Background: an optimization exercise with open tools, aiming at small area. Do not read the settings as production practice. RTL that was checked went through simulation tests only; none was proved equivalent to the original. Not every run is shown, and edits may drop behaviour that the tests do not exercise. For runs 2 to 8, only the layout was checked, not whether the RTL still works.

==> flow/config.mk <==
export PLATFORM = sky130hd
export DESIGN_NAME = CPUtop
export DESIGN_NICKNAME = CPUtop
export VERILOG_FILES = /design/flow/design.v
export SDC_FILE = /design/flow/constraint.sdc
export NUM_CORES = 4
export LEC_CHECK = 0
export ABC_AREA = 1
export CAP_MARGIN = 20
export CORE_MARGIN = 2
export CORE_UTILIZATION = 60
export CTS_BUF_LIST = sky130_fd_sc_hd__clkbuf_8
export CTS_CLUSTER_SIZE = 40
export PLACE_DENSITY = 0.7
export SLEW_MARGIN = 20
==> flow/constraint.sdc <==
create_clock -name core_clock -period 140.0 [get_ports {clk}]
set_input_delay 28.0000 -clock core_clock [delete_from_list [all_inputs] [get_ports {clk}]]
set_output_delay 28.0000 -clock core_clock [all_outputs]
set_load 0.01 [all_outputs]
==> flow/design.v <==
module CPUtop (input power,reset,clk,writeI,softReset,input [31:0] dataI,TPC,output valid,
	output [4:0] wb_reg, output [31:0] wb_data,
	output mem_we, output [31:0] mem_addr, mem_wdata,
	output [31:0] pc);
	localparam MS = 22;    
	integer p;
	reg [29:0] ipc;             
	reg [31:0] instr;           
	reg [511:0] imem;           
	reg [255:0] rf;             
	reg [255:0] dm;             
	reg [31:0] d_ir;            
	reg x_M, x_D, x_ADD, x_SUB, x_SLT, x_J, x_rw, x_mr, x_mw;    
	reg [4:0] x_wr;
	reg [15:0] x_imm;           
	reg x_R;
	reg [31:0] x_rt;
	reg [31:0] m_alu, m_sd;
	reg [MS-1:0] m_q;
	reg m_s, m_M, m_D;
	reg [4:0] m_wr;
	reg m_rw, m_mr, m_mw, m_J;
	reg [31:0] w_d;             
	reg [4:0] w_wr;
	reg w_rw;
	wire clr = reset | softReset;
	genvar j, t;
	wire [1:0] bo = TPC[1:0];
	wire [3:0] bw0 = TPC[5:2];
	wire [3:0] bw1 = TPC[5:2] + 4'd1;
	wire [31:0] rot = (bo == 2'd0) ? dataI :
	                  (bo == 2'd1) ? {dataI[7:0], dataI[31:8]} :
	                  (bo == 2'd2) ? {dataI[15:0], dataI[31:16]} :
	                                 {dataI[23:0], dataI[31:24]};
	reg rq;
	always @(posedge clk) rq <= reset;
	wire [31:0] idat = rot & {32{~(reset & rq)}};
	always @(posedge clk) begin
		for (p = 0; p < 64; p = p + 1)
			if (reset | (writeI & (((p/4) == bw0 && (p%4) >= bo) || ((p/4) == bw1 && (p%4) < bo))))
				imem[32*(p/4) + 24 - 8*(p%4) +: 8] <= idat[24 - 8*(p%4) +: 8];
	end
	always @(posedge clk) begin
		if (reset) instr <= 32'd0;
		else if (!writeI) instr <= imem[32*ipc[3:0] +: 32];
	end
	wire [30:0] ic;
	wire [29:0] ipc1;
	assign ic[0] = 1'b1;
	generate
		for (j = 0; j < 30; j = j + 1) begin : inc
			assign ipc1[j] = ipc[j] ^ ic[j];
			assign ic[j+1] = ipc[j] & ic[j];
		end
	endgenerate
	always @(posedge clk) begin
		if (reset) ipc <= 30'd0;
		else if (!softReset && power) ipc <= m_J ? {14'd0, m_alu[17:2]} : ipc1;
	end
	always @(negedge clk) begin
		if (clr) d_ir <= 32'd0;
		else if (power) d_ir <= instr;
	end
	wire [5:0] op = d_ir[31:26];
	wire [5:0] fn = d_ir[5:0];
	wire isR = (op == 6'b000000);
	wire isJ = (op == 6'b000010);
	wire isAddi = (op == 6'b001000);
	wire isAddiu = (op == 6'b001001);
	wire isLw = (op == 6'b100011);
	wire isSw = (op == 6'b101011);
	wire fSLL = (fn == 6'b000000), fSRL = (fn == 6'b000010), fADD = (fn == 6'b100000), fMUL = (fn == 6'b011000),
	     fDIV = (fn == 6'b011010), fSUB = (fn == 6'b100010), fSLT = (fn == 6'b101010);
	wire id_M = isR & (fMUL | fSLL);
	wire id_D = isR & (fDIV | fSRL);
	wire id_ADD = isLw | isSw | isAddi | (isR & fADD);
	wire id_SUB = isR & fSUB;
	wire id_SLT = isR & fSLT;
	wire id_rw = isR | isAddi | isAddiu | isLw;
	wire [4:0] id_wr = isR ? d_ir[15:11] : d_ir[20:16];
	wire [31:0] rs_v = rf[32*d_ir[23:21] +: 32];    
	wire [31:0] rt_v = rf[32*d_ir[18:16] +: 32];
	wire [31:0] onehot = (rt_v[31:5] == 27'd0) ? (32'd1 << rt_v[4:0]) : 32'd0;
	wire [31:0] id_rt = (isR & (fSLL | fSRL)) ? onehot : rt_v;
	wire [31:0] id_col = isR ? id_rt : {16'd0, d_ir[15:0]};
	always @(negedge clk) begin
		if (clr) begin
			x_M <= 0; x_D <= 0; x_ADD <= 0; x_SUB <= 0; x_SLT <= 0; x_J <= 0;
			x_rw <= 0; x_mr <= 0; x_mw <= 0; x_wr <= 0;
			x_imm <= 0; x_R <= 0; x_rt <= 0;
		end else if (power) begin
			x_M <= id_M; x_D <= id_D; x_ADD <= id_ADD; x_SUB <= id_SUB; x_SLT <= id_SLT; x_J <= isJ;
			x_rw <= id_rw; x_mr <= isLw; x_mw <= isSw; x_wr <= id_wr;
			x_imm <= id_col[15:0]; x_R <= isR; x_rt <= id_rt;
		end
	end
	wire [31:0] x_col = {x_rt[31:16] & {16{x_R}}, x_imm};
	wire [31:0] A = rs_v;
	wire sub = x_SUB | x_SLT;
	wire [32:0] ac;
	wire [31:0] asum;
	assign ac[0] = sub;
	generate
		for (t = 0; t < 32; t = t + 1) begin : add
			wire y = x_col[t] ^ sub;
			assign asum[t] = A[t] ^ y ^ ac[t];
			assign ac[t+1] = (A[t] & y) | (A[t] & ac[t]) | (y & ac[t]);
		end
	endgenerate
	wire [31:0] res_ex = (x_ADD | x_SUB) ? asum :
	                     x_SLT ? {31'd0, ~ac[32]} :
	                     x_J ? {14'd0, x_col[15:0], 2'b00} : 32'd0;
	wire [32*32-1:0] S;         
	wire [31:0] sg, q;
	wire [32:0] zx, zm;         
	assign zx[32] = 1'b1;
	assign zm[32] = 1'b1;
	generate
		for (j = 31; j >= 0; j = j - 1) begin : zchain
			assign zx[j] = zx[j+1] & ~x_col[j];
			assign zm[j] = zm[j+1] & ~m_sd[j];
		end
		for (j = 0; j < 32; j = j + 1) begin : row
			wire rM, rD, aj, act, sp, g1, g0;
			wire [31:0] cv;
			if (j < MS) begin : exr
				assign rM = x_M;
				assign rD = x_D;
				assign aj = A[31-j];
				assign cv = x_col;
				assign act = zx[j+1];
				if (j == 0) begin : s0
					assign sp = 1'b0;
				end else begin : sn
					assign sp = sg[j-1];
				end
			end else begin : memr
				assign rM = m_M;
				assign rD = m_D;
				assign aj = m_alu[31-j];
				assign cv = m_sd;
				assign act = zm[j+1];
				if (j == MS) begin : s0
					assign sp = m_s;
				end else begin : sn
					assign sp = sg[j-1];
				end
			end
			wire da = rD & act;
			assign g1 = rM ? aj : (da & sp);
			assign g0 = da & ~sp;
			wire [j+1:0] c;
			assign c[0] = g0;
			for (t = 0; t <= j; t = t + 1) begin : fa
				wire x, y;
				if (t == 0) begin : inj
					assign x = ~rM & aj;
				end else if (j == MS) begin : fromreg
					assign x = m_alu[32-MS+t-1];
				end else begin : fromrow
					assign x = S[32*(j-1) + t - 1];
				end
				assign y = cv[t] ? g1 : g0;
				assign S[32*j + t] = x ^ y ^ c[t];
				assign c[t+1] = (x & y) | (x & c[t]) | (y & c[t]);
			end
			assign sg[j] = da & ~c[j+1];
			assign q[j] = c[j+1];
		end
	endgenerate
	wire x_arr = x_M | x_D;
	always @(negedge clk) begin
		if (clr) begin
			m_alu <= 0; m_sd <= 0; m_q <= 0; m_s <= 0; m_M <= 0; m_D <= 0;
			m_wr <= 0; m_rw <= 0; m_mr <= 0; m_mw <= 0; m_J <= 0;
		end else if (power) begin
			m_alu <= x_arr ? {S[32*(MS-1) +: MS], A[31-MS:0]} : res_ex;
			m_sd <= x_rt; m_q <= q[MS-1:0]; m_s <= sg[MS-1]; m_M <= x_M; m_D <= x_D;
			m_wr <= x_wr; m_rw <= x_rw; m_mr <= x_mr; m_mw <= x_mw; m_J <= x_J;
		end
	end
	wire [31:0] quo;
	generate
		for (j = 0; j < 32; j = j + 1) begin : qbits
			if (j < MS) begin : lo
				assign quo[31-j] = m_q[j];
			end else begin : hi
				assign quo[31-j] = q[j];
			end
		end
	endgenerate
	wire [31:0] arr = m_M ? S[32*31 +: 32] : (zm[0] ? 32'd0 : quo);
	always @(posedge clk) begin
		for (p = 0; p < 8; p = p + 1)
			if (reset | (m_mw & (m_alu[2:0] == p)))
				dm[32*p +: 32] <= m_sd;
	end
	wire [31:0] dmq = dm[32*m_alu[2:0] +: 32];
	always @(negedge clk) begin
		if (clr) begin
			w_d <= 0; w_wr <= 0; w_rw <= 0;
		end else if (power) begin
			w_d <= m_mr ? dmq : (m_M | m_D) ? arr : m_alu;
			w_wr <= m_wr; w_rw <= m_rw;
		end
	end
	always @(negedge clk) begin
		for (p = 0; p < 8; p = p + 1)
			if (reset | (w_rw & (w_wr[2:0] == p)))
				rf[32*p +: 32] <= w_d;
	end
	assign valid = w_rw;
	assign wb_reg = w_wr;
	assign wb_data = w_d;
	assign mem_we = m_mw;
	assign mem_addr = m_alu;
	assign mem_wdata = m_sd;
	assign pc = {ipc, 2'b00};
endmodule
==> flow/run.sh <==
#!/bin/bash
# synth_recipe.tcl (not shown) runs the flow's synth.tcl, then flattens the netlist and writes it again
# the make line also repeats each setting of config.mk as NAME=value (left out here)
make -C /OpenROAD-flow-scripts/flow DESIGN_CONFIG=/design/flow/config.mk WORK_HOME=/design/flow/orfs CLKGATE_MAP_FILE= SYNTH_SCRIPT=/design/flow/synth_recipe.tcl finish
### Supply voltage drop heat map, run 1

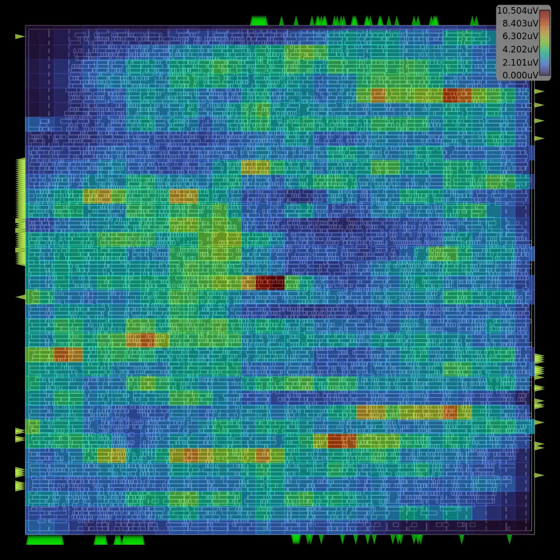

### The metal 4 layer, run 1

Scale: 1.5 px per um.
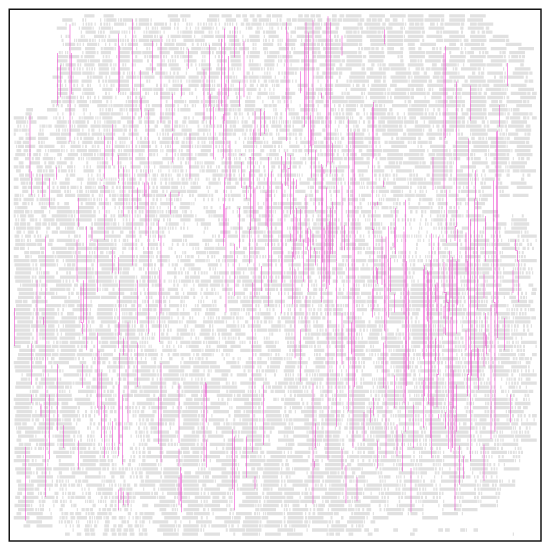
nets with wire on the layer: 208
share of all routed wire: 4.9%
wire length on this layer: 11800 um
main direction: vertical
total wire length: 239100 um
routed vias: 60470

### Signal wires on met2, run 1

Scale: 1.5 px per um.
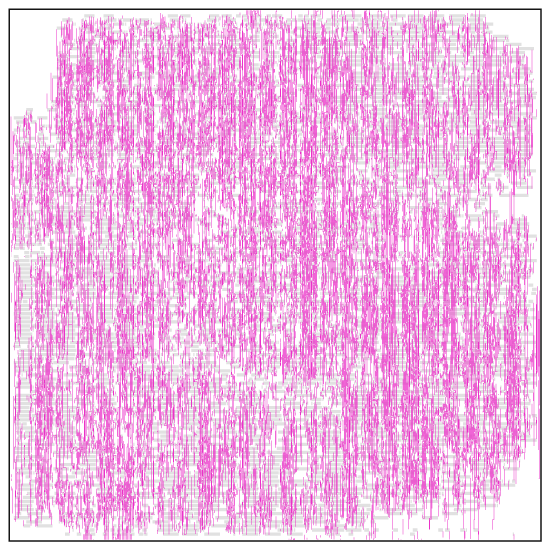
nets with wire on the layer: 6874
main direction: vertical
share of all routed wire: 44%
longest straight run: 113 um
wire length on this layer: 106 mm

==> impl_results.md, run 1 <==
* Routed wire length on met3 at 31620 um
* Number of flip-flops under the largest register name at 480
* Finished Layout Cells at 9702
* Terminus of the critical flop-to-flop path: w_d[31]$_SDFFE_NP0P_
* Start point of the critical path: m_sd[26]$_SDFFE_NP0P_
* Clock-pin transition on the worst setup and hold timing paths at 0.04 ns
* Top Ports at 204
* Clock tree skew after final layout at 0.1752 ns
* Leading cell type by number of instances after synthesis: sky130_fd_sc_hd__o21ai_0
* Area inside the core boundary at 0.1216 mm2
* Port Buffer Count at 175
* Initial standard-cell utilization of the core at 60.28%
* Length of routed met2 wiring at 106000 um
* Crit-path max cell delay at 0.58 ns
* Count of buffers not belonging to the clock network in the layout at 389
* Transition time at the pin with the least slew margin at 1.301 ns
* Flop2flop setup slack at 8.76 ns
* Share of cells above drive strength 1 at 7.222%
* Flip-flop and latch count at 1282
* Top metal layer carrying routed signals: met5
* Proportion of synthesized area in mux cells at 0%
* Number of warning messages in the yosys log at 1
* Commonest cells after routing, fill and taps aside: sky130_fd_sc_hd__o21ai_0 (1412), sky130_fd_sc_hd__nand2_1 (1126), sky130_fd_sc_hd__inv_1 (1053)
* CTS root buffer: sky130_fd_sc_hd__clkbuf_8
* Required time at the worst-slack endpoint at 210.78 ns
* Fraction of met2 tracks used by global routing at 56.64%
* Buffer and inverter count on the worst path at 51
* HPWL after detailed placement at 159500 um
* Number of nets at the end of the flow at 8566
* Xor and xnor fraction of the mapped netlist area at 0.3825%
* Number of cells on the critical path at 367
* Multi-input combinational gate total at 5035
* Setup-failing EPs final at 0
* Source of the worst hold timing path: d_ir[9]$_SDFFE_NP0P_
* Worst hold slack at 0.4596 ns
* Clock tree from TritonCTS: yes
* Max-capacitance violation count at 0
* Worst R2R Start: m_sd[26]$_SDFFE_NP0P_
* Combined area of the multi-input logic cells at 0.03362 mm2
* Filler Cell Count at 9592
* Non-clock buffer share of cell area at 4.081%
* Count of different cell masters after synthesis at 48
* Post-synthesis sequential area ratio at 48.58%
* Dominant class by area: flip-flops and latches
* Antenna-violating nets left at 0
* Global-route met3 utilization at 12.24%
* Post-Route M1 WL at 89710 um
* Dominant combinational cell family by area after synthesis: compound AO/OA/AOI/OAI gates
* Outcome: finished clean
* Leading cell types by total area after synthesis: sky130_fd_sc_hd__edfxtp_1 (41%), sky130_fd_sc_hd__fa_1 (15%), sky130_fd_sc_hd__o21ai_0 (9.9%)
* Final antenna diode count at 4
* Number of gates resized after cts at 0
* Die extent in x at 353.5 um
* Num tapcells at 1625
* Total of hold buffers inserted after clock tree synthesis at 0
* Number of cells on the worst hold path at 2
### Register map, names as in the netlist, run 1

Scale: 1.5 px per um. Other sequential cells in the stronger grey, the rest of the logic in the fainter grey.
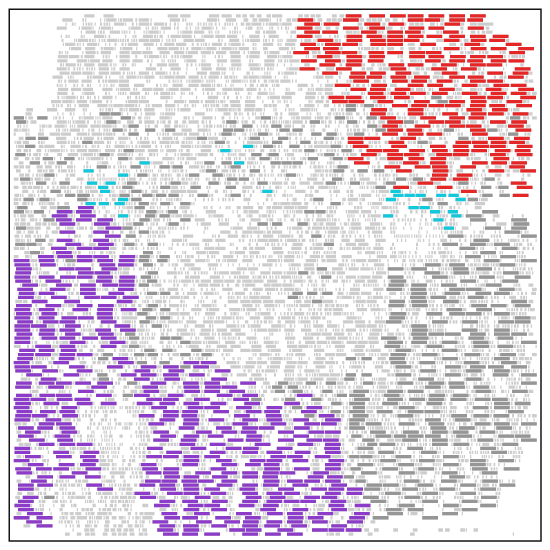

--- run 2 (diff from run 1) ---
--- a/flow/design.v
+++ b/flow/design.v
@@ -34,5 +34,3 @@
 	                                 {dataI[23:0], dataI[31:24]};
-	reg rq;
-	always @(posedge clk) rq <= reset;
-	wire [31:0] idat = rot & {32{~(reset & rq)}};
+	wire [31:0] idat = rot & {32{~reset}};
 	always @(posedge clk) begin
@@ -192,2 +190,3 @@
 	wire [31:0] arr = m_M ? S[32*31 +: 32] : (zm[0] ? 32'd0 : quo);
+	wire [31:0] ddat = m_sd & {32{~reset}};
 	always @(posedge clk) begin
@@ -195,3 +194,3 @@
 			if (reset | (m_mw & (m_alu[2:0] == p)))
-				dm[32*p +: 32] <= m_sd;
+				dm[32*p +: 32] <= ddat;
 	end
@@ -206,2 +205,3 @@
 	end
+	wire [31:0] rdat = w_d & {32{~reset}};
 	always @(negedge clk) begin
@@ -209,3 +209,3 @@
 			if (reset | (w_rw & (w_wr[2:0] == p)))
-				rf[32*p +: 32] <= w_d;
+				rf[32*p +: 32] <= rdat;
 	end
### Register map, names as in the netlist, run 2

Scale: 1.5 px per um. Other sequential cells in the stronger grey, the rest of the logic in the fainter grey.
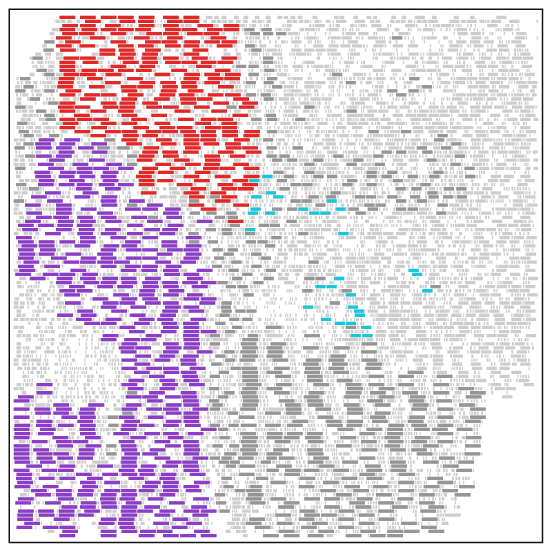
legend:
  purple:
    netlist_name: `imem`
    sequential_cells: 480
  red:
    netlist_name: `dm`
    sequential_cells: 256
  cyan:
    netlist_name: `x_rt`
    sequential_cells: 32
    where: centre
utilization after layout: 67.66%

==> impl_results.md, run 2 <==
* Dominant combinational cell family by area after synthesis: compound AO/OA/AOI/OAI gates (unchanged)
* Flip-flop and latch count at 1281 (was 1282)
* Clock tree from TritonCTS: yes (unchanged)
* Flop2flop setup slack at 6.97 ns (was 8.76 ns)
* Post-synthesis sequential area ratio at 48.28% (was 48.58%)
* Die extent in x at 354.5 um (was 353.5 um)
* Number of flip-flops under the largest register name at 480 (unchanged)
* Clock tree skew after final layout at 0.1189 ns (was 0.1752 ns)
* Routed vias at 60450 (was 60470)
* Share of cells above drive strength 1 at 6.613% (was 7.222%)
* Number of warning messages in the yosys log at 1 (unchanged)
* Leading cell type by number of instances after synthesis: sky130_fd_sc_hd__o21ai_0 (unchanged)
* Top metal layer carrying routed signals: met5 (unchanged)
* Area inside the core boundary at 0.1219 mm2 (was 0.1216 mm2)
* Non-clock buffer share of cell area at 3.634% (was 4.081%)
* Number of cells on the critical path at 361 (was 367)
* Top Ports at 204 (unchanged)
* Antenna-violating nets left at 0 (unchanged)
* Total of hold buffers inserted after clock tree synthesis at 0 (unchanged)
* Count of buffers not belonging to the clock network in the layout at 337 (was 389)
* Outcome: finished clean (unchanged)
* Initial standard-cell utilization of the core at 60.46% (was 60.28%)
* Source of the worst hold timing path: m_wr[1]$_SDFFE_NP0P_ (was d_ir[9]$_SDFFE_NP0P_)
* Num tapcells at 1625 (unchanged)
* Required time at the worst-slack endpoint at 210.74 ns (was 210.78 ns)
* Filler Cell Count at 9534 (was 9592)
* Transition time at the pin with the least slew margin at 1.167 ns (was 1.301 ns)
* Post-Route M1 WL at 87530 um (was 89710 um)
* Final antenna diode count at 9 (was 4)
* Multi-input combinational gate total at 5069 (was 5035)
* Worst R2R Start: m_sd[24]$_SDFFE_NP0P_ (was m_sd[26]$_SDFFE_NP0P_)
* HPWL after detailed placement at 157500 um (was 159500 um)
* Leading cell types by total area after synthesis: sky130_fd_sc_hd__edfxtp_1 (40%), sky130_fd_sc_hd__fa_1 (15%), sky130_fd_sc_hd__o21ai_0 (9.6%) (was sky130_fd_sc_hd__edfxtp_1 (41%), sky130_fd_sc_hd__fa_1 (15%), sky130_fd_sc_hd__o21ai_0 (9.9%))
### Routing congestion map, run 2

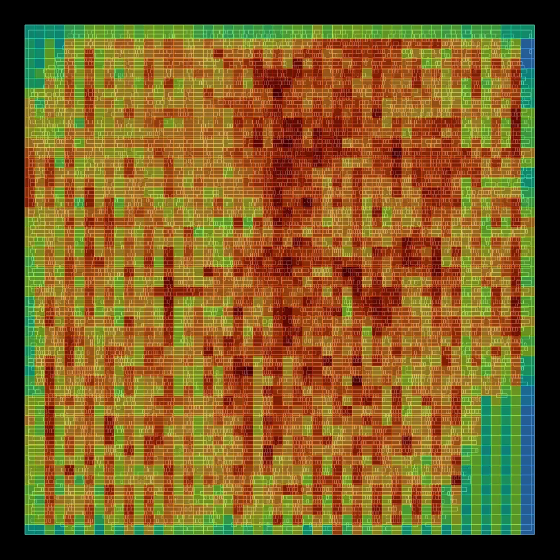
global-route met3 utilization: 10.12%
overall global routing resource usage: 37.38%
routed wirelength normalized by instance count: 24.22 um
fraction of met2 tracks used by global routing: 56.50%
global routing usage on met1: 48.44%

### The metal 4 layer, run 2

Scale: 1.5 px per um.
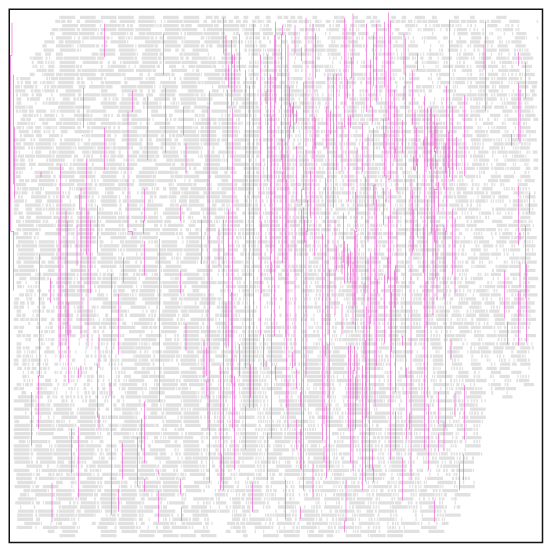

--- run 3 (diff from run 2) ---
--- a/flow/config.mk
+++ b/flow/config.mk
@@ -11,4 +11,3 @@
 export CORE_UTILIZATION = 60
-export CTS_BUF_LIST = sky130_fd_sc_hd__clkbuf_8
-export CTS_CLUSTER_SIZE = 40
+export CTS_BUF_LIST = sky130_fd_sc_hd__clkbuf_4 sky130_fd_sc_hd__clkbuf_8
 export PLACE_DENSITY = 0.7
### The metal 4 layer, run 3

Scale: 1.5 px per um.
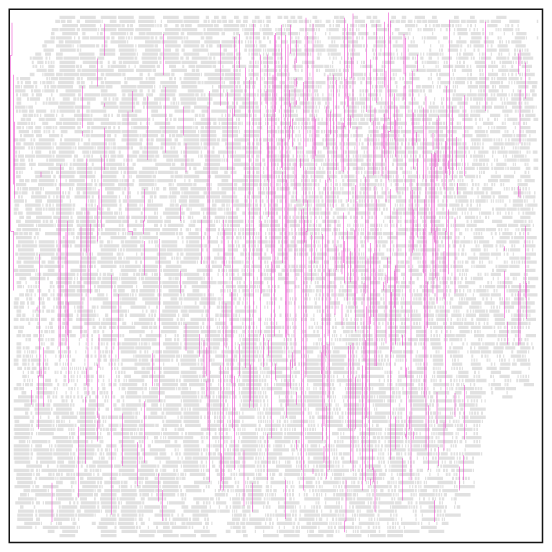
nets with wire on the layer: 213
share of all routed wire: 6.3%
routed vias: 60460
total wire length: 235700 um

### Signal wires on met2, run 3

Scale: 1.5 px per um.
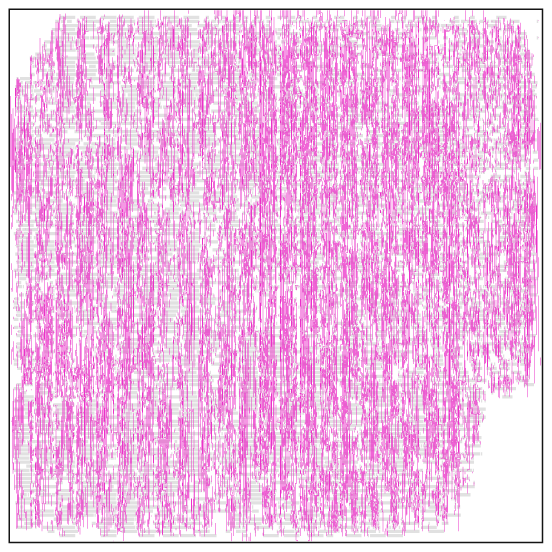
longest straight run: 155 um
nets with wire on the layer: 6840
wire length on this layer: 107 mm
main direction: vertical
fraction of met2 tracks used by global routing: 56.65%

==> impl_results.md, run 3 <==
* Outcome: finished clean (unchanged)
* Final antenna diode count at 9 (unchanged)
* Clock tree from TritonCTS: yes (unchanged)
* Max-capacitance violation count at 0 (unchanged)
* Dominant combinational cell family by area after synthesis: compound AO/OA/AOI/OAI gates (unchanged)
* Clock tree skew after final layout at 0.1207 ns (was 0.1189 ns)
* HPWL after detailed placement at 157500 um (unchanged)
* Top Ports at 204 (unchanged)
* Total of hold buffers inserted after clock tree synthesis at 0 (unchanged)
* Number of nets at the end of the flow at 8575 (was 8576)
* Routed wire length on met3 at 26960 um (was 26640 um)
* Overall global routing resource usage at 37.41% (was 37.38%)
* Utilization after layout at 67.80% (was 67.66%)
* Dominant class by area: flip-flops and latches (unchanged)
* Clock-pin transition on the worst setup and hold timing paths at 0.03 ns (about the same)
* Area inside the core boundary at 0.1219 mm2 (unchanged)
* Global routing usage on met1 at 48.51% (was 48.44%)
* Number of cells on the worst hold path at 2 (unchanged)
* Worst R2R Start: m_sd[29]$_SDFFE_NP0P_ (was m_sd[24]$_SDFFE_NP0P_)
* Post-synthesis sequential area ratio at 48.28% (unchanged)
* Post-Route M1 WL at 87490 um (was 87530 um)
* Port Buffer Count at 175 (unchanged)
* Multi-input combinational gate total at 5069 (unchanged)
* Leading cell types by total area after synthesis: sky130_fd_sc_hd__edfxtp_1 (40%), sky130_fd_sc_hd__fa_1 (15%), sky130_fd_sc_hd__o21ai_0 (9.6%) (unchanged)
* Combined area of the multi-input logic cells at 0.03385 mm2 (unchanged)
* Initial standard-cell utilization of the core at 60.46% (unchanged)
* Non-clock buffer share of cell area at 3.621% (was 3.634%)
* Count of different cell masters after synthesis at 47 (unchanged)
* Filler Cell Count at 9514 (was 9534)
* Proportion of synthesized area in mux cells at 0% (unchanged)
* Required time at the worst-slack endpoint at 210.75 ns (was 210.74 ns)
* Top metal layer carrying routed signals: met5 (unchanged)
* Number of cells on the critical path at 363 (was 361)
* Leading cell type by number of instances after synthesis: sky130_fd_sc_hd__o21ai_0 (unchanged)
* Die extent in x at 354.5 um (unchanged)
* Number of gates resized after cts at 0 (unchanged)
* Flip-flop and latch count at 1281 (unchanged)
* Buffer and inverter count on the worst path at 50 (unchanged)
* Count of buffers not belonging to the clock network in the layout at 336 (was 337)
* Finished Layout Cells at 9723 (was 9724)
* Xor and xnor fraction of the mapped netlist area at 0.3803% (unchanged)
* Source of the worst hold timing path: m_wr[0]$_SDFFE_NP0P_ (was m_wr[1]$_SDFFE_NP0P_)
### Register map, names as in the netlist, run 3

Scale: 1.5 px per um. Other sequential cells in the stronger grey, the rest of the logic in the fainter grey.
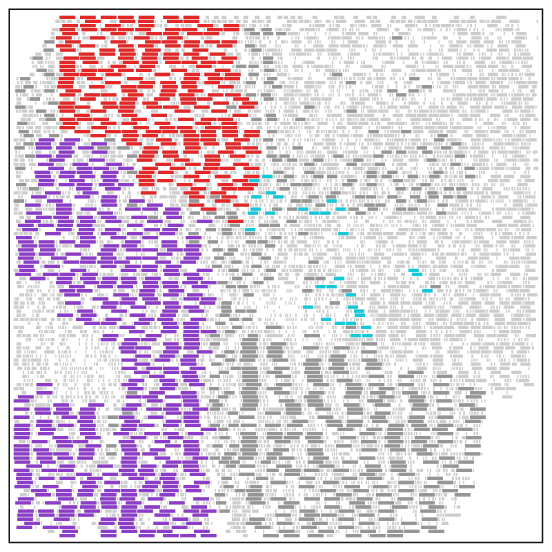

--- run 4 (diff from run 3) ---
--- a/flow/design.v
+++ b/flow/design.v
@@ -4,3 +4,3 @@
 	output [31:0] pc);
-	localparam MS = 22;    
+	localparam MS = 21;    
 	integer p;
@@ -14,5 +14,3 @@
 	reg [4:0] x_wr;
-	reg [15:0] x_imm;           
-	reg x_R;
-	reg [31:0] x_rt;
+	reg [31:0] x_col, x_rt;
 	reg [31:0] m_alu, m_sd;
@@ -87,3 +85,3 @@
 			x_rw <= 0; x_mr <= 0; x_mw <= 0; x_wr <= 0;
-			x_imm <= 0; x_R <= 0; x_rt <= 0;
+			x_col <= 0; x_rt <= 0;
 		end else if (power) begin
@@ -91,6 +89,5 @@
 			x_rw <= id_rw; x_mr <= isLw; x_mw <= isSw; x_wr <= id_wr;
-			x_imm <= id_col[15:0]; x_R <= isR; x_rt <= id_rt;
-		end
-	end
-	wire [31:0] x_col = {x_rt[31:16] & {16{x_R}}, x_imm};
+			x_col <= id_col; x_rt <= id_rt;
+		end
+	end
 	wire [31:0] A = rs_v;
--- a/flow/config.mk
+++ b/flow/config.mk
@@ -10,5 +10,4 @@
 export CORE_MARGIN = 2
-export CORE_UTILIZATION = 60
-export CTS_BUF_LIST = sky130_fd_sc_hd__clkbuf_4 sky130_fd_sc_hd__clkbuf_8
-export PLACE_DENSITY = 0.7
+export CORE_UTILIZATION = 50
+export PLACE_DENSITY = 0.6
 export SLEW_MARGIN = 20
### Register map, names as in the netlist, run 4

Scale: 1 px per um. Other sequential cells in the stronger grey, the rest of the logic in the fainter grey.
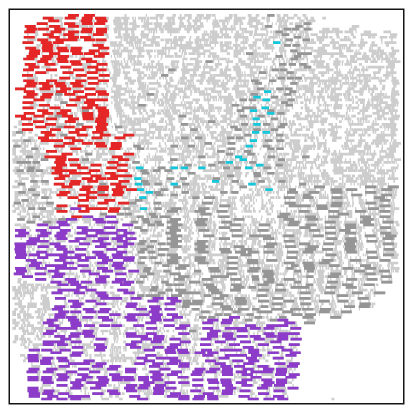
legend:
  red:
    netlist_name: `dm`
    sequential_cells: 256
  cyan:
    netlist_name: `x_rt`
    sequential_cells: 32
  purple:
    netlist_name: `imem`
    sequential_cells: 480

### Signal wires on met2, run 4

Scale: 1.5 px per um.
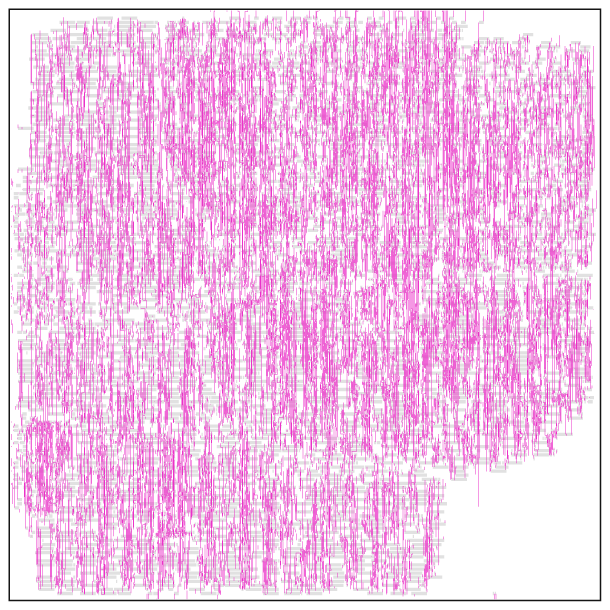
share of all routed wire: 44%
main direction: vertical
nets with wire on the layer: 7026
longest straight run: 151 um
wire length on this layer: 111 mm
fraction of met2 tracks used by global routing: 48.22%
total wire length: 250000 um

==> impl_results.md, run 4 <==
* Outcome: finished clean (unchanged)
* Required time at the worst-slack endpoint at 210.64 ns (was 210.75 ns)
* Share of cells above drive strength 1 at 6.842% (was 7.183%)
* Xor and xnor fraction of the mapped netlist area at 0.3587% (was 0.3803%)
* Number of nets at the end of the flow at 8955 (was 8575)
* Final antenna diode count at 2 (was 9)
* Overall global routing resource usage at 32.37% (was 37.41%)
* Worst R2R Start: m_sd[31]$_SDFFE_NP0P_ (was m_sd[29]$_SDFFE_NP0P_)
* Routed wire length on met3 at 25160 um (was 26960 um)
* Area inside the core boundary at 0.1501 mm2 (was 0.1219 mm2)
* Worst hold slack at 0.4560 ns (was 0.4521 ns)
* Commonest cells after routing, fill and taps aside: sky130_fd_sc_hd__nand2_1 (1343), sky130_fd_sc_hd__inv_1 (1211), sky130_fd_sc_hd__o21ai_0 (1146) (was sky130_fd_sc_hd__o21ai_0 (1365), sky130_fd_sc_hd__nand2_1 (1148), sky130_fd_sc_hd__inv_1 (1032))
* Num tapcells at 2016 (was 1625)
* Top metal layer carrying routed signals: met5 (unchanged)
* Routed wirelength normalized by instance count at 23.96 um (was 24.25 um)
* Start point of the critical path: m_sd[31]$_SDFFE_NP0P_ (was m_sd[29]$_SDFFE_NP0P_)
* Post-synthesis sequential area ratio at 47.37% (was 48.28%)
* Leading cell type by number of instances after synthesis: sky130_fd_sc_hd__nand2_1 (was sky130_fd_sc_hd__o21ai_0)
* Top Ports at 204 (unchanged)
* Initial standard-cell utilization of the core at 50.42% (was 60.46%)
* Non-clock buffer share of cell area at 3.588% (was 3.621%)
* HPWL after detailed placement at 168100 um (was 157500 um)
* Max-capacitance violation count at 0 (unchanged)
* Number of flip-flops under the largest register name at 480 (unchanged)
* CTS root buffer: sky130_fd_sc_hd__clkbuf_16 (was sky130_fd_sc_hd__clkbuf_8)
* Proportion of synthesized area in mux cells at 0% (unchanged)
* Total of hold buffers inserted after clock tree synthesis at 0 (unchanged)
* Source of the worst hold timing path: m_wr[2]$_SDFFE_NP0P_ (was m_wr[0]$_SDFFE_NP0P_)
* Routed vias at 61920 (was 60460)
* Filler Cell Count at 13170 (was 9514)
* Terminus of the critical flop-to-flop path: w_d[0]$_SDFFE_NP0P_ (was w_d[31]$_SDFFE_NP0P_)
* Flop2flop setup slack at 4.38 ns (was 7.11 ns)
* Finished Layout Cells at 10440 (was 9723)
* Antenna-violating nets left at 0 (unchanged)
### The metal 4 layer, run 4

Scale: 1 px per um.
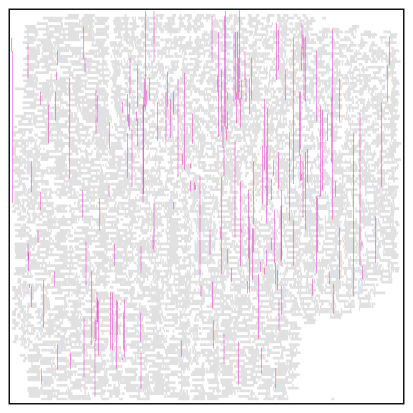

==> run 5: a larger rewrite; changed files in full <==
removed: flow/run.sh
==> flow/design.v <==
module CPUtop (input power,reset,clk,writeI,softReset,input [31:0] dataI,TPC,output valid,
	output [4:0] wb_reg, output [31:0] wb_data,
	output mem_we, output [31:0] mem_addr, mem_wdata,
	output [31:0] pc);
	localparam MS = 22;    
	integer p;
	genvar j, t;
	reg [29:0] ipc;             
	reg [29:0] instr;           
	reg [511:0] imem;           
	reg [255:0] rf;             
	reg [255:0] dm;             
	reg rq;                     
	reg [29:0] d_ir;            
	reg x_M, x_D, x_ADD, x_SUB, x_SLT, x_AI, x_J, x_rw, x_mr, x_mw;    
	reg [4:0] x_wr;
	reg [15:0] x_imm;           
	reg x_R;
	reg [31:0] x_rt;
	reg [31:0] m_alu, m_sd;
	reg [MS-1:0] m_q;
	reg m_s, m_M, m_D, m_ADD, m_SUB, m_SLT, m_AI;
	reg [4:0] m_wr;
	reg m_rw, m_mr, m_mw, m_J;
	reg [31:0] w_d;             
	reg [4:0] w_wr;
	reg w_rw;
	wire clr = reset | softReset;
	wire eN = power & ~clr, hN = ~power & ~clr;               
	wire eI = ~writeI & ~reset, hI = writeI & ~reset;         
	wire run = power & ~softReset;
	wire eP = run & ~reset, hP = ~run & ~reset;               
	wire [1:0] bo = TPC[1:0];
	wire [3:0] bw0 = TPC[5:2];
	wire [3:0] bw1 = TPC[5:2] + 4'd1;
	wire [31:0] rot = (bo == 2'd0) ? dataI :
	                  (bo == 2'd1) ? {dataI[7:0], dataI[31:8]} :
	                  (bo == 2'd2) ? {dataI[15:0], dataI[31:16]} :
	                                 {dataI[23:0], dataI[31:24]};
	always @(posedge clk) rq <= reset;
	wire [31:0] idat = rot & {32{~(reset & rq)}};
	always @(posedge clk) begin
		for (p = 0; p < 64; p = p + 1)
			if (reset | (writeI & (((p/4) == bw0 && (p%4) >= bo) || ((p/4) == bw1 && (p%4) < bo))))
				imem[32*(p/4) + 24 - 8*(p%4) +: 8] <= idat[24 - 8*(p%4) +: 8];
	end
	wire [15:0] ohf = 16'd1 << ipc[3:0];
	wire [29:0] fw, instr_n;
	generate
		for (t = 0; t < 30; t = t + 1) begin : fetch
			localparam integer B = (t < 24) ? t : t + 2;
			wire [15:0] col;
			for (j = 0; j < 16; j = j + 1) begin : w
				assign col[j] = imem[32*j + B];
			end
			mux16oh m (.s(ohf), .d(col), .y(fw[t]));
			ao22 h (.a1(eI), .a2(fw[t]), .b1(hI), .b2(instr[t]), .y(instr_n[t]));
		end
	endgenerate
	always @(posedge clk) instr <= instr_n;
	wire [30:0] ic;
	wire [29:0] ipc1, ipc_d, ipc_n;
	assign ic[0] = 1'b1;
	generate
		for (j = 0; j < 30; j = j + 1) begin : inc
			assign ipc1[j] = ipc[j] ^ ic[j];
			assign ic[j+1] = ipc[j] & ic[j];
			ao22 h (.a1(eP), .a2(ipc_d[j]), .b1(hP), .b2(ipc[j]), .y(ipc_n[j]));
		end
	endgenerate
	assign ipc_d = m_J ? {14'd0, m_alu[17:2]} : ipc1;
	always @(posedge clk) ipc <= ipc_n;
	wire [29:0] d_ir_n;
	generate
		for (t = 0; t < 30; t = t + 1) begin : ifid
			ao22 h (.a1(eN), .a2(instr[t]), .b1(hN), .b2(d_ir[t]), .y(d_ir_n[t]));
		end
	endgenerate
	always @(negedge clk) d_ir <= d_ir_n;
	wire [31:0] ir = {d_ir[29:24], 2'b00, d_ir[23:0]};
	wire [5:0] op = ir[31:26];
	wire [5:0] fn = ir[5:0];
	wire isR = (op == 6'b000000);
	wire isJ = (op == 6'b000010);
	wire isAddi = (op == 6'b001000);
	wire isAddiu = (op == 6'b001001);
	wire isLw = (op == 6'b100011);
	wire isSw = (op == 6'b101011);
	wire fSLL = (fn == 6'b000000), fSRL = (fn == 6'b000010), fADD = (fn == 6'b100000), fMUL = (fn == 6'b011000),
	     fDIV = (fn == 6'b011010), fSUB = (fn == 6'b100010), fSLT = (fn == 6'b101010);
	wire id_M = isR & (fMUL | fSLL);
	wire id_D = isR & (fDIV | fSRL);
	wire id_ADD = isR & fADD;
	wire id_SUB = isR & fSUB;
	wire id_SLT = isR & fSLT;
	wire id_rw = isR | isAddi | isAddiu | isLw;
	wire [4:0] id_wr = isR ? ir[15:11] : ir[20:16];
	wire [7:0] ohs = 8'd1 << ir[23:21];
	wire [7:0] oht = 8'd1 << ir[18:16];
	wire [31:0] rs_v, rt_v;      
	generate
		for (t = 0; t < 32; t = t + 1) begin : rfr
			wire [7:0] col;
			for (j = 0; j < 8; j = j + 1) begin : r
				assign col[j] = rf[32*j + t];
			end
			mux8oh ms (.s(ohs), .d(col), .y(rs_v[t]));
			mux8oh mt (.s(oht), .d(col), .y(rt_v[t]));
		end
	endgenerate
	wire [31:0] onehot = (rt_v[31:5] == 27'd0) ? (32'd1 << rt_v[4:0]) : 32'd0;
	wire [31:0] id_rt = (isR & (fSLL | fSRL)) ? onehot : rt_v;
	wire [15:0] id_imm = isR ? id_rt[15:0] : ir[15:0];
	wire [63:0] xcur = {x_M, x_D, x_ADD, x_SUB, x_SLT, x_AI, x_J, x_rw, x_mr, x_mw, x_wr, x_imm, x_R, x_rt};
	wire [63:0] xnxt = {id_M, id_D, id_ADD, id_SUB, id_SLT, isAddi, isJ, id_rw, isLw, isSw, id_wr, id_imm, isR, id_rt};
	wire [63:0] x_n;
	generate
		for (t = 0; t < 64; t = t + 1) begin : idex
			ao22 h (.a1(eN), .a2(xnxt[t]), .b1(hN), .b2(xcur[t]), .y(x_n[t]));
		end
	endgenerate
	always @(negedge clk) {x_M, x_D, x_ADD, x_SUB, x_SLT, x_AI, x_J, x_rw, x_mr, x_mw, x_wr, x_imm, x_R, x_rt} <= x_n;
	wire [31:0] x_col = {x_rt[31:16] & {16{x_R}}, x_imm};
	wire [31:0] A = rs_v;
	wire [32:0] ac;
	wire [31:0] asum;
	assign ac[0] = 1'b0;
	generate
		for (t = 0; t < 32; t = t + 1) begin : add
			if (t < 16) begin : lo
				fa1 f (.a(A[t]), .b(x_imm[t]), .c(ac[t]), .s(asum[t]), .co(ac[t+1]));
			end else begin : hi
				assign asum[t] = A[t] ^ ac[t];
				assign ac[t+1] = A[t] & ac[t];
			end
		end
	endgenerate
	wire [32*32-1:0] S;         
	wire [31:0] sg, q;
	wire [32:0] zx, zm;         
	wire [31:0] xcn = ~x_col, mcn = ~m_sd;
	assign zx[32] = 1'b1;
	assign zm[32] = 1'b1;
	generate
		for (j = 31; j >= 0; j = j - 1) begin : zchain
			assign zx[j] = zx[j+1] & ~x_col[j];
			assign zm[j] = zm[j+1] & ~m_sd[j];
		end
		for (j = 0; j < 32; j = j + 1) begin : row
			wire rM, rD, aj, act, sp, g1, g0;
			wire [31:0] cv;
			if (j < MS) begin : exr
				assign rM = x_M;
				assign rD = x_D;
				assign aj = A[31-j];
				assign cv = x_col;
				assign act = zx[j+1];
				if (j == 0) begin : s0
					assign sp = 1'b0;
				end else begin : sn
					assign sp = sg[j-1];
				end
			end else begin : memr
				assign rM = m_M;
				assign rD = m_D;
				assign aj = m_alu[31-j];
				assign cv = m_sd;
				assign act = zm[j+1];
				if (j == MS) begin : s0
					assign sp = m_s;
				end else begin : sn
					assign sp = sg[j-1];
				end
			end
			wire da = rD & act;
			if (j == 31) begin : last
				assign g1 = rM ? aj : ((da & sp) | m_ADD);
				assign g0 = (da & ~sp) | m_SUB | m_SLT;
			end else begin : mid
				assign g1 = rM ? aj : (da & sp);
				assign g0 = da & ~sp;
			end
			wire g1n = ~g1, g0n = ~g0;
			wire [31:0] cvn = (j < MS) ? xcn : mcn;
			wire [j+1:0] c;
			assign c[0] = g0;
			for (t = 0; t <= j; t = t + 1) begin : fa
				wire x, y;
				if (t == 0) begin : inj
					assign x = ~rM & aj;
				end else if (j == MS) begin : fromreg
					assign x = m_alu[32-MS+t-1];
				end else begin : fromrow
					assign x = S[32*(j-1) + t - 1];
				end
				o22ai ym (.a1(cvn[t]), .a2(g1n), .b1(cv[t]), .b2(g0n), .y(y));
				fa1 f (.a(x), .b(y), .c(c[t]), .s(S[32*j + t]), .co(c[t+1]));
			end
			assign sg[j] = da & ~c[j+1];
			assign q[j] = c[j+1];
		end
	endgenerate
	wire [31:0] m_alu_d = (x_mr | x_mw | x_AI) ? asum :
	                      x_J ? {14'd0, x_col[15:0], 2'b00} :
	                      {S[32*(MS-1) +: MS], A[31-MS:0]};
	wire [101:0] mcur = {m_alu, m_sd, m_q, m_s, m_M, m_D, m_ADD, m_SUB, m_SLT, m_AI, m_wr, m_rw, m_mr, m_mw, m_J};
	wire [101:0] mnxt = {m_alu_d, x_rt, q[MS-1:0], sg[MS-1], x_M, x_D, x_ADD, x_SUB, x_SLT, x_AI, x_wr, x_rw, x_mr, x_mw, x_J};
	wire [101:0] m_n;
	generate
		for (t = 0; t < 102; t = t + 1) begin : exmem
			ao22 h (.a1(eN), .a2(mnxt[t]), .b1(hN), .b2(mcur[t]), .y(m_n[t]));
		end
	endgenerate
	always @(negedge clk) {m_alu, m_sd, m_q, m_s, m_M, m_D, m_ADD, m_SUB, m_SLT, m_AI, m_wr, m_rw, m_mr, m_mw, m_J} <= m_n;
	wire [31:0] quo;
	generate
		for (j = 0; j < 32; j = j + 1) begin : qbits
			if (j < MS) begin : lo
				assign quo[31-j] = m_q[j];
			end else begin : hi
				assign quo[31-j] = q[j];
			end
		end
	endgenerate
	wire [31:0] arr = (m_M | m_ADD | m_SUB) ? S[32*31 +: 32] :
	                  m_D ? (zm[0] ? 32'd0 : quo) :
	                  m_SLT ? {31'd0, ~q[31]} : 32'd0;
	wire [7:0] oha = 8'd1 << m_alu[2:0];
	always @(posedge clk) begin
		for (p = 0; p < 8; p = p + 1)
			if (reset | (m_mw & oha[p]))
				dm[32*p +: 32] <= m_sd;
	end
	wire [31:0] dmq;
	generate
		for (t = 0; t < 32; t = t + 1) begin : dmr
			wire [7:0] col;
			for (j = 0; j < 8; j = j + 1) begin : r
				assign col[j] = dm[32*j + t];
			end
			mux8oh m (.s(oha), .d(col), .y(dmq[t]));
		end
	endgenerate
	wire [31:0] w_d_d = m_mr ? dmq : m_AI ? m_alu : arr;
	wire [37:0] wcur = {w_d, w_wr, w_rw};
	wire [37:0] wnxt = {w_d_d, m_wr, m_rw};
	wire [37:0] w_n;
	generate
		for (t = 0; t < 38; t = t + 1) begin : memwb
			ao22 h (.a1(eN), .a2(wnxt[t]), .b1(hN), .b2(wcur[t]), .y(w_n[t]));
		end
	endgenerate
	always @(negedge clk) {w_d, w_wr, w_rw} <= w_n;
	wire [7:0] ohw = 8'd1 << w_wr[2:0];
	always @(negedge clk) begin
		for (p = 0; p < 8; p = p + 1)
			if (reset | (w_rw & ohw[p]))
				rf[32*p +: 32] <= w_d;
	end
	assign valid = w_rw;
	assign wb_reg = w_wr;
	assign wb_data = w_d;
	assign mem_we = m_mw;
	assign mem_addr = m_alu;
	assign mem_wdata = m_sd;
	assign pc = {ipc, 2'b00};
endmodule
module mux16oh (input [15:0] s, input [15:0] d, output y);
	wire [5:0] n;
	wire h0, h1;
	aoi222 u0 (.a1(d[0]), .a2(s[0]), .b1(d[1]), .b2(s[1]), .c1(d[2]), .c2(s[2]), .y(n[0]));
	aoi222 u1 (.a1(d[3]), .a2(s[3]), .b1(d[4]), .b2(s[4]), .c1(d[5]), .c2(s[5]), .y(n[1]));
	aoi222 u2 (.a1(d[6]), .a2(s[6]), .b1(d[7]), .b2(s[7]), .c1(d[8]), .c2(s[8]), .y(n[2]));
	aoi222 u3 (.a1(d[9]), .a2(s[9]), .b1(d[10]), .b2(s[10]), .c1(d[11]), .c2(s[11]), .y(n[3]));
	aoi222 u4 (.a1(d[12]), .a2(s[12]), .b1(d[13]), .b2(s[13]), .c1(d[14]), .c2(s[14]), .y(n[4]));
	nand2g u5 (.a(d[15]), .b(s[15]), .y(n[5]));
	nand3g u6 (.a(n[0]), .b(n[1]), .c(n[2]), .y(h0));
	nand3g u7 (.a(n[3]), .b(n[4]), .c(n[5]), .y(h1));
	or2g u8 (.a(h0), .b(h1), .y(y));
endmodule
module mux8oh (input [7:0] s, input [7:0] d, output y);
	wire [2:0] n;
	aoi222 u0 (.a1(d[0]), .a2(s[0]), .b1(d[1]), .b2(s[1]), .c1(d[2]), .c2(s[2]), .y(n[0]));
	aoi222 u1 (.a1(d[3]), .a2(s[3]), .b1(d[4]), .b2(s[4]), .c1(d[5]), .c2(s[5]), .y(n[1]));
	aoi22 u2 (.a1(d[6]), .a2(s[6]), .b1(d[7]), .b2(s[7]), .y(n[2]));
	nand3g u3 (.a(n[0]), .b(n[1]), .c(n[2]), .y(y));
endmodule
module fa1 (input a, b, c, output s, co);
	assign s = a ^ b ^ c;
	assign co = (a & b) | (a & c) | (b & c);
endmodule
module o22ai (input a1, a2, b1, b2, output y);
	assign y = ~((a1 | a2) & (b1 | b2));
endmodule
module ao22 (input a1, a2, b1, b2, output y);
	assign y = (a1 & a2) | (b1 & b2);
endmodule
module aoi22 (input a1, a2, b1, b2, output y);
	assign y = ~((a1 & a2) | (b1 & b2));
endmodule
module aoi222 (input a1, a2, b1, b2, c1, c2, output y);
	assign y = ~((a1 & a2) | (b1 & b2) | (c1 & c2));
endmodule
module nand2g (input a, b, output y);
	assign y = ~(a & b);
endmodule
module nand3g (input a, b, c, output y);
	assign y = ~(a & b & c);
endmodule
module or2g (input a, b, output y);
	assign y = a | b;
endmodule
==> flow/flow/run.sh <==
#!/bin/bash
# Own layout flow: the standard ORFS flow (standard.sh) with these changes:
#  - port buffers use the smallest buffer cell;
#  - clock tree synthesis options (flow/cts_args.txt).
# Registers, floorplan, power grid, placement, routing and reports are ORFS's
# own steps, run by standard.sh. Each step's full log is in orfs/logs/, and
# make's own output in flow_make.log.
set -euo pipefail
W=$(pwd)
rm -rf "$W/scripts_own"
cp -r "$FLOW_HOME/scripts" "$W/scripts_own"
cp "$W/flow/abc_area.script" "$W/scripts_own/abc_area.script"
export SCRIPTS_DIR="$W/scripts_own"
export CTS_ARGS="$(cat "$W/flow/cts_args.txt")"
export BUFFER_PORTS_ARGS="-buffer_cell sky130_fd_sc_hd__buf_1"
bash "$W/standard.sh" "SCRIPTS_DIR=$SCRIPTS_DIR" finish > "$W/flow_make.log" 2>&1
==> flow/flow/abc_area.script <==
strash
dch
amap
&get -n
&st
&dch
&put
amap
topo
stime -c
==> flow/flow/cts_args.txt <==
-sink_clustering_enable -repair_clock_nets -dont_use_dummy_load -buf_list {sky130_fd_sc_hd__clkbuf_8}
==> flow/standard.sh <==
#!/bin/bash
# synth_recipe.tcl (not shown) runs the flow's synth.tcl, then flattens the netlist and writes it again
# the make line also repeats each setting of config.mk as NAME=value (left out here)
make -C /OpenROAD-flow-scripts/flow DESIGN_CONFIG=/design/flow/config.mk WORK_HOME=/design/flow/orfs CLKGATE_MAP_FILE= SYNTH_SCRIPT=/design/flow/synth_recipe.tcl "${@:-finish}"
==> flow/config.mk <==
export PLATFORM = sky130hd
export DESIGN_NAME = CPUtop
export DESIGN_NICKNAME = CPUtop
export VERILOG_FILES = /design/flow/design.v
export SDC_FILE = /design/flow/constraint.sdc
export NUM_CORES = 4
export LEC_CHECK = 0
export ABC_AREA = 1
export CAP_MARGIN = 20
export CORE_MARGIN = 2
export CORE_UTILIZATION = 60
export PLACE_DENSITY = 0.7
export SLEW_MARGIN = 20
export SYNTH_HIERARCHICAL = 1
### The metal 4 layer, run 5

Scale: 1.5 px per um.
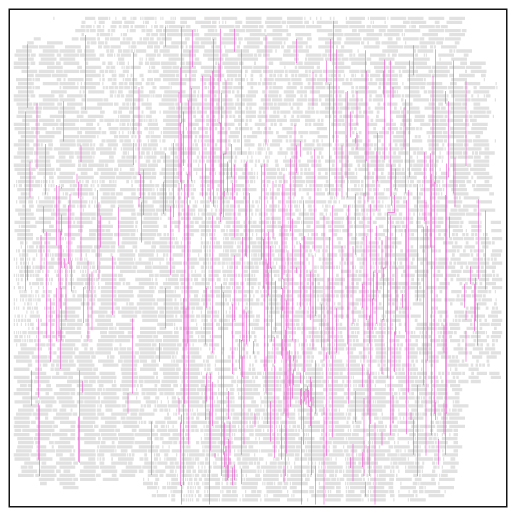
share of all routed wire: 6.8%
main direction: vertical
nets with wire on the layer: 241
wire length on this layer: 13900 um

### Cell sizes after repair, run 5

Scale: 1.5 px per um.
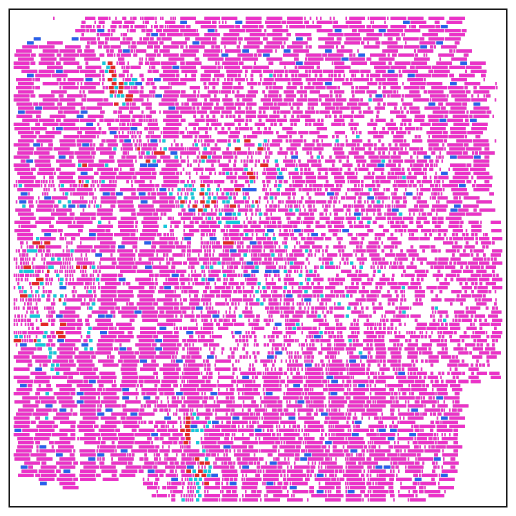
legend:
  red:
    size: _2 cells
    cells: 72
    share: 1.3%
  cyan:
    size: _3 and _4 cells
    cells: 213
    share: 3.9%
  magenta:
    size: _0 and _1 cells
    cells: 5019
    share: 91%
  blue:
    size: _6 and larger
    cells: 213
    share: 3.9%
post-layout instance area: 0.07293 mm2
post-layout worst setup margin: 15.35 ns
count of buffers not belonging to the clock network in the layout: 383
area added between synthesis and finish: 13.95%

==> impl_results.md, run 5 <==
* Source of the worst hold timing path: w_wr[3]$_DFF_N_ (was m_wr[2]$_SDFFE_NP0P_)
* Count of different cell masters after synthesis at 34 (was 53)
* Xor and xnor fraction of the mapped netlist area at 0% (was 0.3587%)
* Clock tree from TritonCTS: yes (unchanged)
* Routed wire length on met3 at 23750 um (was 25160 um)
* Non-clock buffer share of cell area at 3.097% (was 3.588%)
* Clock tree skew after final layout at 0.1360 ns (was 0.04863 ns)
* Start point of the critical path: x_rt[31]$_DFF_N_ (was m_sd[31]$_SDFFE_NP0P_)
* Worst hold slack at 0.4571 ns (was 0.4560 ns)
* Multi-input combinational gate total at 2955 (was 5265)
* Terminus of the critical flop-to-flop path: m_alu[31]$_DFF_N_ (was w_d[0]$_SDFFE_NP0P_)
* Antenna-violating nets left at 0 (unchanged)
* CTS root buffer: sky130_fd_sc_hd__clkbuf_8 (was sky130_fd_sc_hd__clkbuf_16)
* Required time at the worst-slack endpoint at 210.72 ns (was 210.64 ns)
* Leading cell types by total area after synthesis: sky130_fd_sc_hd__edfxtp_1 (47%), sky130_fd_sc_hd__fa_1 (17%), sky130_fd_sc_hd__dfxtp_1 (9.2%) (was sky130_fd_sc_hd__edfxtp_1 (39%), sky130_fd_sc_hd__fa_1 (15%), sky130_fd_sc_hd__dfxtp_1 (8.0%))
* Top Ports at 204 (unchanged)
* Number of nets at the end of the flow at 6180 (was 8955)
* Commonest cells after routing, fill and taps aside: sky130_fd_sc_hd__edfxtp_1 (992), sky130_fd_sc_hd__clkinv_1 (682), sky130_fd_sc_hd__o22ai_1 (598) (was sky130_fd_sc_hd__nand2_1 (1343), sky130_fd_sc_hd__inv_1 (1211), sky130_fd_sc_hd__o21ai_0 (1146))
* Overall global routing resource usage at 37.50% (was 32.37%)
* Combined area of the multi-input logic cells at 0.02778 mm2 (was 0.03472 mm2)
* Transition time at the pin with the least slew margin at 1.214 ns (was 1.221 ns)
* Filler Cell Count at 7552 (was 13170)
* Length of routed met2 wiring at 93850 um (was 111200 um)
* Outcome: finished clean (unchanged)
* Routed wirelength normalized by instance count at 29.52 um (was 23.96 um)
* Buffer and inverter count on the worst path at 23 (was 53)
* Num tapcells at 1391 (was 2016)
### Register map, names as in the netlist, run 5

Scale: 1.5 px per um. Other sequential cells in the stronger grey, the rest of the logic in the fainter grey.
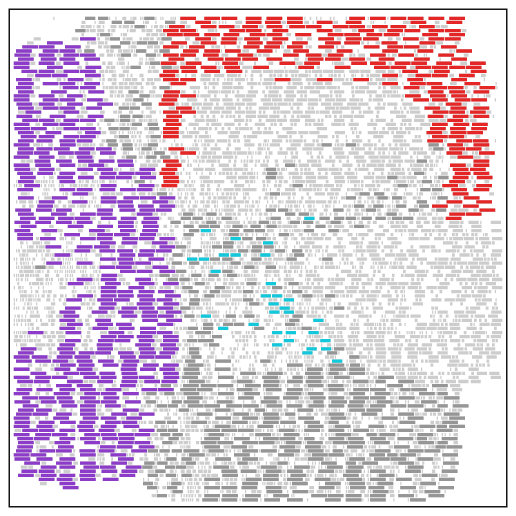

--- run 6 (diff from run 5) ---
--- a/flow/flow/run.sh
+++ b/flow/flow/run.sh
@@ -3,3 +3,6 @@
 #  - port buffers use the smallest buffer cell;
-#  - clock tree synthesis options (flow/cts_args.txt).
+#  - clock tree synthesis: the clock inverter of the falling-edge registers is
+#    kept whole (not copied next to each register), so CTS builds one tree on
+#    clk and one on the inverted clock; no dummy loads; options in
+#    flow/cts_args.txt.
 # Registers, floorplan, power grid, placement, routing and reports are ORFS's
@@ -12,2 +15,4 @@
 cp "$W/flow/abc_area.script" "$W/scripts_own/abc_area.script"
+sed -i 's/^repair_clock_inverters$/# repair_clock_inverters (left out by flow\/run.sh)/' "$W/scripts_own/cts.tcl"
+grep -q "left out by flow" "$W/scripts_own/cts.tcl"
 export SCRIPTS_DIR="$W/scripts_own"
==> flow/flow/cts_args.txt (replaced) <==
-sink_clustering_enable -repair_clock_nets -dont_use_dummy_load -buf_list {sky130_fd_sc_hd__clkbuf_8} -sink_clustering_size 16 -sink_clustering_max_diameter 50
### Register map, names as in the netlist, run 6

Scale: 1.5 px per um. Other sequential cells in the stronger grey, the rest of the logic in the fainter grey.
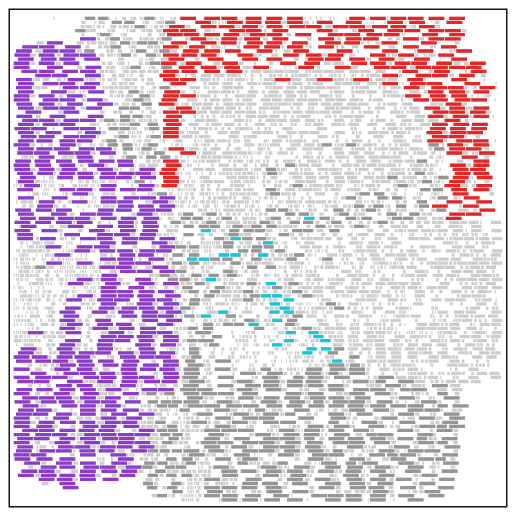
legend:
  purple:
    netlist_name: `imem`
    sequential_cells: 480
    where: a column on the left
  cyan:
    netlist_name: `x_rt`
    sequential_cells: 32
    where: centre
  red:
    netlist_name: `dm`
    sequential_cells: 256
not coloured: 519

==> impl_results.md, run 6 <==
* Number of cells on the worst hold path at 1 (unchanged)
* Num tapcells at 1391 (unchanged)
* Final antenna diode count at 4 (unchanged)
* Terminus of the critical flop-to-flop path: m_alu[31]$_DFF_N_ (unchanged)
* Max-capacitance violation count at 0 (unchanged)
* Combined area of the multi-input logic cells at 0.02778 mm2 (unchanged)
* Number of warning messages in the yosys log at 7 (unchanged)
* Overall global routing resource usage at 36.99% (was 37.50%)
* Finished Layout Cells at 6380 (was 6912)
* Setup-failing EPs final at 0 (unchanged)
* Crit-path max cell delay at 0.51 ns (about the same)
* Number of nets at the end of the flow at 5648 (was 6180)
* Leading cell types by total area after synthesis: sky130_fd_sc_hd__edfxtp_1 (47%), sky130_fd_sc_hd__fa_1 (17%), sky130_fd_sc_hd__dfxtp_1 (9.2%) (unchanged)
* Outcome: finished clean (unchanged)
* Commonest cells after routing, fill and taps aside: sky130_fd_sc_hd__edfxtp_1 (992), sky130_fd_sc_hd__o22ai_1 (598), sky130_fd_sc_hd__fa_1 (544) (was sky130_fd_sc_hd__edfxtp_1 (992), sky130_fd_sc_hd__clkinv_1 (682), sky130_fd_sc_hd__o22ai_1 (598))
* Share of cells above drive strength 1 at 9.127% (was 9.027%)
* Flip-flop and latch count at 1287 (unchanged)
* Post-Route M1 WL at 72490 um (was 72460 um)
* Start point of the critical path: x_rt[31]$_DFF_N_ (unchanged)
* Clock tree skew after final layout at 0.6748 ns (was 0.1360 ns)
* Worst hold slack at 0.4141 ns (was 0.4571 ns)
* Required time at the worst-slack endpoint at 211.28 ns (was 210.72 ns)
* Transition time at the pin with the least slew margin at 1.253 ns (was 1.214 ns)
* Total of hold buffers inserted after clock tree synthesis at 0 (unchanged)
* Dominant class by area: flip-flops and latches (unchanged)
* Antenna-violating nets left at 0 (unchanged)
* HPWL after detailed placement at 134400 um (unchanged)
* Port Buffer Count at 175 (unchanged)
* Routed wirelength normalized by instance count at 31.54 um (was 29.52 um)
* Post-synthesis sequential area ratio at 55.77% (unchanged)
### Cell sizes after repair, run 6

Scale: 1.5 px per um.
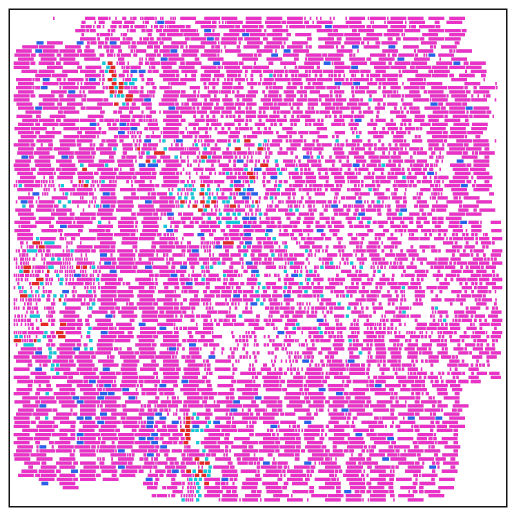
legend:
  cyan:
    size: _3 and _4 cells
    cells: 214
    share: 4.3%
  magenta:
    size: _0 and _1 cells
    cells: 4530
    share: 91%
  red:
    size: _2 cells
    cells: 72
    share: 1.4%
  blue:
    size: _6 and larger
    cells: 169
    share: 3.4%
area added between synthesis and finish: 10.12%
post-layout instance area: 0.07049 mm2

### Supply voltage drop heat map, run 6

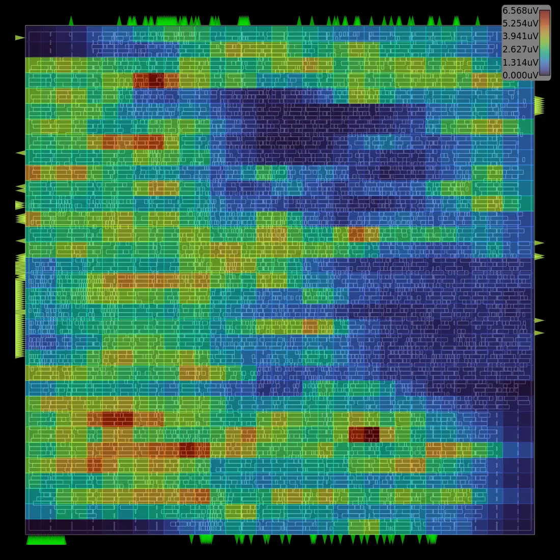

--- run 7 (diff from run 6) ---
--- a/flow/design.v
+++ b/flow/design.v
@@ -14,6 +14,9 @@
 	reg [29:0] d_ir;            
-	reg x_M, x_D, x_ADD, x_SUB, x_SLT, x_AI, x_J, x_rw, x_mr, x_mw;    
+	localparam [3:0] C_NONE = 4'b0000, C_ZW = 4'b0001,    
+	                 C_AI = 4'b0010, C_LW = 4'b0011, C_SW = 4'b0100, C_J = 4'b0101,
+	                 C_M = 4'b1000, C_D = 4'b1001,          
+	                 C_ADD = 4'b1100, C_SUB = 4'b1101, C_SLT = 4'b1110;
+	reg [3:0] x_c;              
 	reg [4:0] x_wr;
 	reg [15:0] x_imm;           
-	reg x_R;
 	reg [31:0] x_rt;
@@ -21,5 +24,11 @@
 	reg [MS-1:0] m_q;
-	reg m_s, m_M, m_D, m_ADD, m_SUB, m_SLT, m_AI;
+	reg m_s;
+	reg [3:0] m_c;
 	reg [4:0] m_wr;
-	reg m_rw, m_mr, m_mw, m_J;
+	wire x_M = (x_c == C_M), x_D = (x_c == C_D), x_AI = (x_c == C_AI), x_J = (x_c == C_J);
+	wire x_mr = (x_c == C_LW), x_mw = (x_c == C_SW), x_R = x_c[3];
+	wire m_M = (m_c == C_M), m_D = (m_c == C_D), m_ADD = (m_c == C_ADD), m_SUB = (m_c == C_SUB);
+	wire m_SLT = (m_c == C_SLT), m_AI = (m_c == C_AI), m_J = (m_c == C_J);
+	wire m_mr = (m_c == C_LW), m_mw = (m_c == C_SW);
+	wire m_rw = m_c[3] | (~m_c[2] & (m_c[1] | m_c[0]));
 	reg [31:0] w_d;             
@@ -90,8 +99,5 @@
 	     fDIV = (fn == 6'b011010), fSUB = (fn == 6'b100010), fSLT = (fn == 6'b101010);
-	wire id_M = isR & (fMUL | fSLL);
-	wire id_D = isR & (fDIV | fSRL);
-	wire id_ADD = isR & fADD;
-	wire id_SUB = isR & fSUB;
-	wire id_SLT = isR & fSLT;
-	wire id_rw = isR | isAddi | isAddiu | isLw;
+	wire [3:0] id_c = isR ? ((fMUL | fSLL) ? C_M : (fDIV | fSRL) ? C_D : fADD ? C_ADD :
+	                         fSUB ? C_SUB : fSLT ? C_SLT : C_ZW) :
+	                  isAddi ? C_AI : isAddiu ? C_ZW : isLw ? C_LW : isSw ? C_SW : isJ ? C_J : C_NONE;
 	wire [4:0] id_wr = isR ? ir[15:11] : ir[20:16];
@@ -113,7 +119,7 @@
 	wire [15:0] id_imm = isR ? id_rt[15:0] : ir[15:0];
-	wire [63:0] xcur = {x_M, x_D, x_ADD, x_SUB, x_SLT, x_AI, x_J, x_rw, x_mr, x_mw, x_wr, x_imm, x_R, x_rt};
-	wire [63:0] xnxt = {id_M, id_D, id_ADD, id_SUB, id_SLT, isAddi, isJ, id_rw, isLw, isSw, id_wr, id_imm, isR, id_rt};
-	wire [63:0] x_n;
+	wire [56:0] xcur = {x_c, x_wr, x_imm, x_rt};
+	wire [56:0] xnxt = {id_c, id_wr, id_imm, id_rt};
+	wire [56:0] x_n;
 	generate
-		for (t = 0; t < 64; t = t + 1) begin : idex
+		for (t = 0; t < 57; t = t + 1) begin : idex
 			ao22 h (.a1(eN), .a2(xnxt[t]), .b1(hN), .b2(xcur[t]), .y(x_n[t]));
@@ -121,3 +127,3 @@
 	endgenerate
-	always @(negedge clk) {x_M, x_D, x_ADD, x_SUB, x_SLT, x_AI, x_J, x_rw, x_mr, x_mw, x_wr, x_imm, x_R, x_rt} <= x_n;
+	always @(negedge clk) {x_c, x_wr, x_imm, x_rt} <= x_n;
 	wire [31:0] x_col = {x_rt[31:16] & {16{x_R}}, x_imm};
@@ -205,7 +211,7 @@
 	                      {S[32*(MS-1) +: MS], A[31-MS:0]};
-	wire [101:0] mcur = {m_alu, m_sd, m_q, m_s, m_M, m_D, m_ADD, m_SUB, m_SLT, m_AI, m_wr, m_rw, m_mr, m_mw, m_J};
-	wire [101:0] mnxt = {m_alu_d, x_rt, q[MS-1:0], sg[MS-1], x_M, x_D, x_ADD, x_SUB, x_SLT, x_AI, x_wr, x_rw, x_mr, x_mw, x_J};
-	wire [101:0] m_n;
+	wire [95:0] mcur = {m_alu, m_sd, m_q, m_s, m_c, m_wr};
+	wire [95:0] mnxt = {m_alu_d, x_rt, q[MS-1:0], sg[MS-1], x_c, x_wr};
+	wire [95:0] m_n;
 	generate
-		for (t = 0; t < 102; t = t + 1) begin : exmem
+		for (t = 0; t < 96; t = t + 1) begin : exmem
 			ao22 h (.a1(eN), .a2(mnxt[t]), .b1(hN), .b2(mcur[t]), .y(m_n[t]));
@@ -213,3 +219,3 @@
 	endgenerate
-	always @(negedge clk) {m_alu, m_sd, m_q, m_s, m_M, m_D, m_ADD, m_SUB, m_SLT, m_AI, m_wr, m_rw, m_mr, m_mw, m_J} <= m_n;
+	always @(negedge clk) {m_alu, m_sd, m_q, m_s, m_c, m_wr} <= m_n;
 	wire [31:0] quo;
--- a/flow/config.mk
+++ b/flow/config.mk
@@ -8,3 +8,3 @@
 export ABC_AREA = 1
-export CAP_MARGIN = 20
+export CAP_MARGIN = 10
 export CORE_MARGIN = 2
@@ -12,3 +12,3 @@
 export PLACE_DENSITY = 0.7
-export SLEW_MARGIN = 20
+export SLEW_MARGIN = 10
 export SYNTH_HIERARCHICAL = 1
### Supply voltage drop heat map, run 7

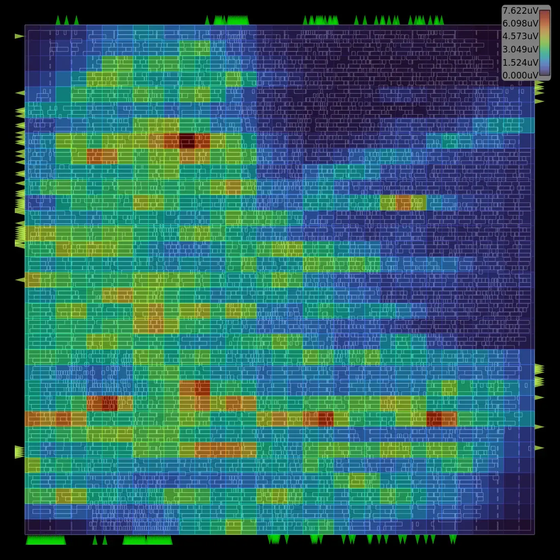

### Register map, names as in the netlist, run 7

Scale: 1.5 px per um. Other sequential cells in the stronger grey, the rest of the logic in the fainter grey.
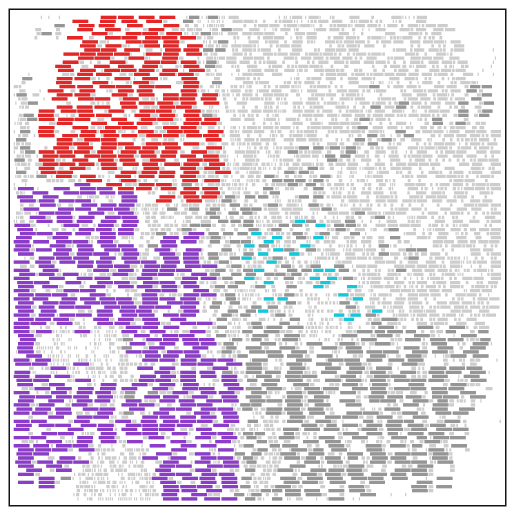
legend:
  purple:
    netlist_name: `imem`
    sequential_cells: 480
  cyan:
    netlist_name: `x_rt`
    sequential_cells: 32
    where: centre
  red:
    netlist_name: `dm`
    sequential_cells: 256
    where: upper left
area of all sequential standard cells: 0.03543 mm2
utilization after layout: 66.06%
fraction of area in registers: 50.95%

==> impl_results.md, run 7 <==
* Outcome: finished clean (unchanged)
* Source of the worst hold timing path: imem[496]$_DFFE_PP_ (was x_wr[3]$_DFF_N_)
* Top Ports at 204 (unchanged)
* Number of flip-flops under the largest register name at 480 (unchanged)
* Final antenna diode count at 2 (was 4)
* HPWL after detailed placement at 136100 um (was 134400 um)
* Dominant combinational cell family by area after synthesis: compound AO/OA/AOI/OAI gates (unchanged)
* Leading cell types by total area after synthesis: sky130_fd_sc_hd__edfxtp_1 (47%), sky130_fd_sc_hd__fa_1 (17%), sky130_fd_sc_hd__dfxtp_1 (8.9%) (was sky130_fd_sc_hd__edfxtp_1 (47%), sky130_fd_sc_hd__fa_1 (17%), sky130_fd_sc_hd__dfxtp_1 (9.2%))
* Crit-path max cell delay at 0.72 ns (was 0.51 ns)
* Global routing usage on met1 at 50.69% (was 48.66%)
* Routed wire length on met3 at 25580 um (was 22720 um)
* Dominant class by area: flip-flops and latches (unchanged)
* Buffer and inverter count on the worst path at 16 (was 23)
* Length of routed met2 wiring at 92960 um (was 91750 um)
* Post-synthesis sequential area ratio at 55.59% (was 55.77%)
* Initial standard-cell utilization of the core at 60.55% (was 60.63%)
* Number of cells on the worst hold path at 4 (was 1)
* Flip-flop and latch count at 1274 (was 1287)
* Multi-input combinational gate total at 2889 (was 2955)
* Proportion of synthesized area in mux cells at 0% (unchanged)
* Leading cell type by number of instances after synthesis: sky130_fd_sc_hd__edfxtp_1 (unchanged)
* Num tapcells at 1391 (unchanged)
* Worst hold slack at 0.4029 ns (was 0.4141 ns)
* Routed wirelength normalized by instance count at 32.77 um (was 31.54 um)
* Number of gates resized after cts at 0 (unchanged)
* Top metal layer carrying routed signals: met4 (was met5)
* Routed vias at 47070 (was 46950)
* Finished Layout Cells at 6312 (was 6380)
* Non-clock buffer share of cell area at 3.136% (was 3.197%)
* Total wire length at 206800 um (was 201200 um)
* Global-route met3 utilization at 8.588% (was 8.300%)
* Area added between synthesis and finish at 9.094% (was 10.12%)
* Port Buffer Count at 175 (unchanged)
* Antenna-violating nets left at 0 (unchanged)
* Flop2flop setup slack at 14.97 ns (was 15.31 ns)
* Area inside the core boundary at 0.1053 mm2 (was 0.1056 mm2)
* Post-layout instance area at 0.06954 mm2 (was 0.07049 mm2)
* Required time at the worst-slack endpoint at 211.18 ns (was 211.28 ns)
* Combined area of the multi-input logic cells at 0.02747 mm2 (was 0.02778 mm2)
* Count of different cell masters after synthesis at 42 (was 34)
* Die extent in x at 329.9 um (was 330.6 um)
* Post-Route M1 WL at 74210 um (was 72490 um)
* Clock tree from TritonCTS: yes (unchanged)
* Post-layout worst setup margin at 14.97 ns (was 15.31 ns)
* Clock tree skew after final layout at 0.4476 ns (was 0.6748 ns)
* Terminus of the critical flop-to-flop path: w_d[0]$_DFF_N_ (was m_alu[31]$_DFF_N_)
* Transition time at the pin with the least slew margin at 1.288 ns (was 1.253 ns)
* Max-capacitance violation count at 0 (unchanged)
* Overall global routing resource usage at 37.87% (was 36.99%)
* Clock-pin transition on the worst setup and hold timing paths at 0.10 ns (was 0.09 ns)
### The metal 4 layer, run 7

Scale: 1.5 px per um.
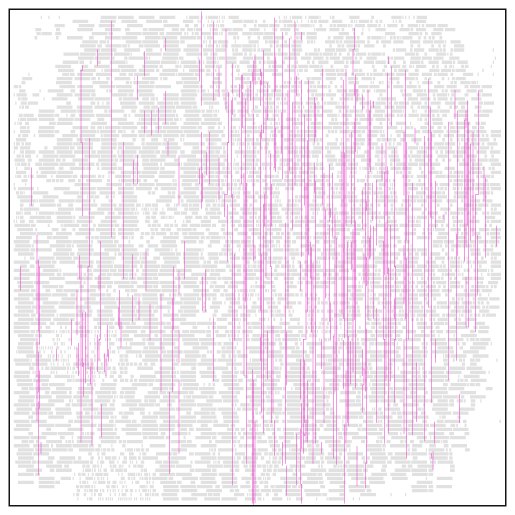

--- run 8 (diff from run 7) ---
--- a/flow/config.mk
+++ b/flow/config.mk
@@ -10,4 +10,4 @@
 export CORE_MARGIN = 2
-export CORE_UTILIZATION = 60
-export PLACE_DENSITY = 0.7
+export CORE_UTILIZATION = 72
+export PLACE_DENSITY = 0.8
 export SLEW_MARGIN = 10
### The metal 4 layer, run 8

Scale: 1.5 px per um.
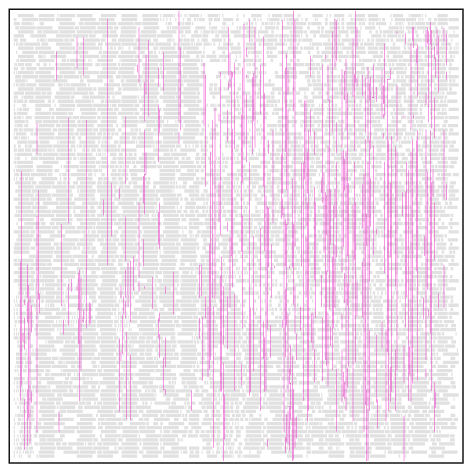
share of all routed wire: 7.9%
nets with wire on the layer: 265

### Signal wires on met2, run 8

Scale: 2 px per um.
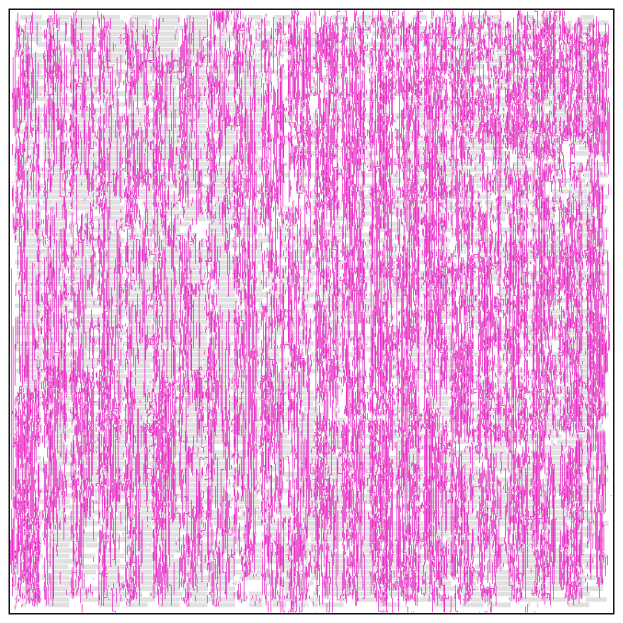
longest straight run: 116 um
main direction: vertical

==> impl_results.md, run 8 <==
* Outcome: finished clean (unchanged)
* Finished Layout Cells at 6059 (was 6312)
* Top Ports at 204 (unchanged)
* Number of cells on the critical path at 324 (was 327)
* Clock tree skew after final layout at 0.3955 ns (was 0.4476 ns)
* Commonest cells after routing, fill and taps aside: sky130_fd_sc_hd__edfxtp_1 (992), sky130_fd_sc_hd__o22ai_1 (583), sky130_fd_sc_hd__fa_1 (544) (unchanged)
* Share of cells above drive strength 1 at 7.584% (was 8.294%)
* Worst R2R Start: m_sd[30]$_DFF_N_ (was m_sd[31]$_DFF_N_)
* Required time at the worst-slack endpoint at 211.14 ns (was 211.18 ns)
* Crit-path max cell delay at 0.74 ns (was 0.72 ns)
* Utilization after layout at 78.33% (was 66.06%)
* HPWL after detailed placement at 134200 um (was 136100 um)
* Clock tree from TritonCTS: yes (unchanged)
* Fraction of area in registers at 51.35% (was 50.95%)
* Global routing usage on met1 at 58.86% (was 50.69%)
* Antenna-violating nets left at 0 (unchanged)
* Post-synthesis sequential area ratio at 55.59% (unchanged)
* Leading cell types by total area after synthesis: sky130_fd_sc_hd__edfxtp_1 (47%), sky130_fd_sc_hd__fa_1 (17%), sky130_fd_sc_hd__dfxtp_1 (8.9%) (unchanged)
* Area added between synthesis and finish at 8.258% (was 9.094%)
* Post-layout instance area at 0.06901 mm2 (was 0.06954 mm2)
* Routed wire length on met3 at 30500 um (was 25580 um)
* Source of the worst hold timing path: x_rt[8]$_DFF_N_ (was imem[496]$_DFFE_PP_)
* Terminus of the critical flop-to-flop path: w_d[0]$_DFF_N_ (unchanged)
* Proportion of synthesized area in mux cells at 0% (unchanged)
* Fraction of met2 tracks used by global routing at 63.94% (was 57.17%)
* Routed vias at 47860 (was 47070)
* Combined area of the multi-input logic cells at 0.02748 mm2 (was 0.02747 mm2)
* Dominant class by area: flip-flops and latches (unchanged)
* Count of buffers not belonging to the clock network in the layout at 353 (was 374)
* Final antenna diode count at 2 (unchanged)
* Top metal layer carrying routed signals: met5 (was met4)
* Post-layout worst setup margin at 14.19 ns (was 14.97 ns)
* Port Buffer Count at 175 (unchanged)
* Number of gates resized after cts at 0 (unchanged)
### Supply voltage drop heat map, run 8

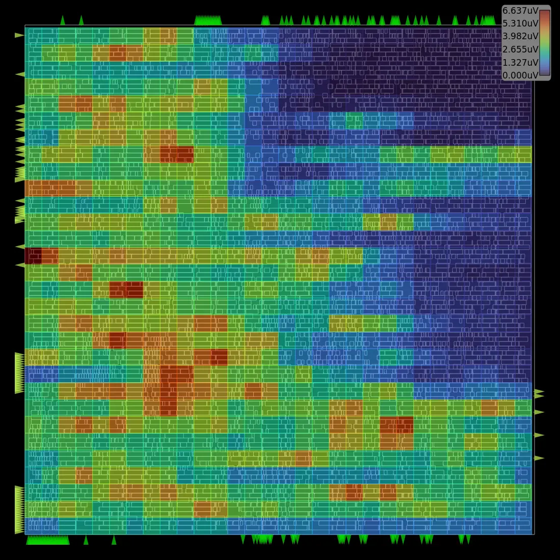

--- run 9 (diff from run 8) ---
--- a/flow/design.v
+++ b/flow/design.v
@@ -50,7 +50,20 @@
 	wire [31:0] idat = rot & {32{~(reset & rq)}};
-	always @(posedge clk) begin
+	reg [63:0] iwe;
+	always @(*) begin
 		for (p = 0; p < 64; p = p + 1)
-			if (reset | (writeI & (((p/4) == bw0 && (p%4) >= bo) || ((p/4) == bw1 && (p%4) < bo))))
-				imem[32*(p/4) + 24 - 8*(p%4) +: 8] <= idat[24 - 8*(p%4) +: 8];
+			iwe[p] = reset | (writeI & (((p/4) == bw0 && (p%4) >= bo) || ((p/4) == bw1 && (p%4) < bo)));
 	end
+	wire [63:0] iweb = ~iwe;
+	wire [511:0] imem_n;
+	generate
+		for (j = 0; j < 512; j = j + 1) begin : imw
+			localparam integer BY = 4*(j/32) + 3 - (j%32)/8;    
+			if ((j%32) == 24 || (j%32) == 25) begin : unused
+				assign imem_n[j] = 1'b0;
+			end else begin : st
+				ao22 h (.a1(iwe[BY]), .a2(idat[j%32]), .b1(iweb[BY]), .b2(imem[j]), .y(imem_n[j]));
+			end
+		end
+	endgenerate
+	always @(posedge clk) imem <= imem_n;
 	wire [15:0] ohf = 16'd1 << ipc[3:0];
@@ -234,7 +247,11 @@
 	wire [7:0] oha = 8'd1 << m_alu[2:0];
-	always @(posedge clk) begin
-		for (p = 0; p < 8; p = p + 1)
-			if (reset | (m_mw & oha[p]))
-				dm[32*p +: 32] <= m_sd;
-	end
+	wire [7:0] dwe = {8{reset}} | ({8{m_mw}} & oha);
+	wire [7:0] dweb = ~dwe;
+	wire [255:0] dm_n;
+	generate
+		for (j = 0; j < 256; j = j + 1) begin : dmw
+			ao22 h (.a1(dwe[j/32]), .a2(m_sd[j%32]), .b1(dweb[j/32]), .b2(dm[j]), .y(dm_n[j]));
+		end
+	endgenerate
+	always @(posedge clk) dm <= dm_n;
 	wire [31:0] dmq;
@@ -260,7 +277,11 @@
 	wire [7:0] ohw = 8'd1 << w_wr[2:0];
-	always @(negedge clk) begin
-		for (p = 0; p < 8; p = p + 1)
-			if (reset | (w_rw & ohw[p]))
-				rf[32*p +: 32] <= w_d;
-	end
+	wire [7:0] rwe = {8{reset}} | ({8{w_rw}} & ohw);
+	wire [7:0] rweb = ~rwe;
+	wire [255:0] rf_n;
+	generate
+		for (j = 0; j < 256; j = j + 1) begin : rfw
+			ao22 h (.a1(rwe[j/32]), .a2(w_d[j%32]), .b1(rweb[j/32]), .b2(rf[j]), .y(rf_n[j]));
+		end
+	endgenerate
+	always @(negedge clk) rf <= rf_n;
 	assign valid = w_rw;
--- a/flow/config.mk
+++ b/flow/config.mk
@@ -8,7 +8,7 @@
 export ABC_AREA = 1
-export CAP_MARGIN = 10
+export CAP_MARGIN = 20
 export CORE_MARGIN = 2
-export CORE_UTILIZATION = 72
-export PLACE_DENSITY = 0.8
-export SLEW_MARGIN = 10
+export CORE_UTILIZATION = 60
+export PLACE_DENSITY = 0.7
+export SLEW_MARGIN = 20
 export SYNTH_HIERARCHICAL = 1
### Supply voltage drop heat map, run 9

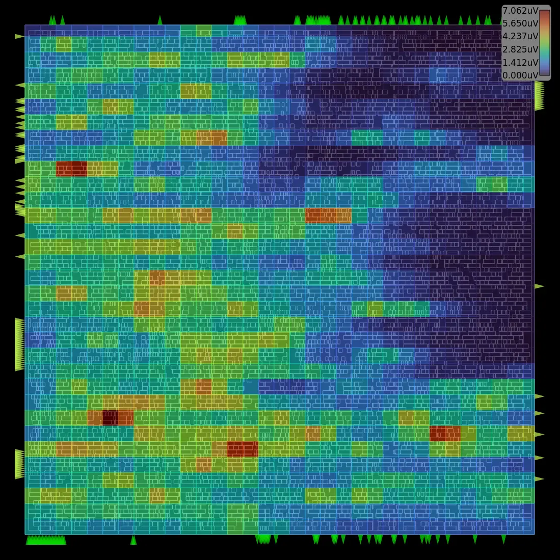

==> impl_results.md, run 9 <==
* Outcome: finished clean (unchanged)
* Clock tree skew after final layout at 0.5733 ns (was 0.3955 ns)
* Area inside the core boundary at 0.1036 mm2 (was 0.08810 mm2)
* Count of buffers not belonging to the clock network in the layout at 382 (was 353)
* Area of all sequential standard cells at 0.02550 mm2 (was 0.03543 mm2)
* Number of warning messages in the yosys log at 7 (unchanged)
* Post-synthesis sequential area ratio at 40.66% (was 55.59%)
* Worst R2R Start: x_c[3]$_DFF_N_ (was m_sd[30]$_DFF_N_)
* Top Ports at 204 (unchanged)
* Initial standard-cell utilization of the core at 60.51% (was 72.35%)
* Clock-pin transition on the worst setup and hold timing paths at 0.10 ns (about the same)
* Terminus of the critical flop-to-flop path: m_alu[31]$_DFF_N_ (was w_d[0]$_DFF_N_)
* Combined area of the multi-input logic cells at 0.03633 mm2 (was 0.02748 mm2)
* Filler Cell Count at 8304 (was 5198)
* Number of flip-flops under the largest register name at 480 (unchanged)
* Dominant class by area: multi-input combinational cells (was flip-flops and latches)
* Routed vias at 55730 (was 47860)
* Start point of the critical path: x_c[3]$_DFF_N_ (was m_sd[30]$_DFF_N_)
* Crit-path max cell delay at 0.63 ns (was 0.74 ns)
* Number of nets at the end of the flow at 6647 (was 5555)
* Die extent in x at 327.3 um (was 301.5 um)
* Post-layout worst setup margin at 15.09 ns (was 14.19 ns)
* Top metal layer carrying routed signals: met5 (unchanged)
* Commonest cells after routing, fill and taps aside: sky130_fd_sc_hd__a22o_1 (1277), sky130_fd_sc_hd__dfxtp_1 (1274), sky130_fd_sc_hd__o22ai_1 (620) (was sky130_fd_sc_hd__edfxtp_1 (992), sky130_fd_sc_hd__o22ai_1 (583), sky130_fd_sc_hd__fa_1 (544))
* Xor and xnor fraction of the mapped netlist area at 0% (unchanged)
* Number of gates resized after cts at 0 (unchanged)
* Required time at the worst-slack endpoint at 211.26 ns (was 211.14 ns)
* Buffer and inverter count on the worst path at 24 (was 14)
* Final antenna diode count at 5 (was 2)
* Share of cells above drive strength 1 at 7.420% (was 7.584%)
* Transition time at the pin with the least slew margin at 1.174 ns (was 1.342 ns)
* Multi-input combinational gate total at 3848 (was 2889)
* Leading cell types by total area after synthesis: sky130_fd_sc_hd__dfxtp_1 (41%), sky130_fd_sc_hd__a22o_1 (18%), sky130_fd_sc_hd__fa_1 (17%) (was sky130_fd_sc_hd__edfxtp_1 (47%), sky130_fd_sc_hd__fa_1 (17%), sky130_fd_sc_hd__dfxtp_1 (8.9%))
* Worst hold slack at 0.4686 ns (was 0.4657 ns)
* Count of different cell masters after synthesis at 37 (was 42)
* Post-layout instance area at 0.06897 mm2 (was 0.06901 mm2)
* Routed wire length on met3 at 27680 um (was 30500 um)
* Area added between synthesis and finish at 9.973% (was 8.258%)
* Finished Layout Cells at 7369 (was 6059)
* Flip-flop and latch count at 1274 (unchanged)
* Number of cells on the critical path at 365 (was 324)
* Fraction of met2 tracks used by global routing at 59.97% (was 63.94%)
* Leading cell type by number of instances after synthesis: sky130_fd_sc_hd__a22o_1 (was sky130_fd_sc_hd__edfxtp_1)
* Post-Route M1 WL at 88600 um (was 67160 um)
* Number of cells on the worst hold path at 4 (was 1)
* Max-capacitance violation count at 0 (unchanged)
* Flop2flop setup slack at 15.09 ns (was 14.19 ns)
* Fraction of area in registers at 36.98% (was 51.35%)
### Routing congestion map, run 9

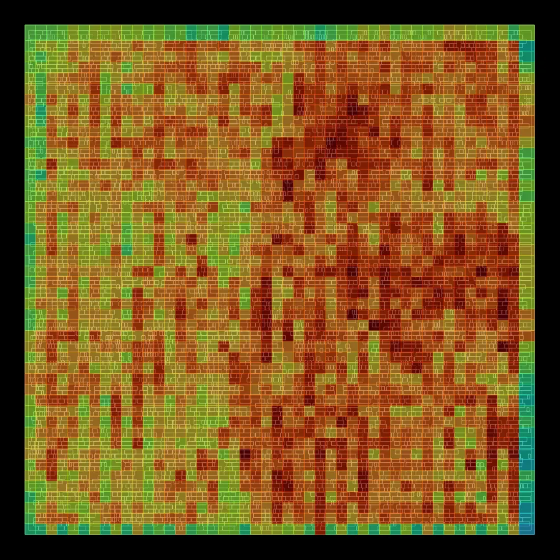
global routing usage on met1: 56.95%
overall global routing resource usage: 41.69%
routed wirelength normalized by instance count: 31.03 um
highest-utilization routing layer at the global route stage: met2

### Cell sizes after repair, run 9

Scale: 1.5 px per um.
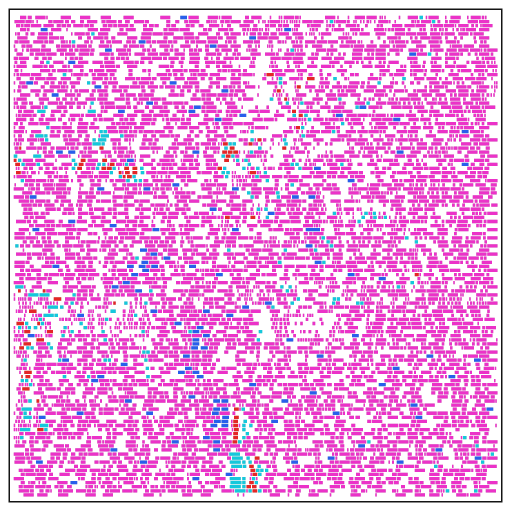

--- run 10 (diff from run 9) ---
--- a/flow/design.v
+++ b/flow/design.v
@@ -8,3 +8,3 @@
 	reg [29:0] ipc;             
-	reg [29:0] instr;           
+	reg [26:0] instr;
 	reg [511:0] imem;           
@@ -13,3 +13,3 @@
 	reg rq;                     
-	reg [29:0] d_ir;            
+	reg [26:0] d_ir;            
 	localparam [3:0] C_NONE = 4'b0000, C_ZW = 4'b0001,    
@@ -69,3 +69,3 @@
 	wire [15:0] ohf = 16'd1 << ipc[3:0];
-	wire [29:0] fw, instr_n;
+	wire [29:0] fw;
 	generate
@@ -78,3 +78,14 @@
 			mux16oh m (.s(ohf), .d(col), .y(fw[t]));
-			ao22 h (.a1(eI), .a2(fw[t]), .b1(hI), .b2(instr[t]), .y(instr_n[t]));
+		end
+	endgenerate
+	localparam [2:0] O_R = 3'd0, O_OTHER = 3'd1, O_J = 3'd2, O_ADDI = 3'd3,
+	                 O_ADDIU = 3'd4, O_LW = 3'd5, O_SW = 3'd6;
+	wire [5:0] fop = fw[29:24];
+	wire [2:0] foc = (fop == 6'b000000) ? O_R : (fop == 6'b000010) ? O_J : (fop == 6'b001000) ? O_ADDI :
+	                 (fop == 6'b001001) ? O_ADDIU : (fop == 6'b100011) ? O_LW : (fop == 6'b101011) ? O_SW : O_OTHER;
+	wire [26:0] fi = {foc, fw[23:0]};
+	wire [26:0] instr_n;
+	generate
+		for (t = 0; t < 27; t = t + 1) begin : fhold
+			ao22 h (.a1(eI), .a2(fi[t]), .b1(hI), .b2(instr[t]), .y(instr_n[t]));
 		end
@@ -94,5 +105,5 @@
 	always @(posedge clk) ipc <= ipc_n;
-	wire [29:0] d_ir_n;
+	wire [26:0] d_ir_n;
 	generate
-		for (t = 0; t < 30; t = t + 1) begin : ifid
+		for (t = 0; t < 27; t = t + 1) begin : ifid
 			ao22 h (.a1(eN), .a2(instr[t]), .b1(hN), .b2(d_ir[t]), .y(d_ir_n[t]));
@@ -101,11 +112,11 @@
 	always @(negedge clk) d_ir <= d_ir_n;
-	wire [31:0] ir = {d_ir[29:24], 2'b00, d_ir[23:0]};
-	wire [5:0] op = ir[31:26];
+	wire [23:0] ir = d_ir[23:0];
+	wire [2:0] oc = d_ir[26:24];
 	wire [5:0] fn = ir[5:0];
-	wire isR = (op == 6'b000000);
-	wire isJ = (op == 6'b000010);
-	wire isAddi = (op == 6'b001000);
-	wire isAddiu = (op == 6'b001001);
-	wire isLw = (op == 6'b100011);
-	wire isSw = (op == 6'b101011);
+	wire isR = (oc == O_R);
+	wire isJ = (oc == O_J);
+	wire isAddi = (oc == O_ADDI);
+	wire isAddiu = (oc == O_ADDIU);
+	wire isLw = (oc == O_LW);
+	wire isSw = (oc == O_SW);
 	wire fSLL = (fn == 6'b000000), fSRL = (fn == 6'b000010), fADD = (fn == 6'b100000), fMUL = (fn == 6'b011000),
--- a/flow/config.mk
+++ b/flow/config.mk
@@ -8,7 +8,7 @@
 export ABC_AREA = 1
-export CAP_MARGIN = 20
+export CAP_MARGIN = 10
 export CORE_MARGIN = 2
-export CORE_UTILIZATION = 60
-export PLACE_DENSITY = 0.7
-export SLEW_MARGIN = 20
+export CORE_UTILIZATION = 72
+export PLACE_DENSITY = 0.8
+export SLEW_MARGIN = 10
 export SYNTH_HIERARCHICAL = 1
### Cell sizes after repair, run 10

Scale: 1.5 px per um.
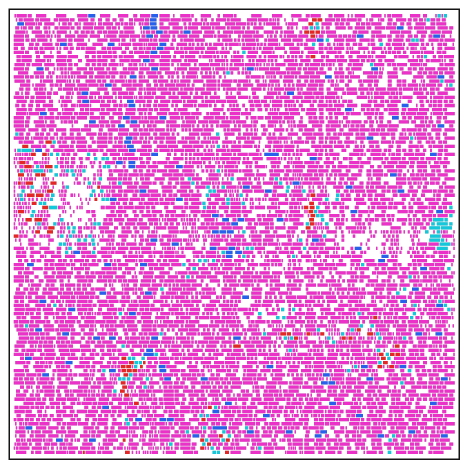
legend:
  blue:
    size: _6 and larger
    cells: 149
    share: 2.5%
  cyan:
    size: _3 and _4 cells
    cells: 224
    share: 3.7%
  magenta:
    size: _0 and _1 cells
    cells: 5544
    share: 92%
  red:
    size: _2 cells
    cells: 89
    share: 1.5%
post-layout instance area: 0.06877 mm2
count of buffers not belonging to the clock network in the layout: 392
area added between synthesis and finish: 9.790%

### Supply voltage drop heat map, run 10

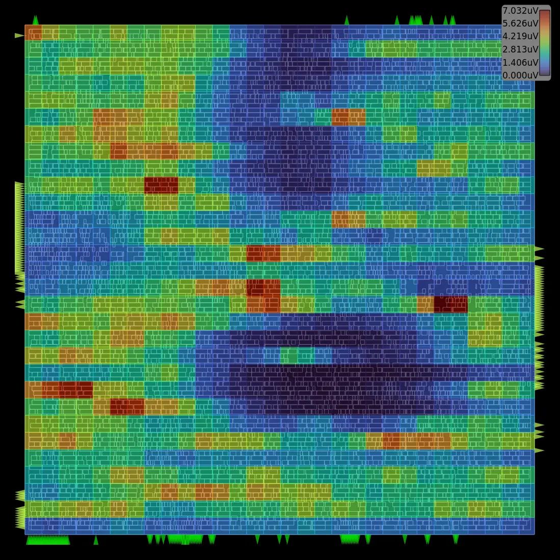

==> impl_results.md, run 10 <==
* Xor and xnor fraction of the mapped netlist area at 0% (unchanged)
* Dominant combinational cell family by area after synthesis: compound AO/OA/AOI/OAI gates (unchanged)
* Global-route met3 utilization at 17.82% (was 10.60%)
* Post-layout worst setup margin at 13.95 ns (was 15.09 ns)
* Routed wirelength normalized by instance count at 32.30 um (was 31.03 um)
* Dominant class by area: multi-input combinational cells (unchanged)
* Routed vias at 58490 (was 55730)
* Leading cell type by number of instances after synthesis: sky130_fd_sc_hd__a22o_1 (unchanged)
* Total of hold buffers inserted after clock tree synthesis at 0 (unchanged)
* Flip-flop and latch count at 1268 (was 1274)
* Clock tree from TritonCTS: yes (unchanged)
* Flop2flop setup slack at 13.95 ns (was 15.09 ns)
* Num tapcells at 1155 (was 1380)
* Buffer and inverter count on the worst path at 23 (was 24)
* Post-synthesis sequential area ratio at 40.53% (was 40.66%)
* Overall global routing resource usage at 50.81% (was 41.69%)
* Area inside the core boundary at 0.08648 mm2 (was 0.1036 mm2)
* Multi-input combinational gate total at 3853 (was 3848)
* Commonest cells after routing, fill and taps aside: sky130_fd_sc_hd__a22o_1 (1271), sky130_fd_sc_hd__dfxtp_1 (1268), sky130_fd_sc_hd__o22ai_1 (588) (was sky130_fd_sc_hd__a22o_1 (1277), sky130_fd_sc_hd__dfxtp_1 (1274), sky130_fd_sc_hd__o22ai_1 (620))
* Area of all sequential standard cells at 0.02538 mm2 (was 0.02550 mm2)
* Required time at the worst-slack endpoint at 211.30 ns (was 211.26 ns)
* Fraction of area in registers at 36.91% (was 36.98%)
* Worst hold slack at 0.4658 ns (was 0.4686 ns)
* Filler Cell Count at 5692 (was 8304)
* Count of different cell masters after synthesis at 38 (was 37)
* Antenna-violating nets left at 0 (unchanged)
* Outcome: finished clean (unchanged)
* Start point of the critical path: x_c[3]$_DFF_N_ (unchanged)
* Fraction of met2 tracks used by global routing at 73.89% (was 59.97%)
* Number of gates resized after cts at 0 (unchanged)
* Global routing usage on met1 at 63.91% (was 56.95%)
* Combined area of the multi-input logic cells at 0.03627 mm2 (was 0.03633 mm2)
* Number of nets at the end of the flow at 6669 (was 6647)
### Signal wires on met2, run 10

Scale: 2 px per um.
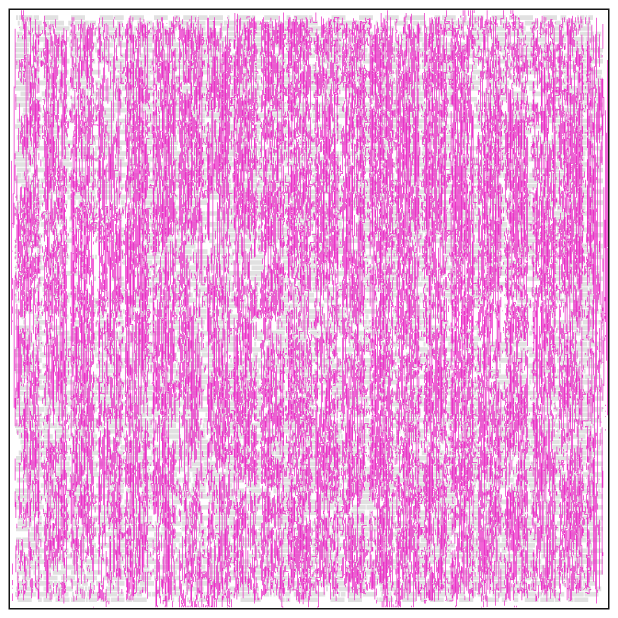

--- run 11 (diff from run 10) ---
==> flow/flow/cts_args.txt (replaced) <==
-sink_clustering_enable -repair_clock_nets -dont_use_dummy_load -no_insertion_delay -buf_list {sky130_fd_sc_hd__clkbuf_8} -sink_clustering_size 16 -sink_clustering_max_diameter 50
### Signal wires on met2, run 11

Scale: 2 px per um.
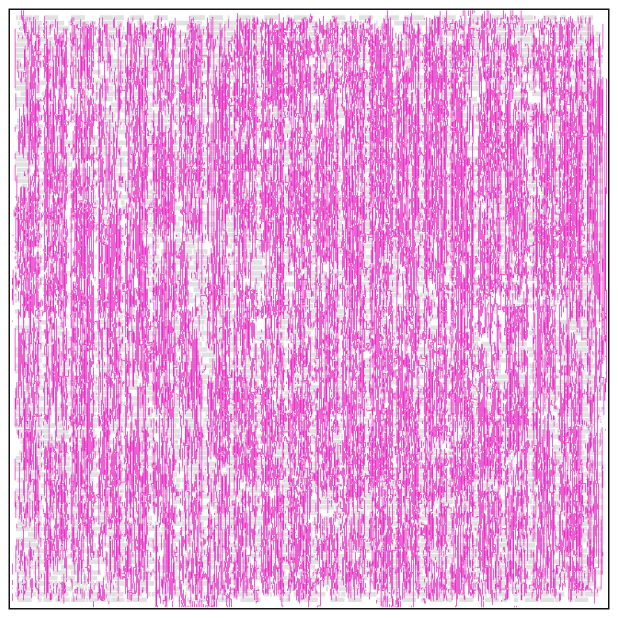
longest straight run: 137 um
nets with wire on the layer: 6000
share of all routed wire: 43%
wire length on this layer: 96.6 mm
main direction: vertical

==> impl_results.md, run 11 <==
* Area added between synthesis and finish at 9.019% (was 9.790%)
* Commonest cells after routing, fill and taps aside: sky130_fd_sc_hd__a22o_1 (1271), sky130_fd_sc_hd__dfxtp_1 (1268), sky130_fd_sc_hd__o22ai_1 (588) (unchanged)
* Clock tree from TritonCTS: yes (unchanged)
* Combined area of the multi-input logic cells at 0.03626 mm2 (was 0.03627 mm2)
* Global routing usage on met1 at 62.12% (was 63.91%)
* Die extent in x at 299.0 um (unchanged)
* Outcome: finished clean (unchanged)
* Xor and xnor fraction of the mapped netlist area at 0% (unchanged)
* Proportion of synthesized area in mux cells at 0% (unchanged)
* Max-capacitance violation count at 0 (unchanged)
* Non-clock buffer share of cell area at 3.456% (was 3.413%)
* Transition time at the pin with the least slew margin at 1.265 ns (was 1.373 ns)
* Top metal layer carrying routed signals: met5 (unchanged)
* Area inside the core boundary at 0.08648 mm2 (unchanged)
* Number of gates resized after cts at 0 (unchanged)
* Initial standard-cell utilization of the core at 72.43% (unchanged)
* Share of cells above drive strength 1 at 7.134% (was 7.692%)
* Clock-pin transition on the worst setup and hold timing paths at 0.09 ns (was 0.10 ns)
* Buffer and inverter count on the worst path at 23 (unchanged)
* Leading cell types by total area after synthesis: sky130_fd_sc_hd__dfxtp_1 (41%), sky130_fd_sc_hd__a22o_1 (18%), sky130_fd_sc_hd__fa_1 (17%) (unchanged)
* Setup-failing EPs final at 0 (unchanged)
* Area of all sequential standard cells at 0.02538 mm2 (unchanged)
* Clock tree skew after final layout at 1.025 ns (was 0.6706 ns)
* Utilization after layout at 78.96% (was 79.52%)
* Global-route met3 utilization at 15.11% (was 17.82%)
* Worst hold slack at 0.4681 ns (was 0.4658 ns)
* Number of cells on the critical path at 364 (unchanged)
* Filler Cell Count at 5770 (was 5692)
* Count of buffers not belonging to the clock network in the layout at 392 (unchanged)
* Top Ports at 204 (unchanged)
* Number of warning messages in the yosys log at 7 (unchanged)
* Length of routed met2 wiring at 96600 um (was 98240 um)
* Crit-path max cell delay at 0.67 ns (was 0.65 ns)
* Start point of the critical path: x_c[3]$_DFF_N_ (unchanged)
* Overall global routing resource usage at 48.80% (was 50.81%)
* Post-layout instance area at 0.06829 mm2 (was 0.06877 mm2)
* Routed wirelength normalized by instance count at 31.52 um (was 32.30 um)
* Number of nets at the end of the flow at 6634 (was 6669)
* Antenna-violating nets left at 0 (unchanged)
* Fraction of area in registers at 37.17% (was 36.91%)
* Number of cells on the worst hold path at 1 (unchanged)
* Highest-utilization routing layer at the global route stage: met2 (unchanged)
* Worst R2R Start: x_c[3]$_DFF_N_ (unchanged)
* Finished Layout Cells at 7132 (was 7170)
* Flop2flop setup slack at 14.05 ns (was 13.95 ns)
* HPWL after detailed placement at 151100 um (unchanged)
* Source of the worst hold timing path: dm[221]$_DFF_P_ (unchanged)
* Post-Route M1 WL at 76580 um (was 78200 um)
* Routed wire length on met3 at 33280 um (was 35280 um)
* Final antenna diode count at 6 (was 9)
### The metal 4 layer, run 11

Scale: 1.5 px per um.
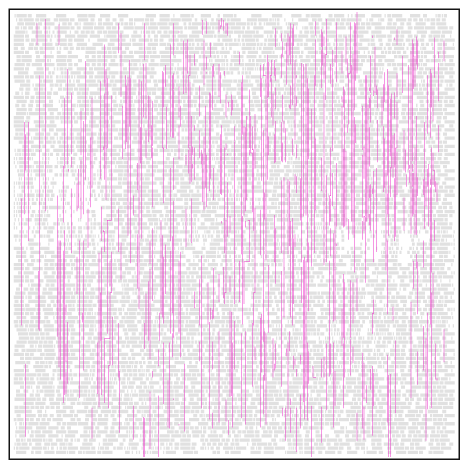
nets with wire on the layer: 398
main direction: vertical
routed vias: 57360
total wire length: 224800 um

### Cell sizes after repair, run 11

Scale: 1.5 px per um.
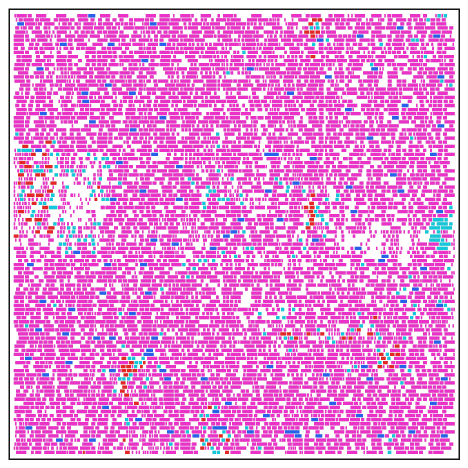

--- run 12 (diff from run 11) ---
==> flow/flow/abc_area.script (replaced) <==
strash
dch
amap
&get -n
&st
&dch
&put
amap
&get -n
&st
&dch
&put
amap
topo
stime -c
### Cell sizes after repair, run 12

Scale: 1.5 px per um.
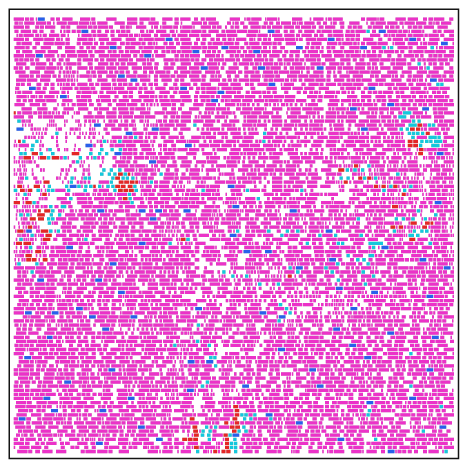
legend:
  blue:
    size: _6 and larger
    cells: 114
    share: 1.9%
  cyan:
    size: _3 and _4 cells
    cells: 229
    share: 3.9%
  red:
    size: _2 cells
    cells: 100
    share: 1.7%
  magenta:
    size: _0 and _1 cells
    cells: 5499
    share: 93%
count of buffers not belonging to the clock network in the layout: 396
area added between synthesis and finish: 9.020%
post-layout instance area: 0.06804 mm2
post-layout worst setup margin: 14.83 ns

### Register map, names as in the netlist, run 12

Scale: 1.5 px per um. Other sequential cells in the stronger grey, the rest of the logic in the fainter grey.
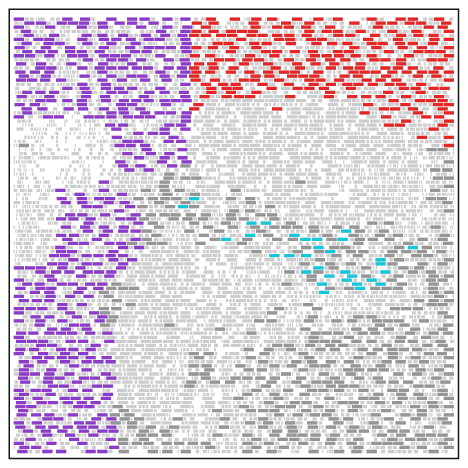
legend:
  cyan:
    netlist_name: `x_rt`
    sequential_cells: 32
  purple:
    netlist_name: `imem`
    sequential_cells: 480
  red:
    netlist_name: `dm`
    sequential_cells: 256
not coloured: 500

==> impl_results.md, run 12 <==
* Combined area of the multi-input logic cells at 0.03621 mm2 (was 0.03626 mm2)
* Number of nets at the end of the flow at 6605 (was 6634)
* Xor and xnor fraction of the mapped netlist area at 0% (unchanged)
* Highest-utilization routing layer at the global route stage: met2 (unchanged)
* Port Buffer Count at 175 (unchanged)
* Total of hold buffers inserted after clock tree synthesis at 0 (unchanged)
* Fraction of met2 tracks used by global routing at 71.49% (was 72.07%)
* Worst hold slack at 0.4689 ns (was 0.4681 ns)
* Filler Cell Count at 5646 (was 5770)
* Leading cell type by number of instances after synthesis: sky130_fd_sc_hd__a22o_1 (unchanged)
* Length of routed met2 wiring at 94140 um (was 96600 um)
* Top metal layer carrying routed signals: met5 (unchanged)
* Routed wire length on met3 at 34630 um (was 33280 um)
* Non-clock buffer share of cell area at 3.417% (was 3.456%)
* Number of warning messages in the yosys log at 7 (unchanged)
* Number of gates resized after cts at 0 (unchanged)
* Total wire length at 224300 um (was 224800 um)
* Area of all sequential standard cells at 0.02538 mm2 (unchanged)
* HPWL after detailed placement at 150600 um (was 151100 um)
* Setup-failing EPs final at 0 (unchanged)
* Dominant class by area: multi-input combinational cells (unchanged)
* Required time at the worst-slack endpoint at 211.49 ns (was 211.53 ns)
* Outcome: finished clean (unchanged)
* Transition time at the pin with the least slew margin at 1.401 ns (was 1.265 ns)
* Post-synthesis sequential area ratio at 40.67% (was 40.53%)
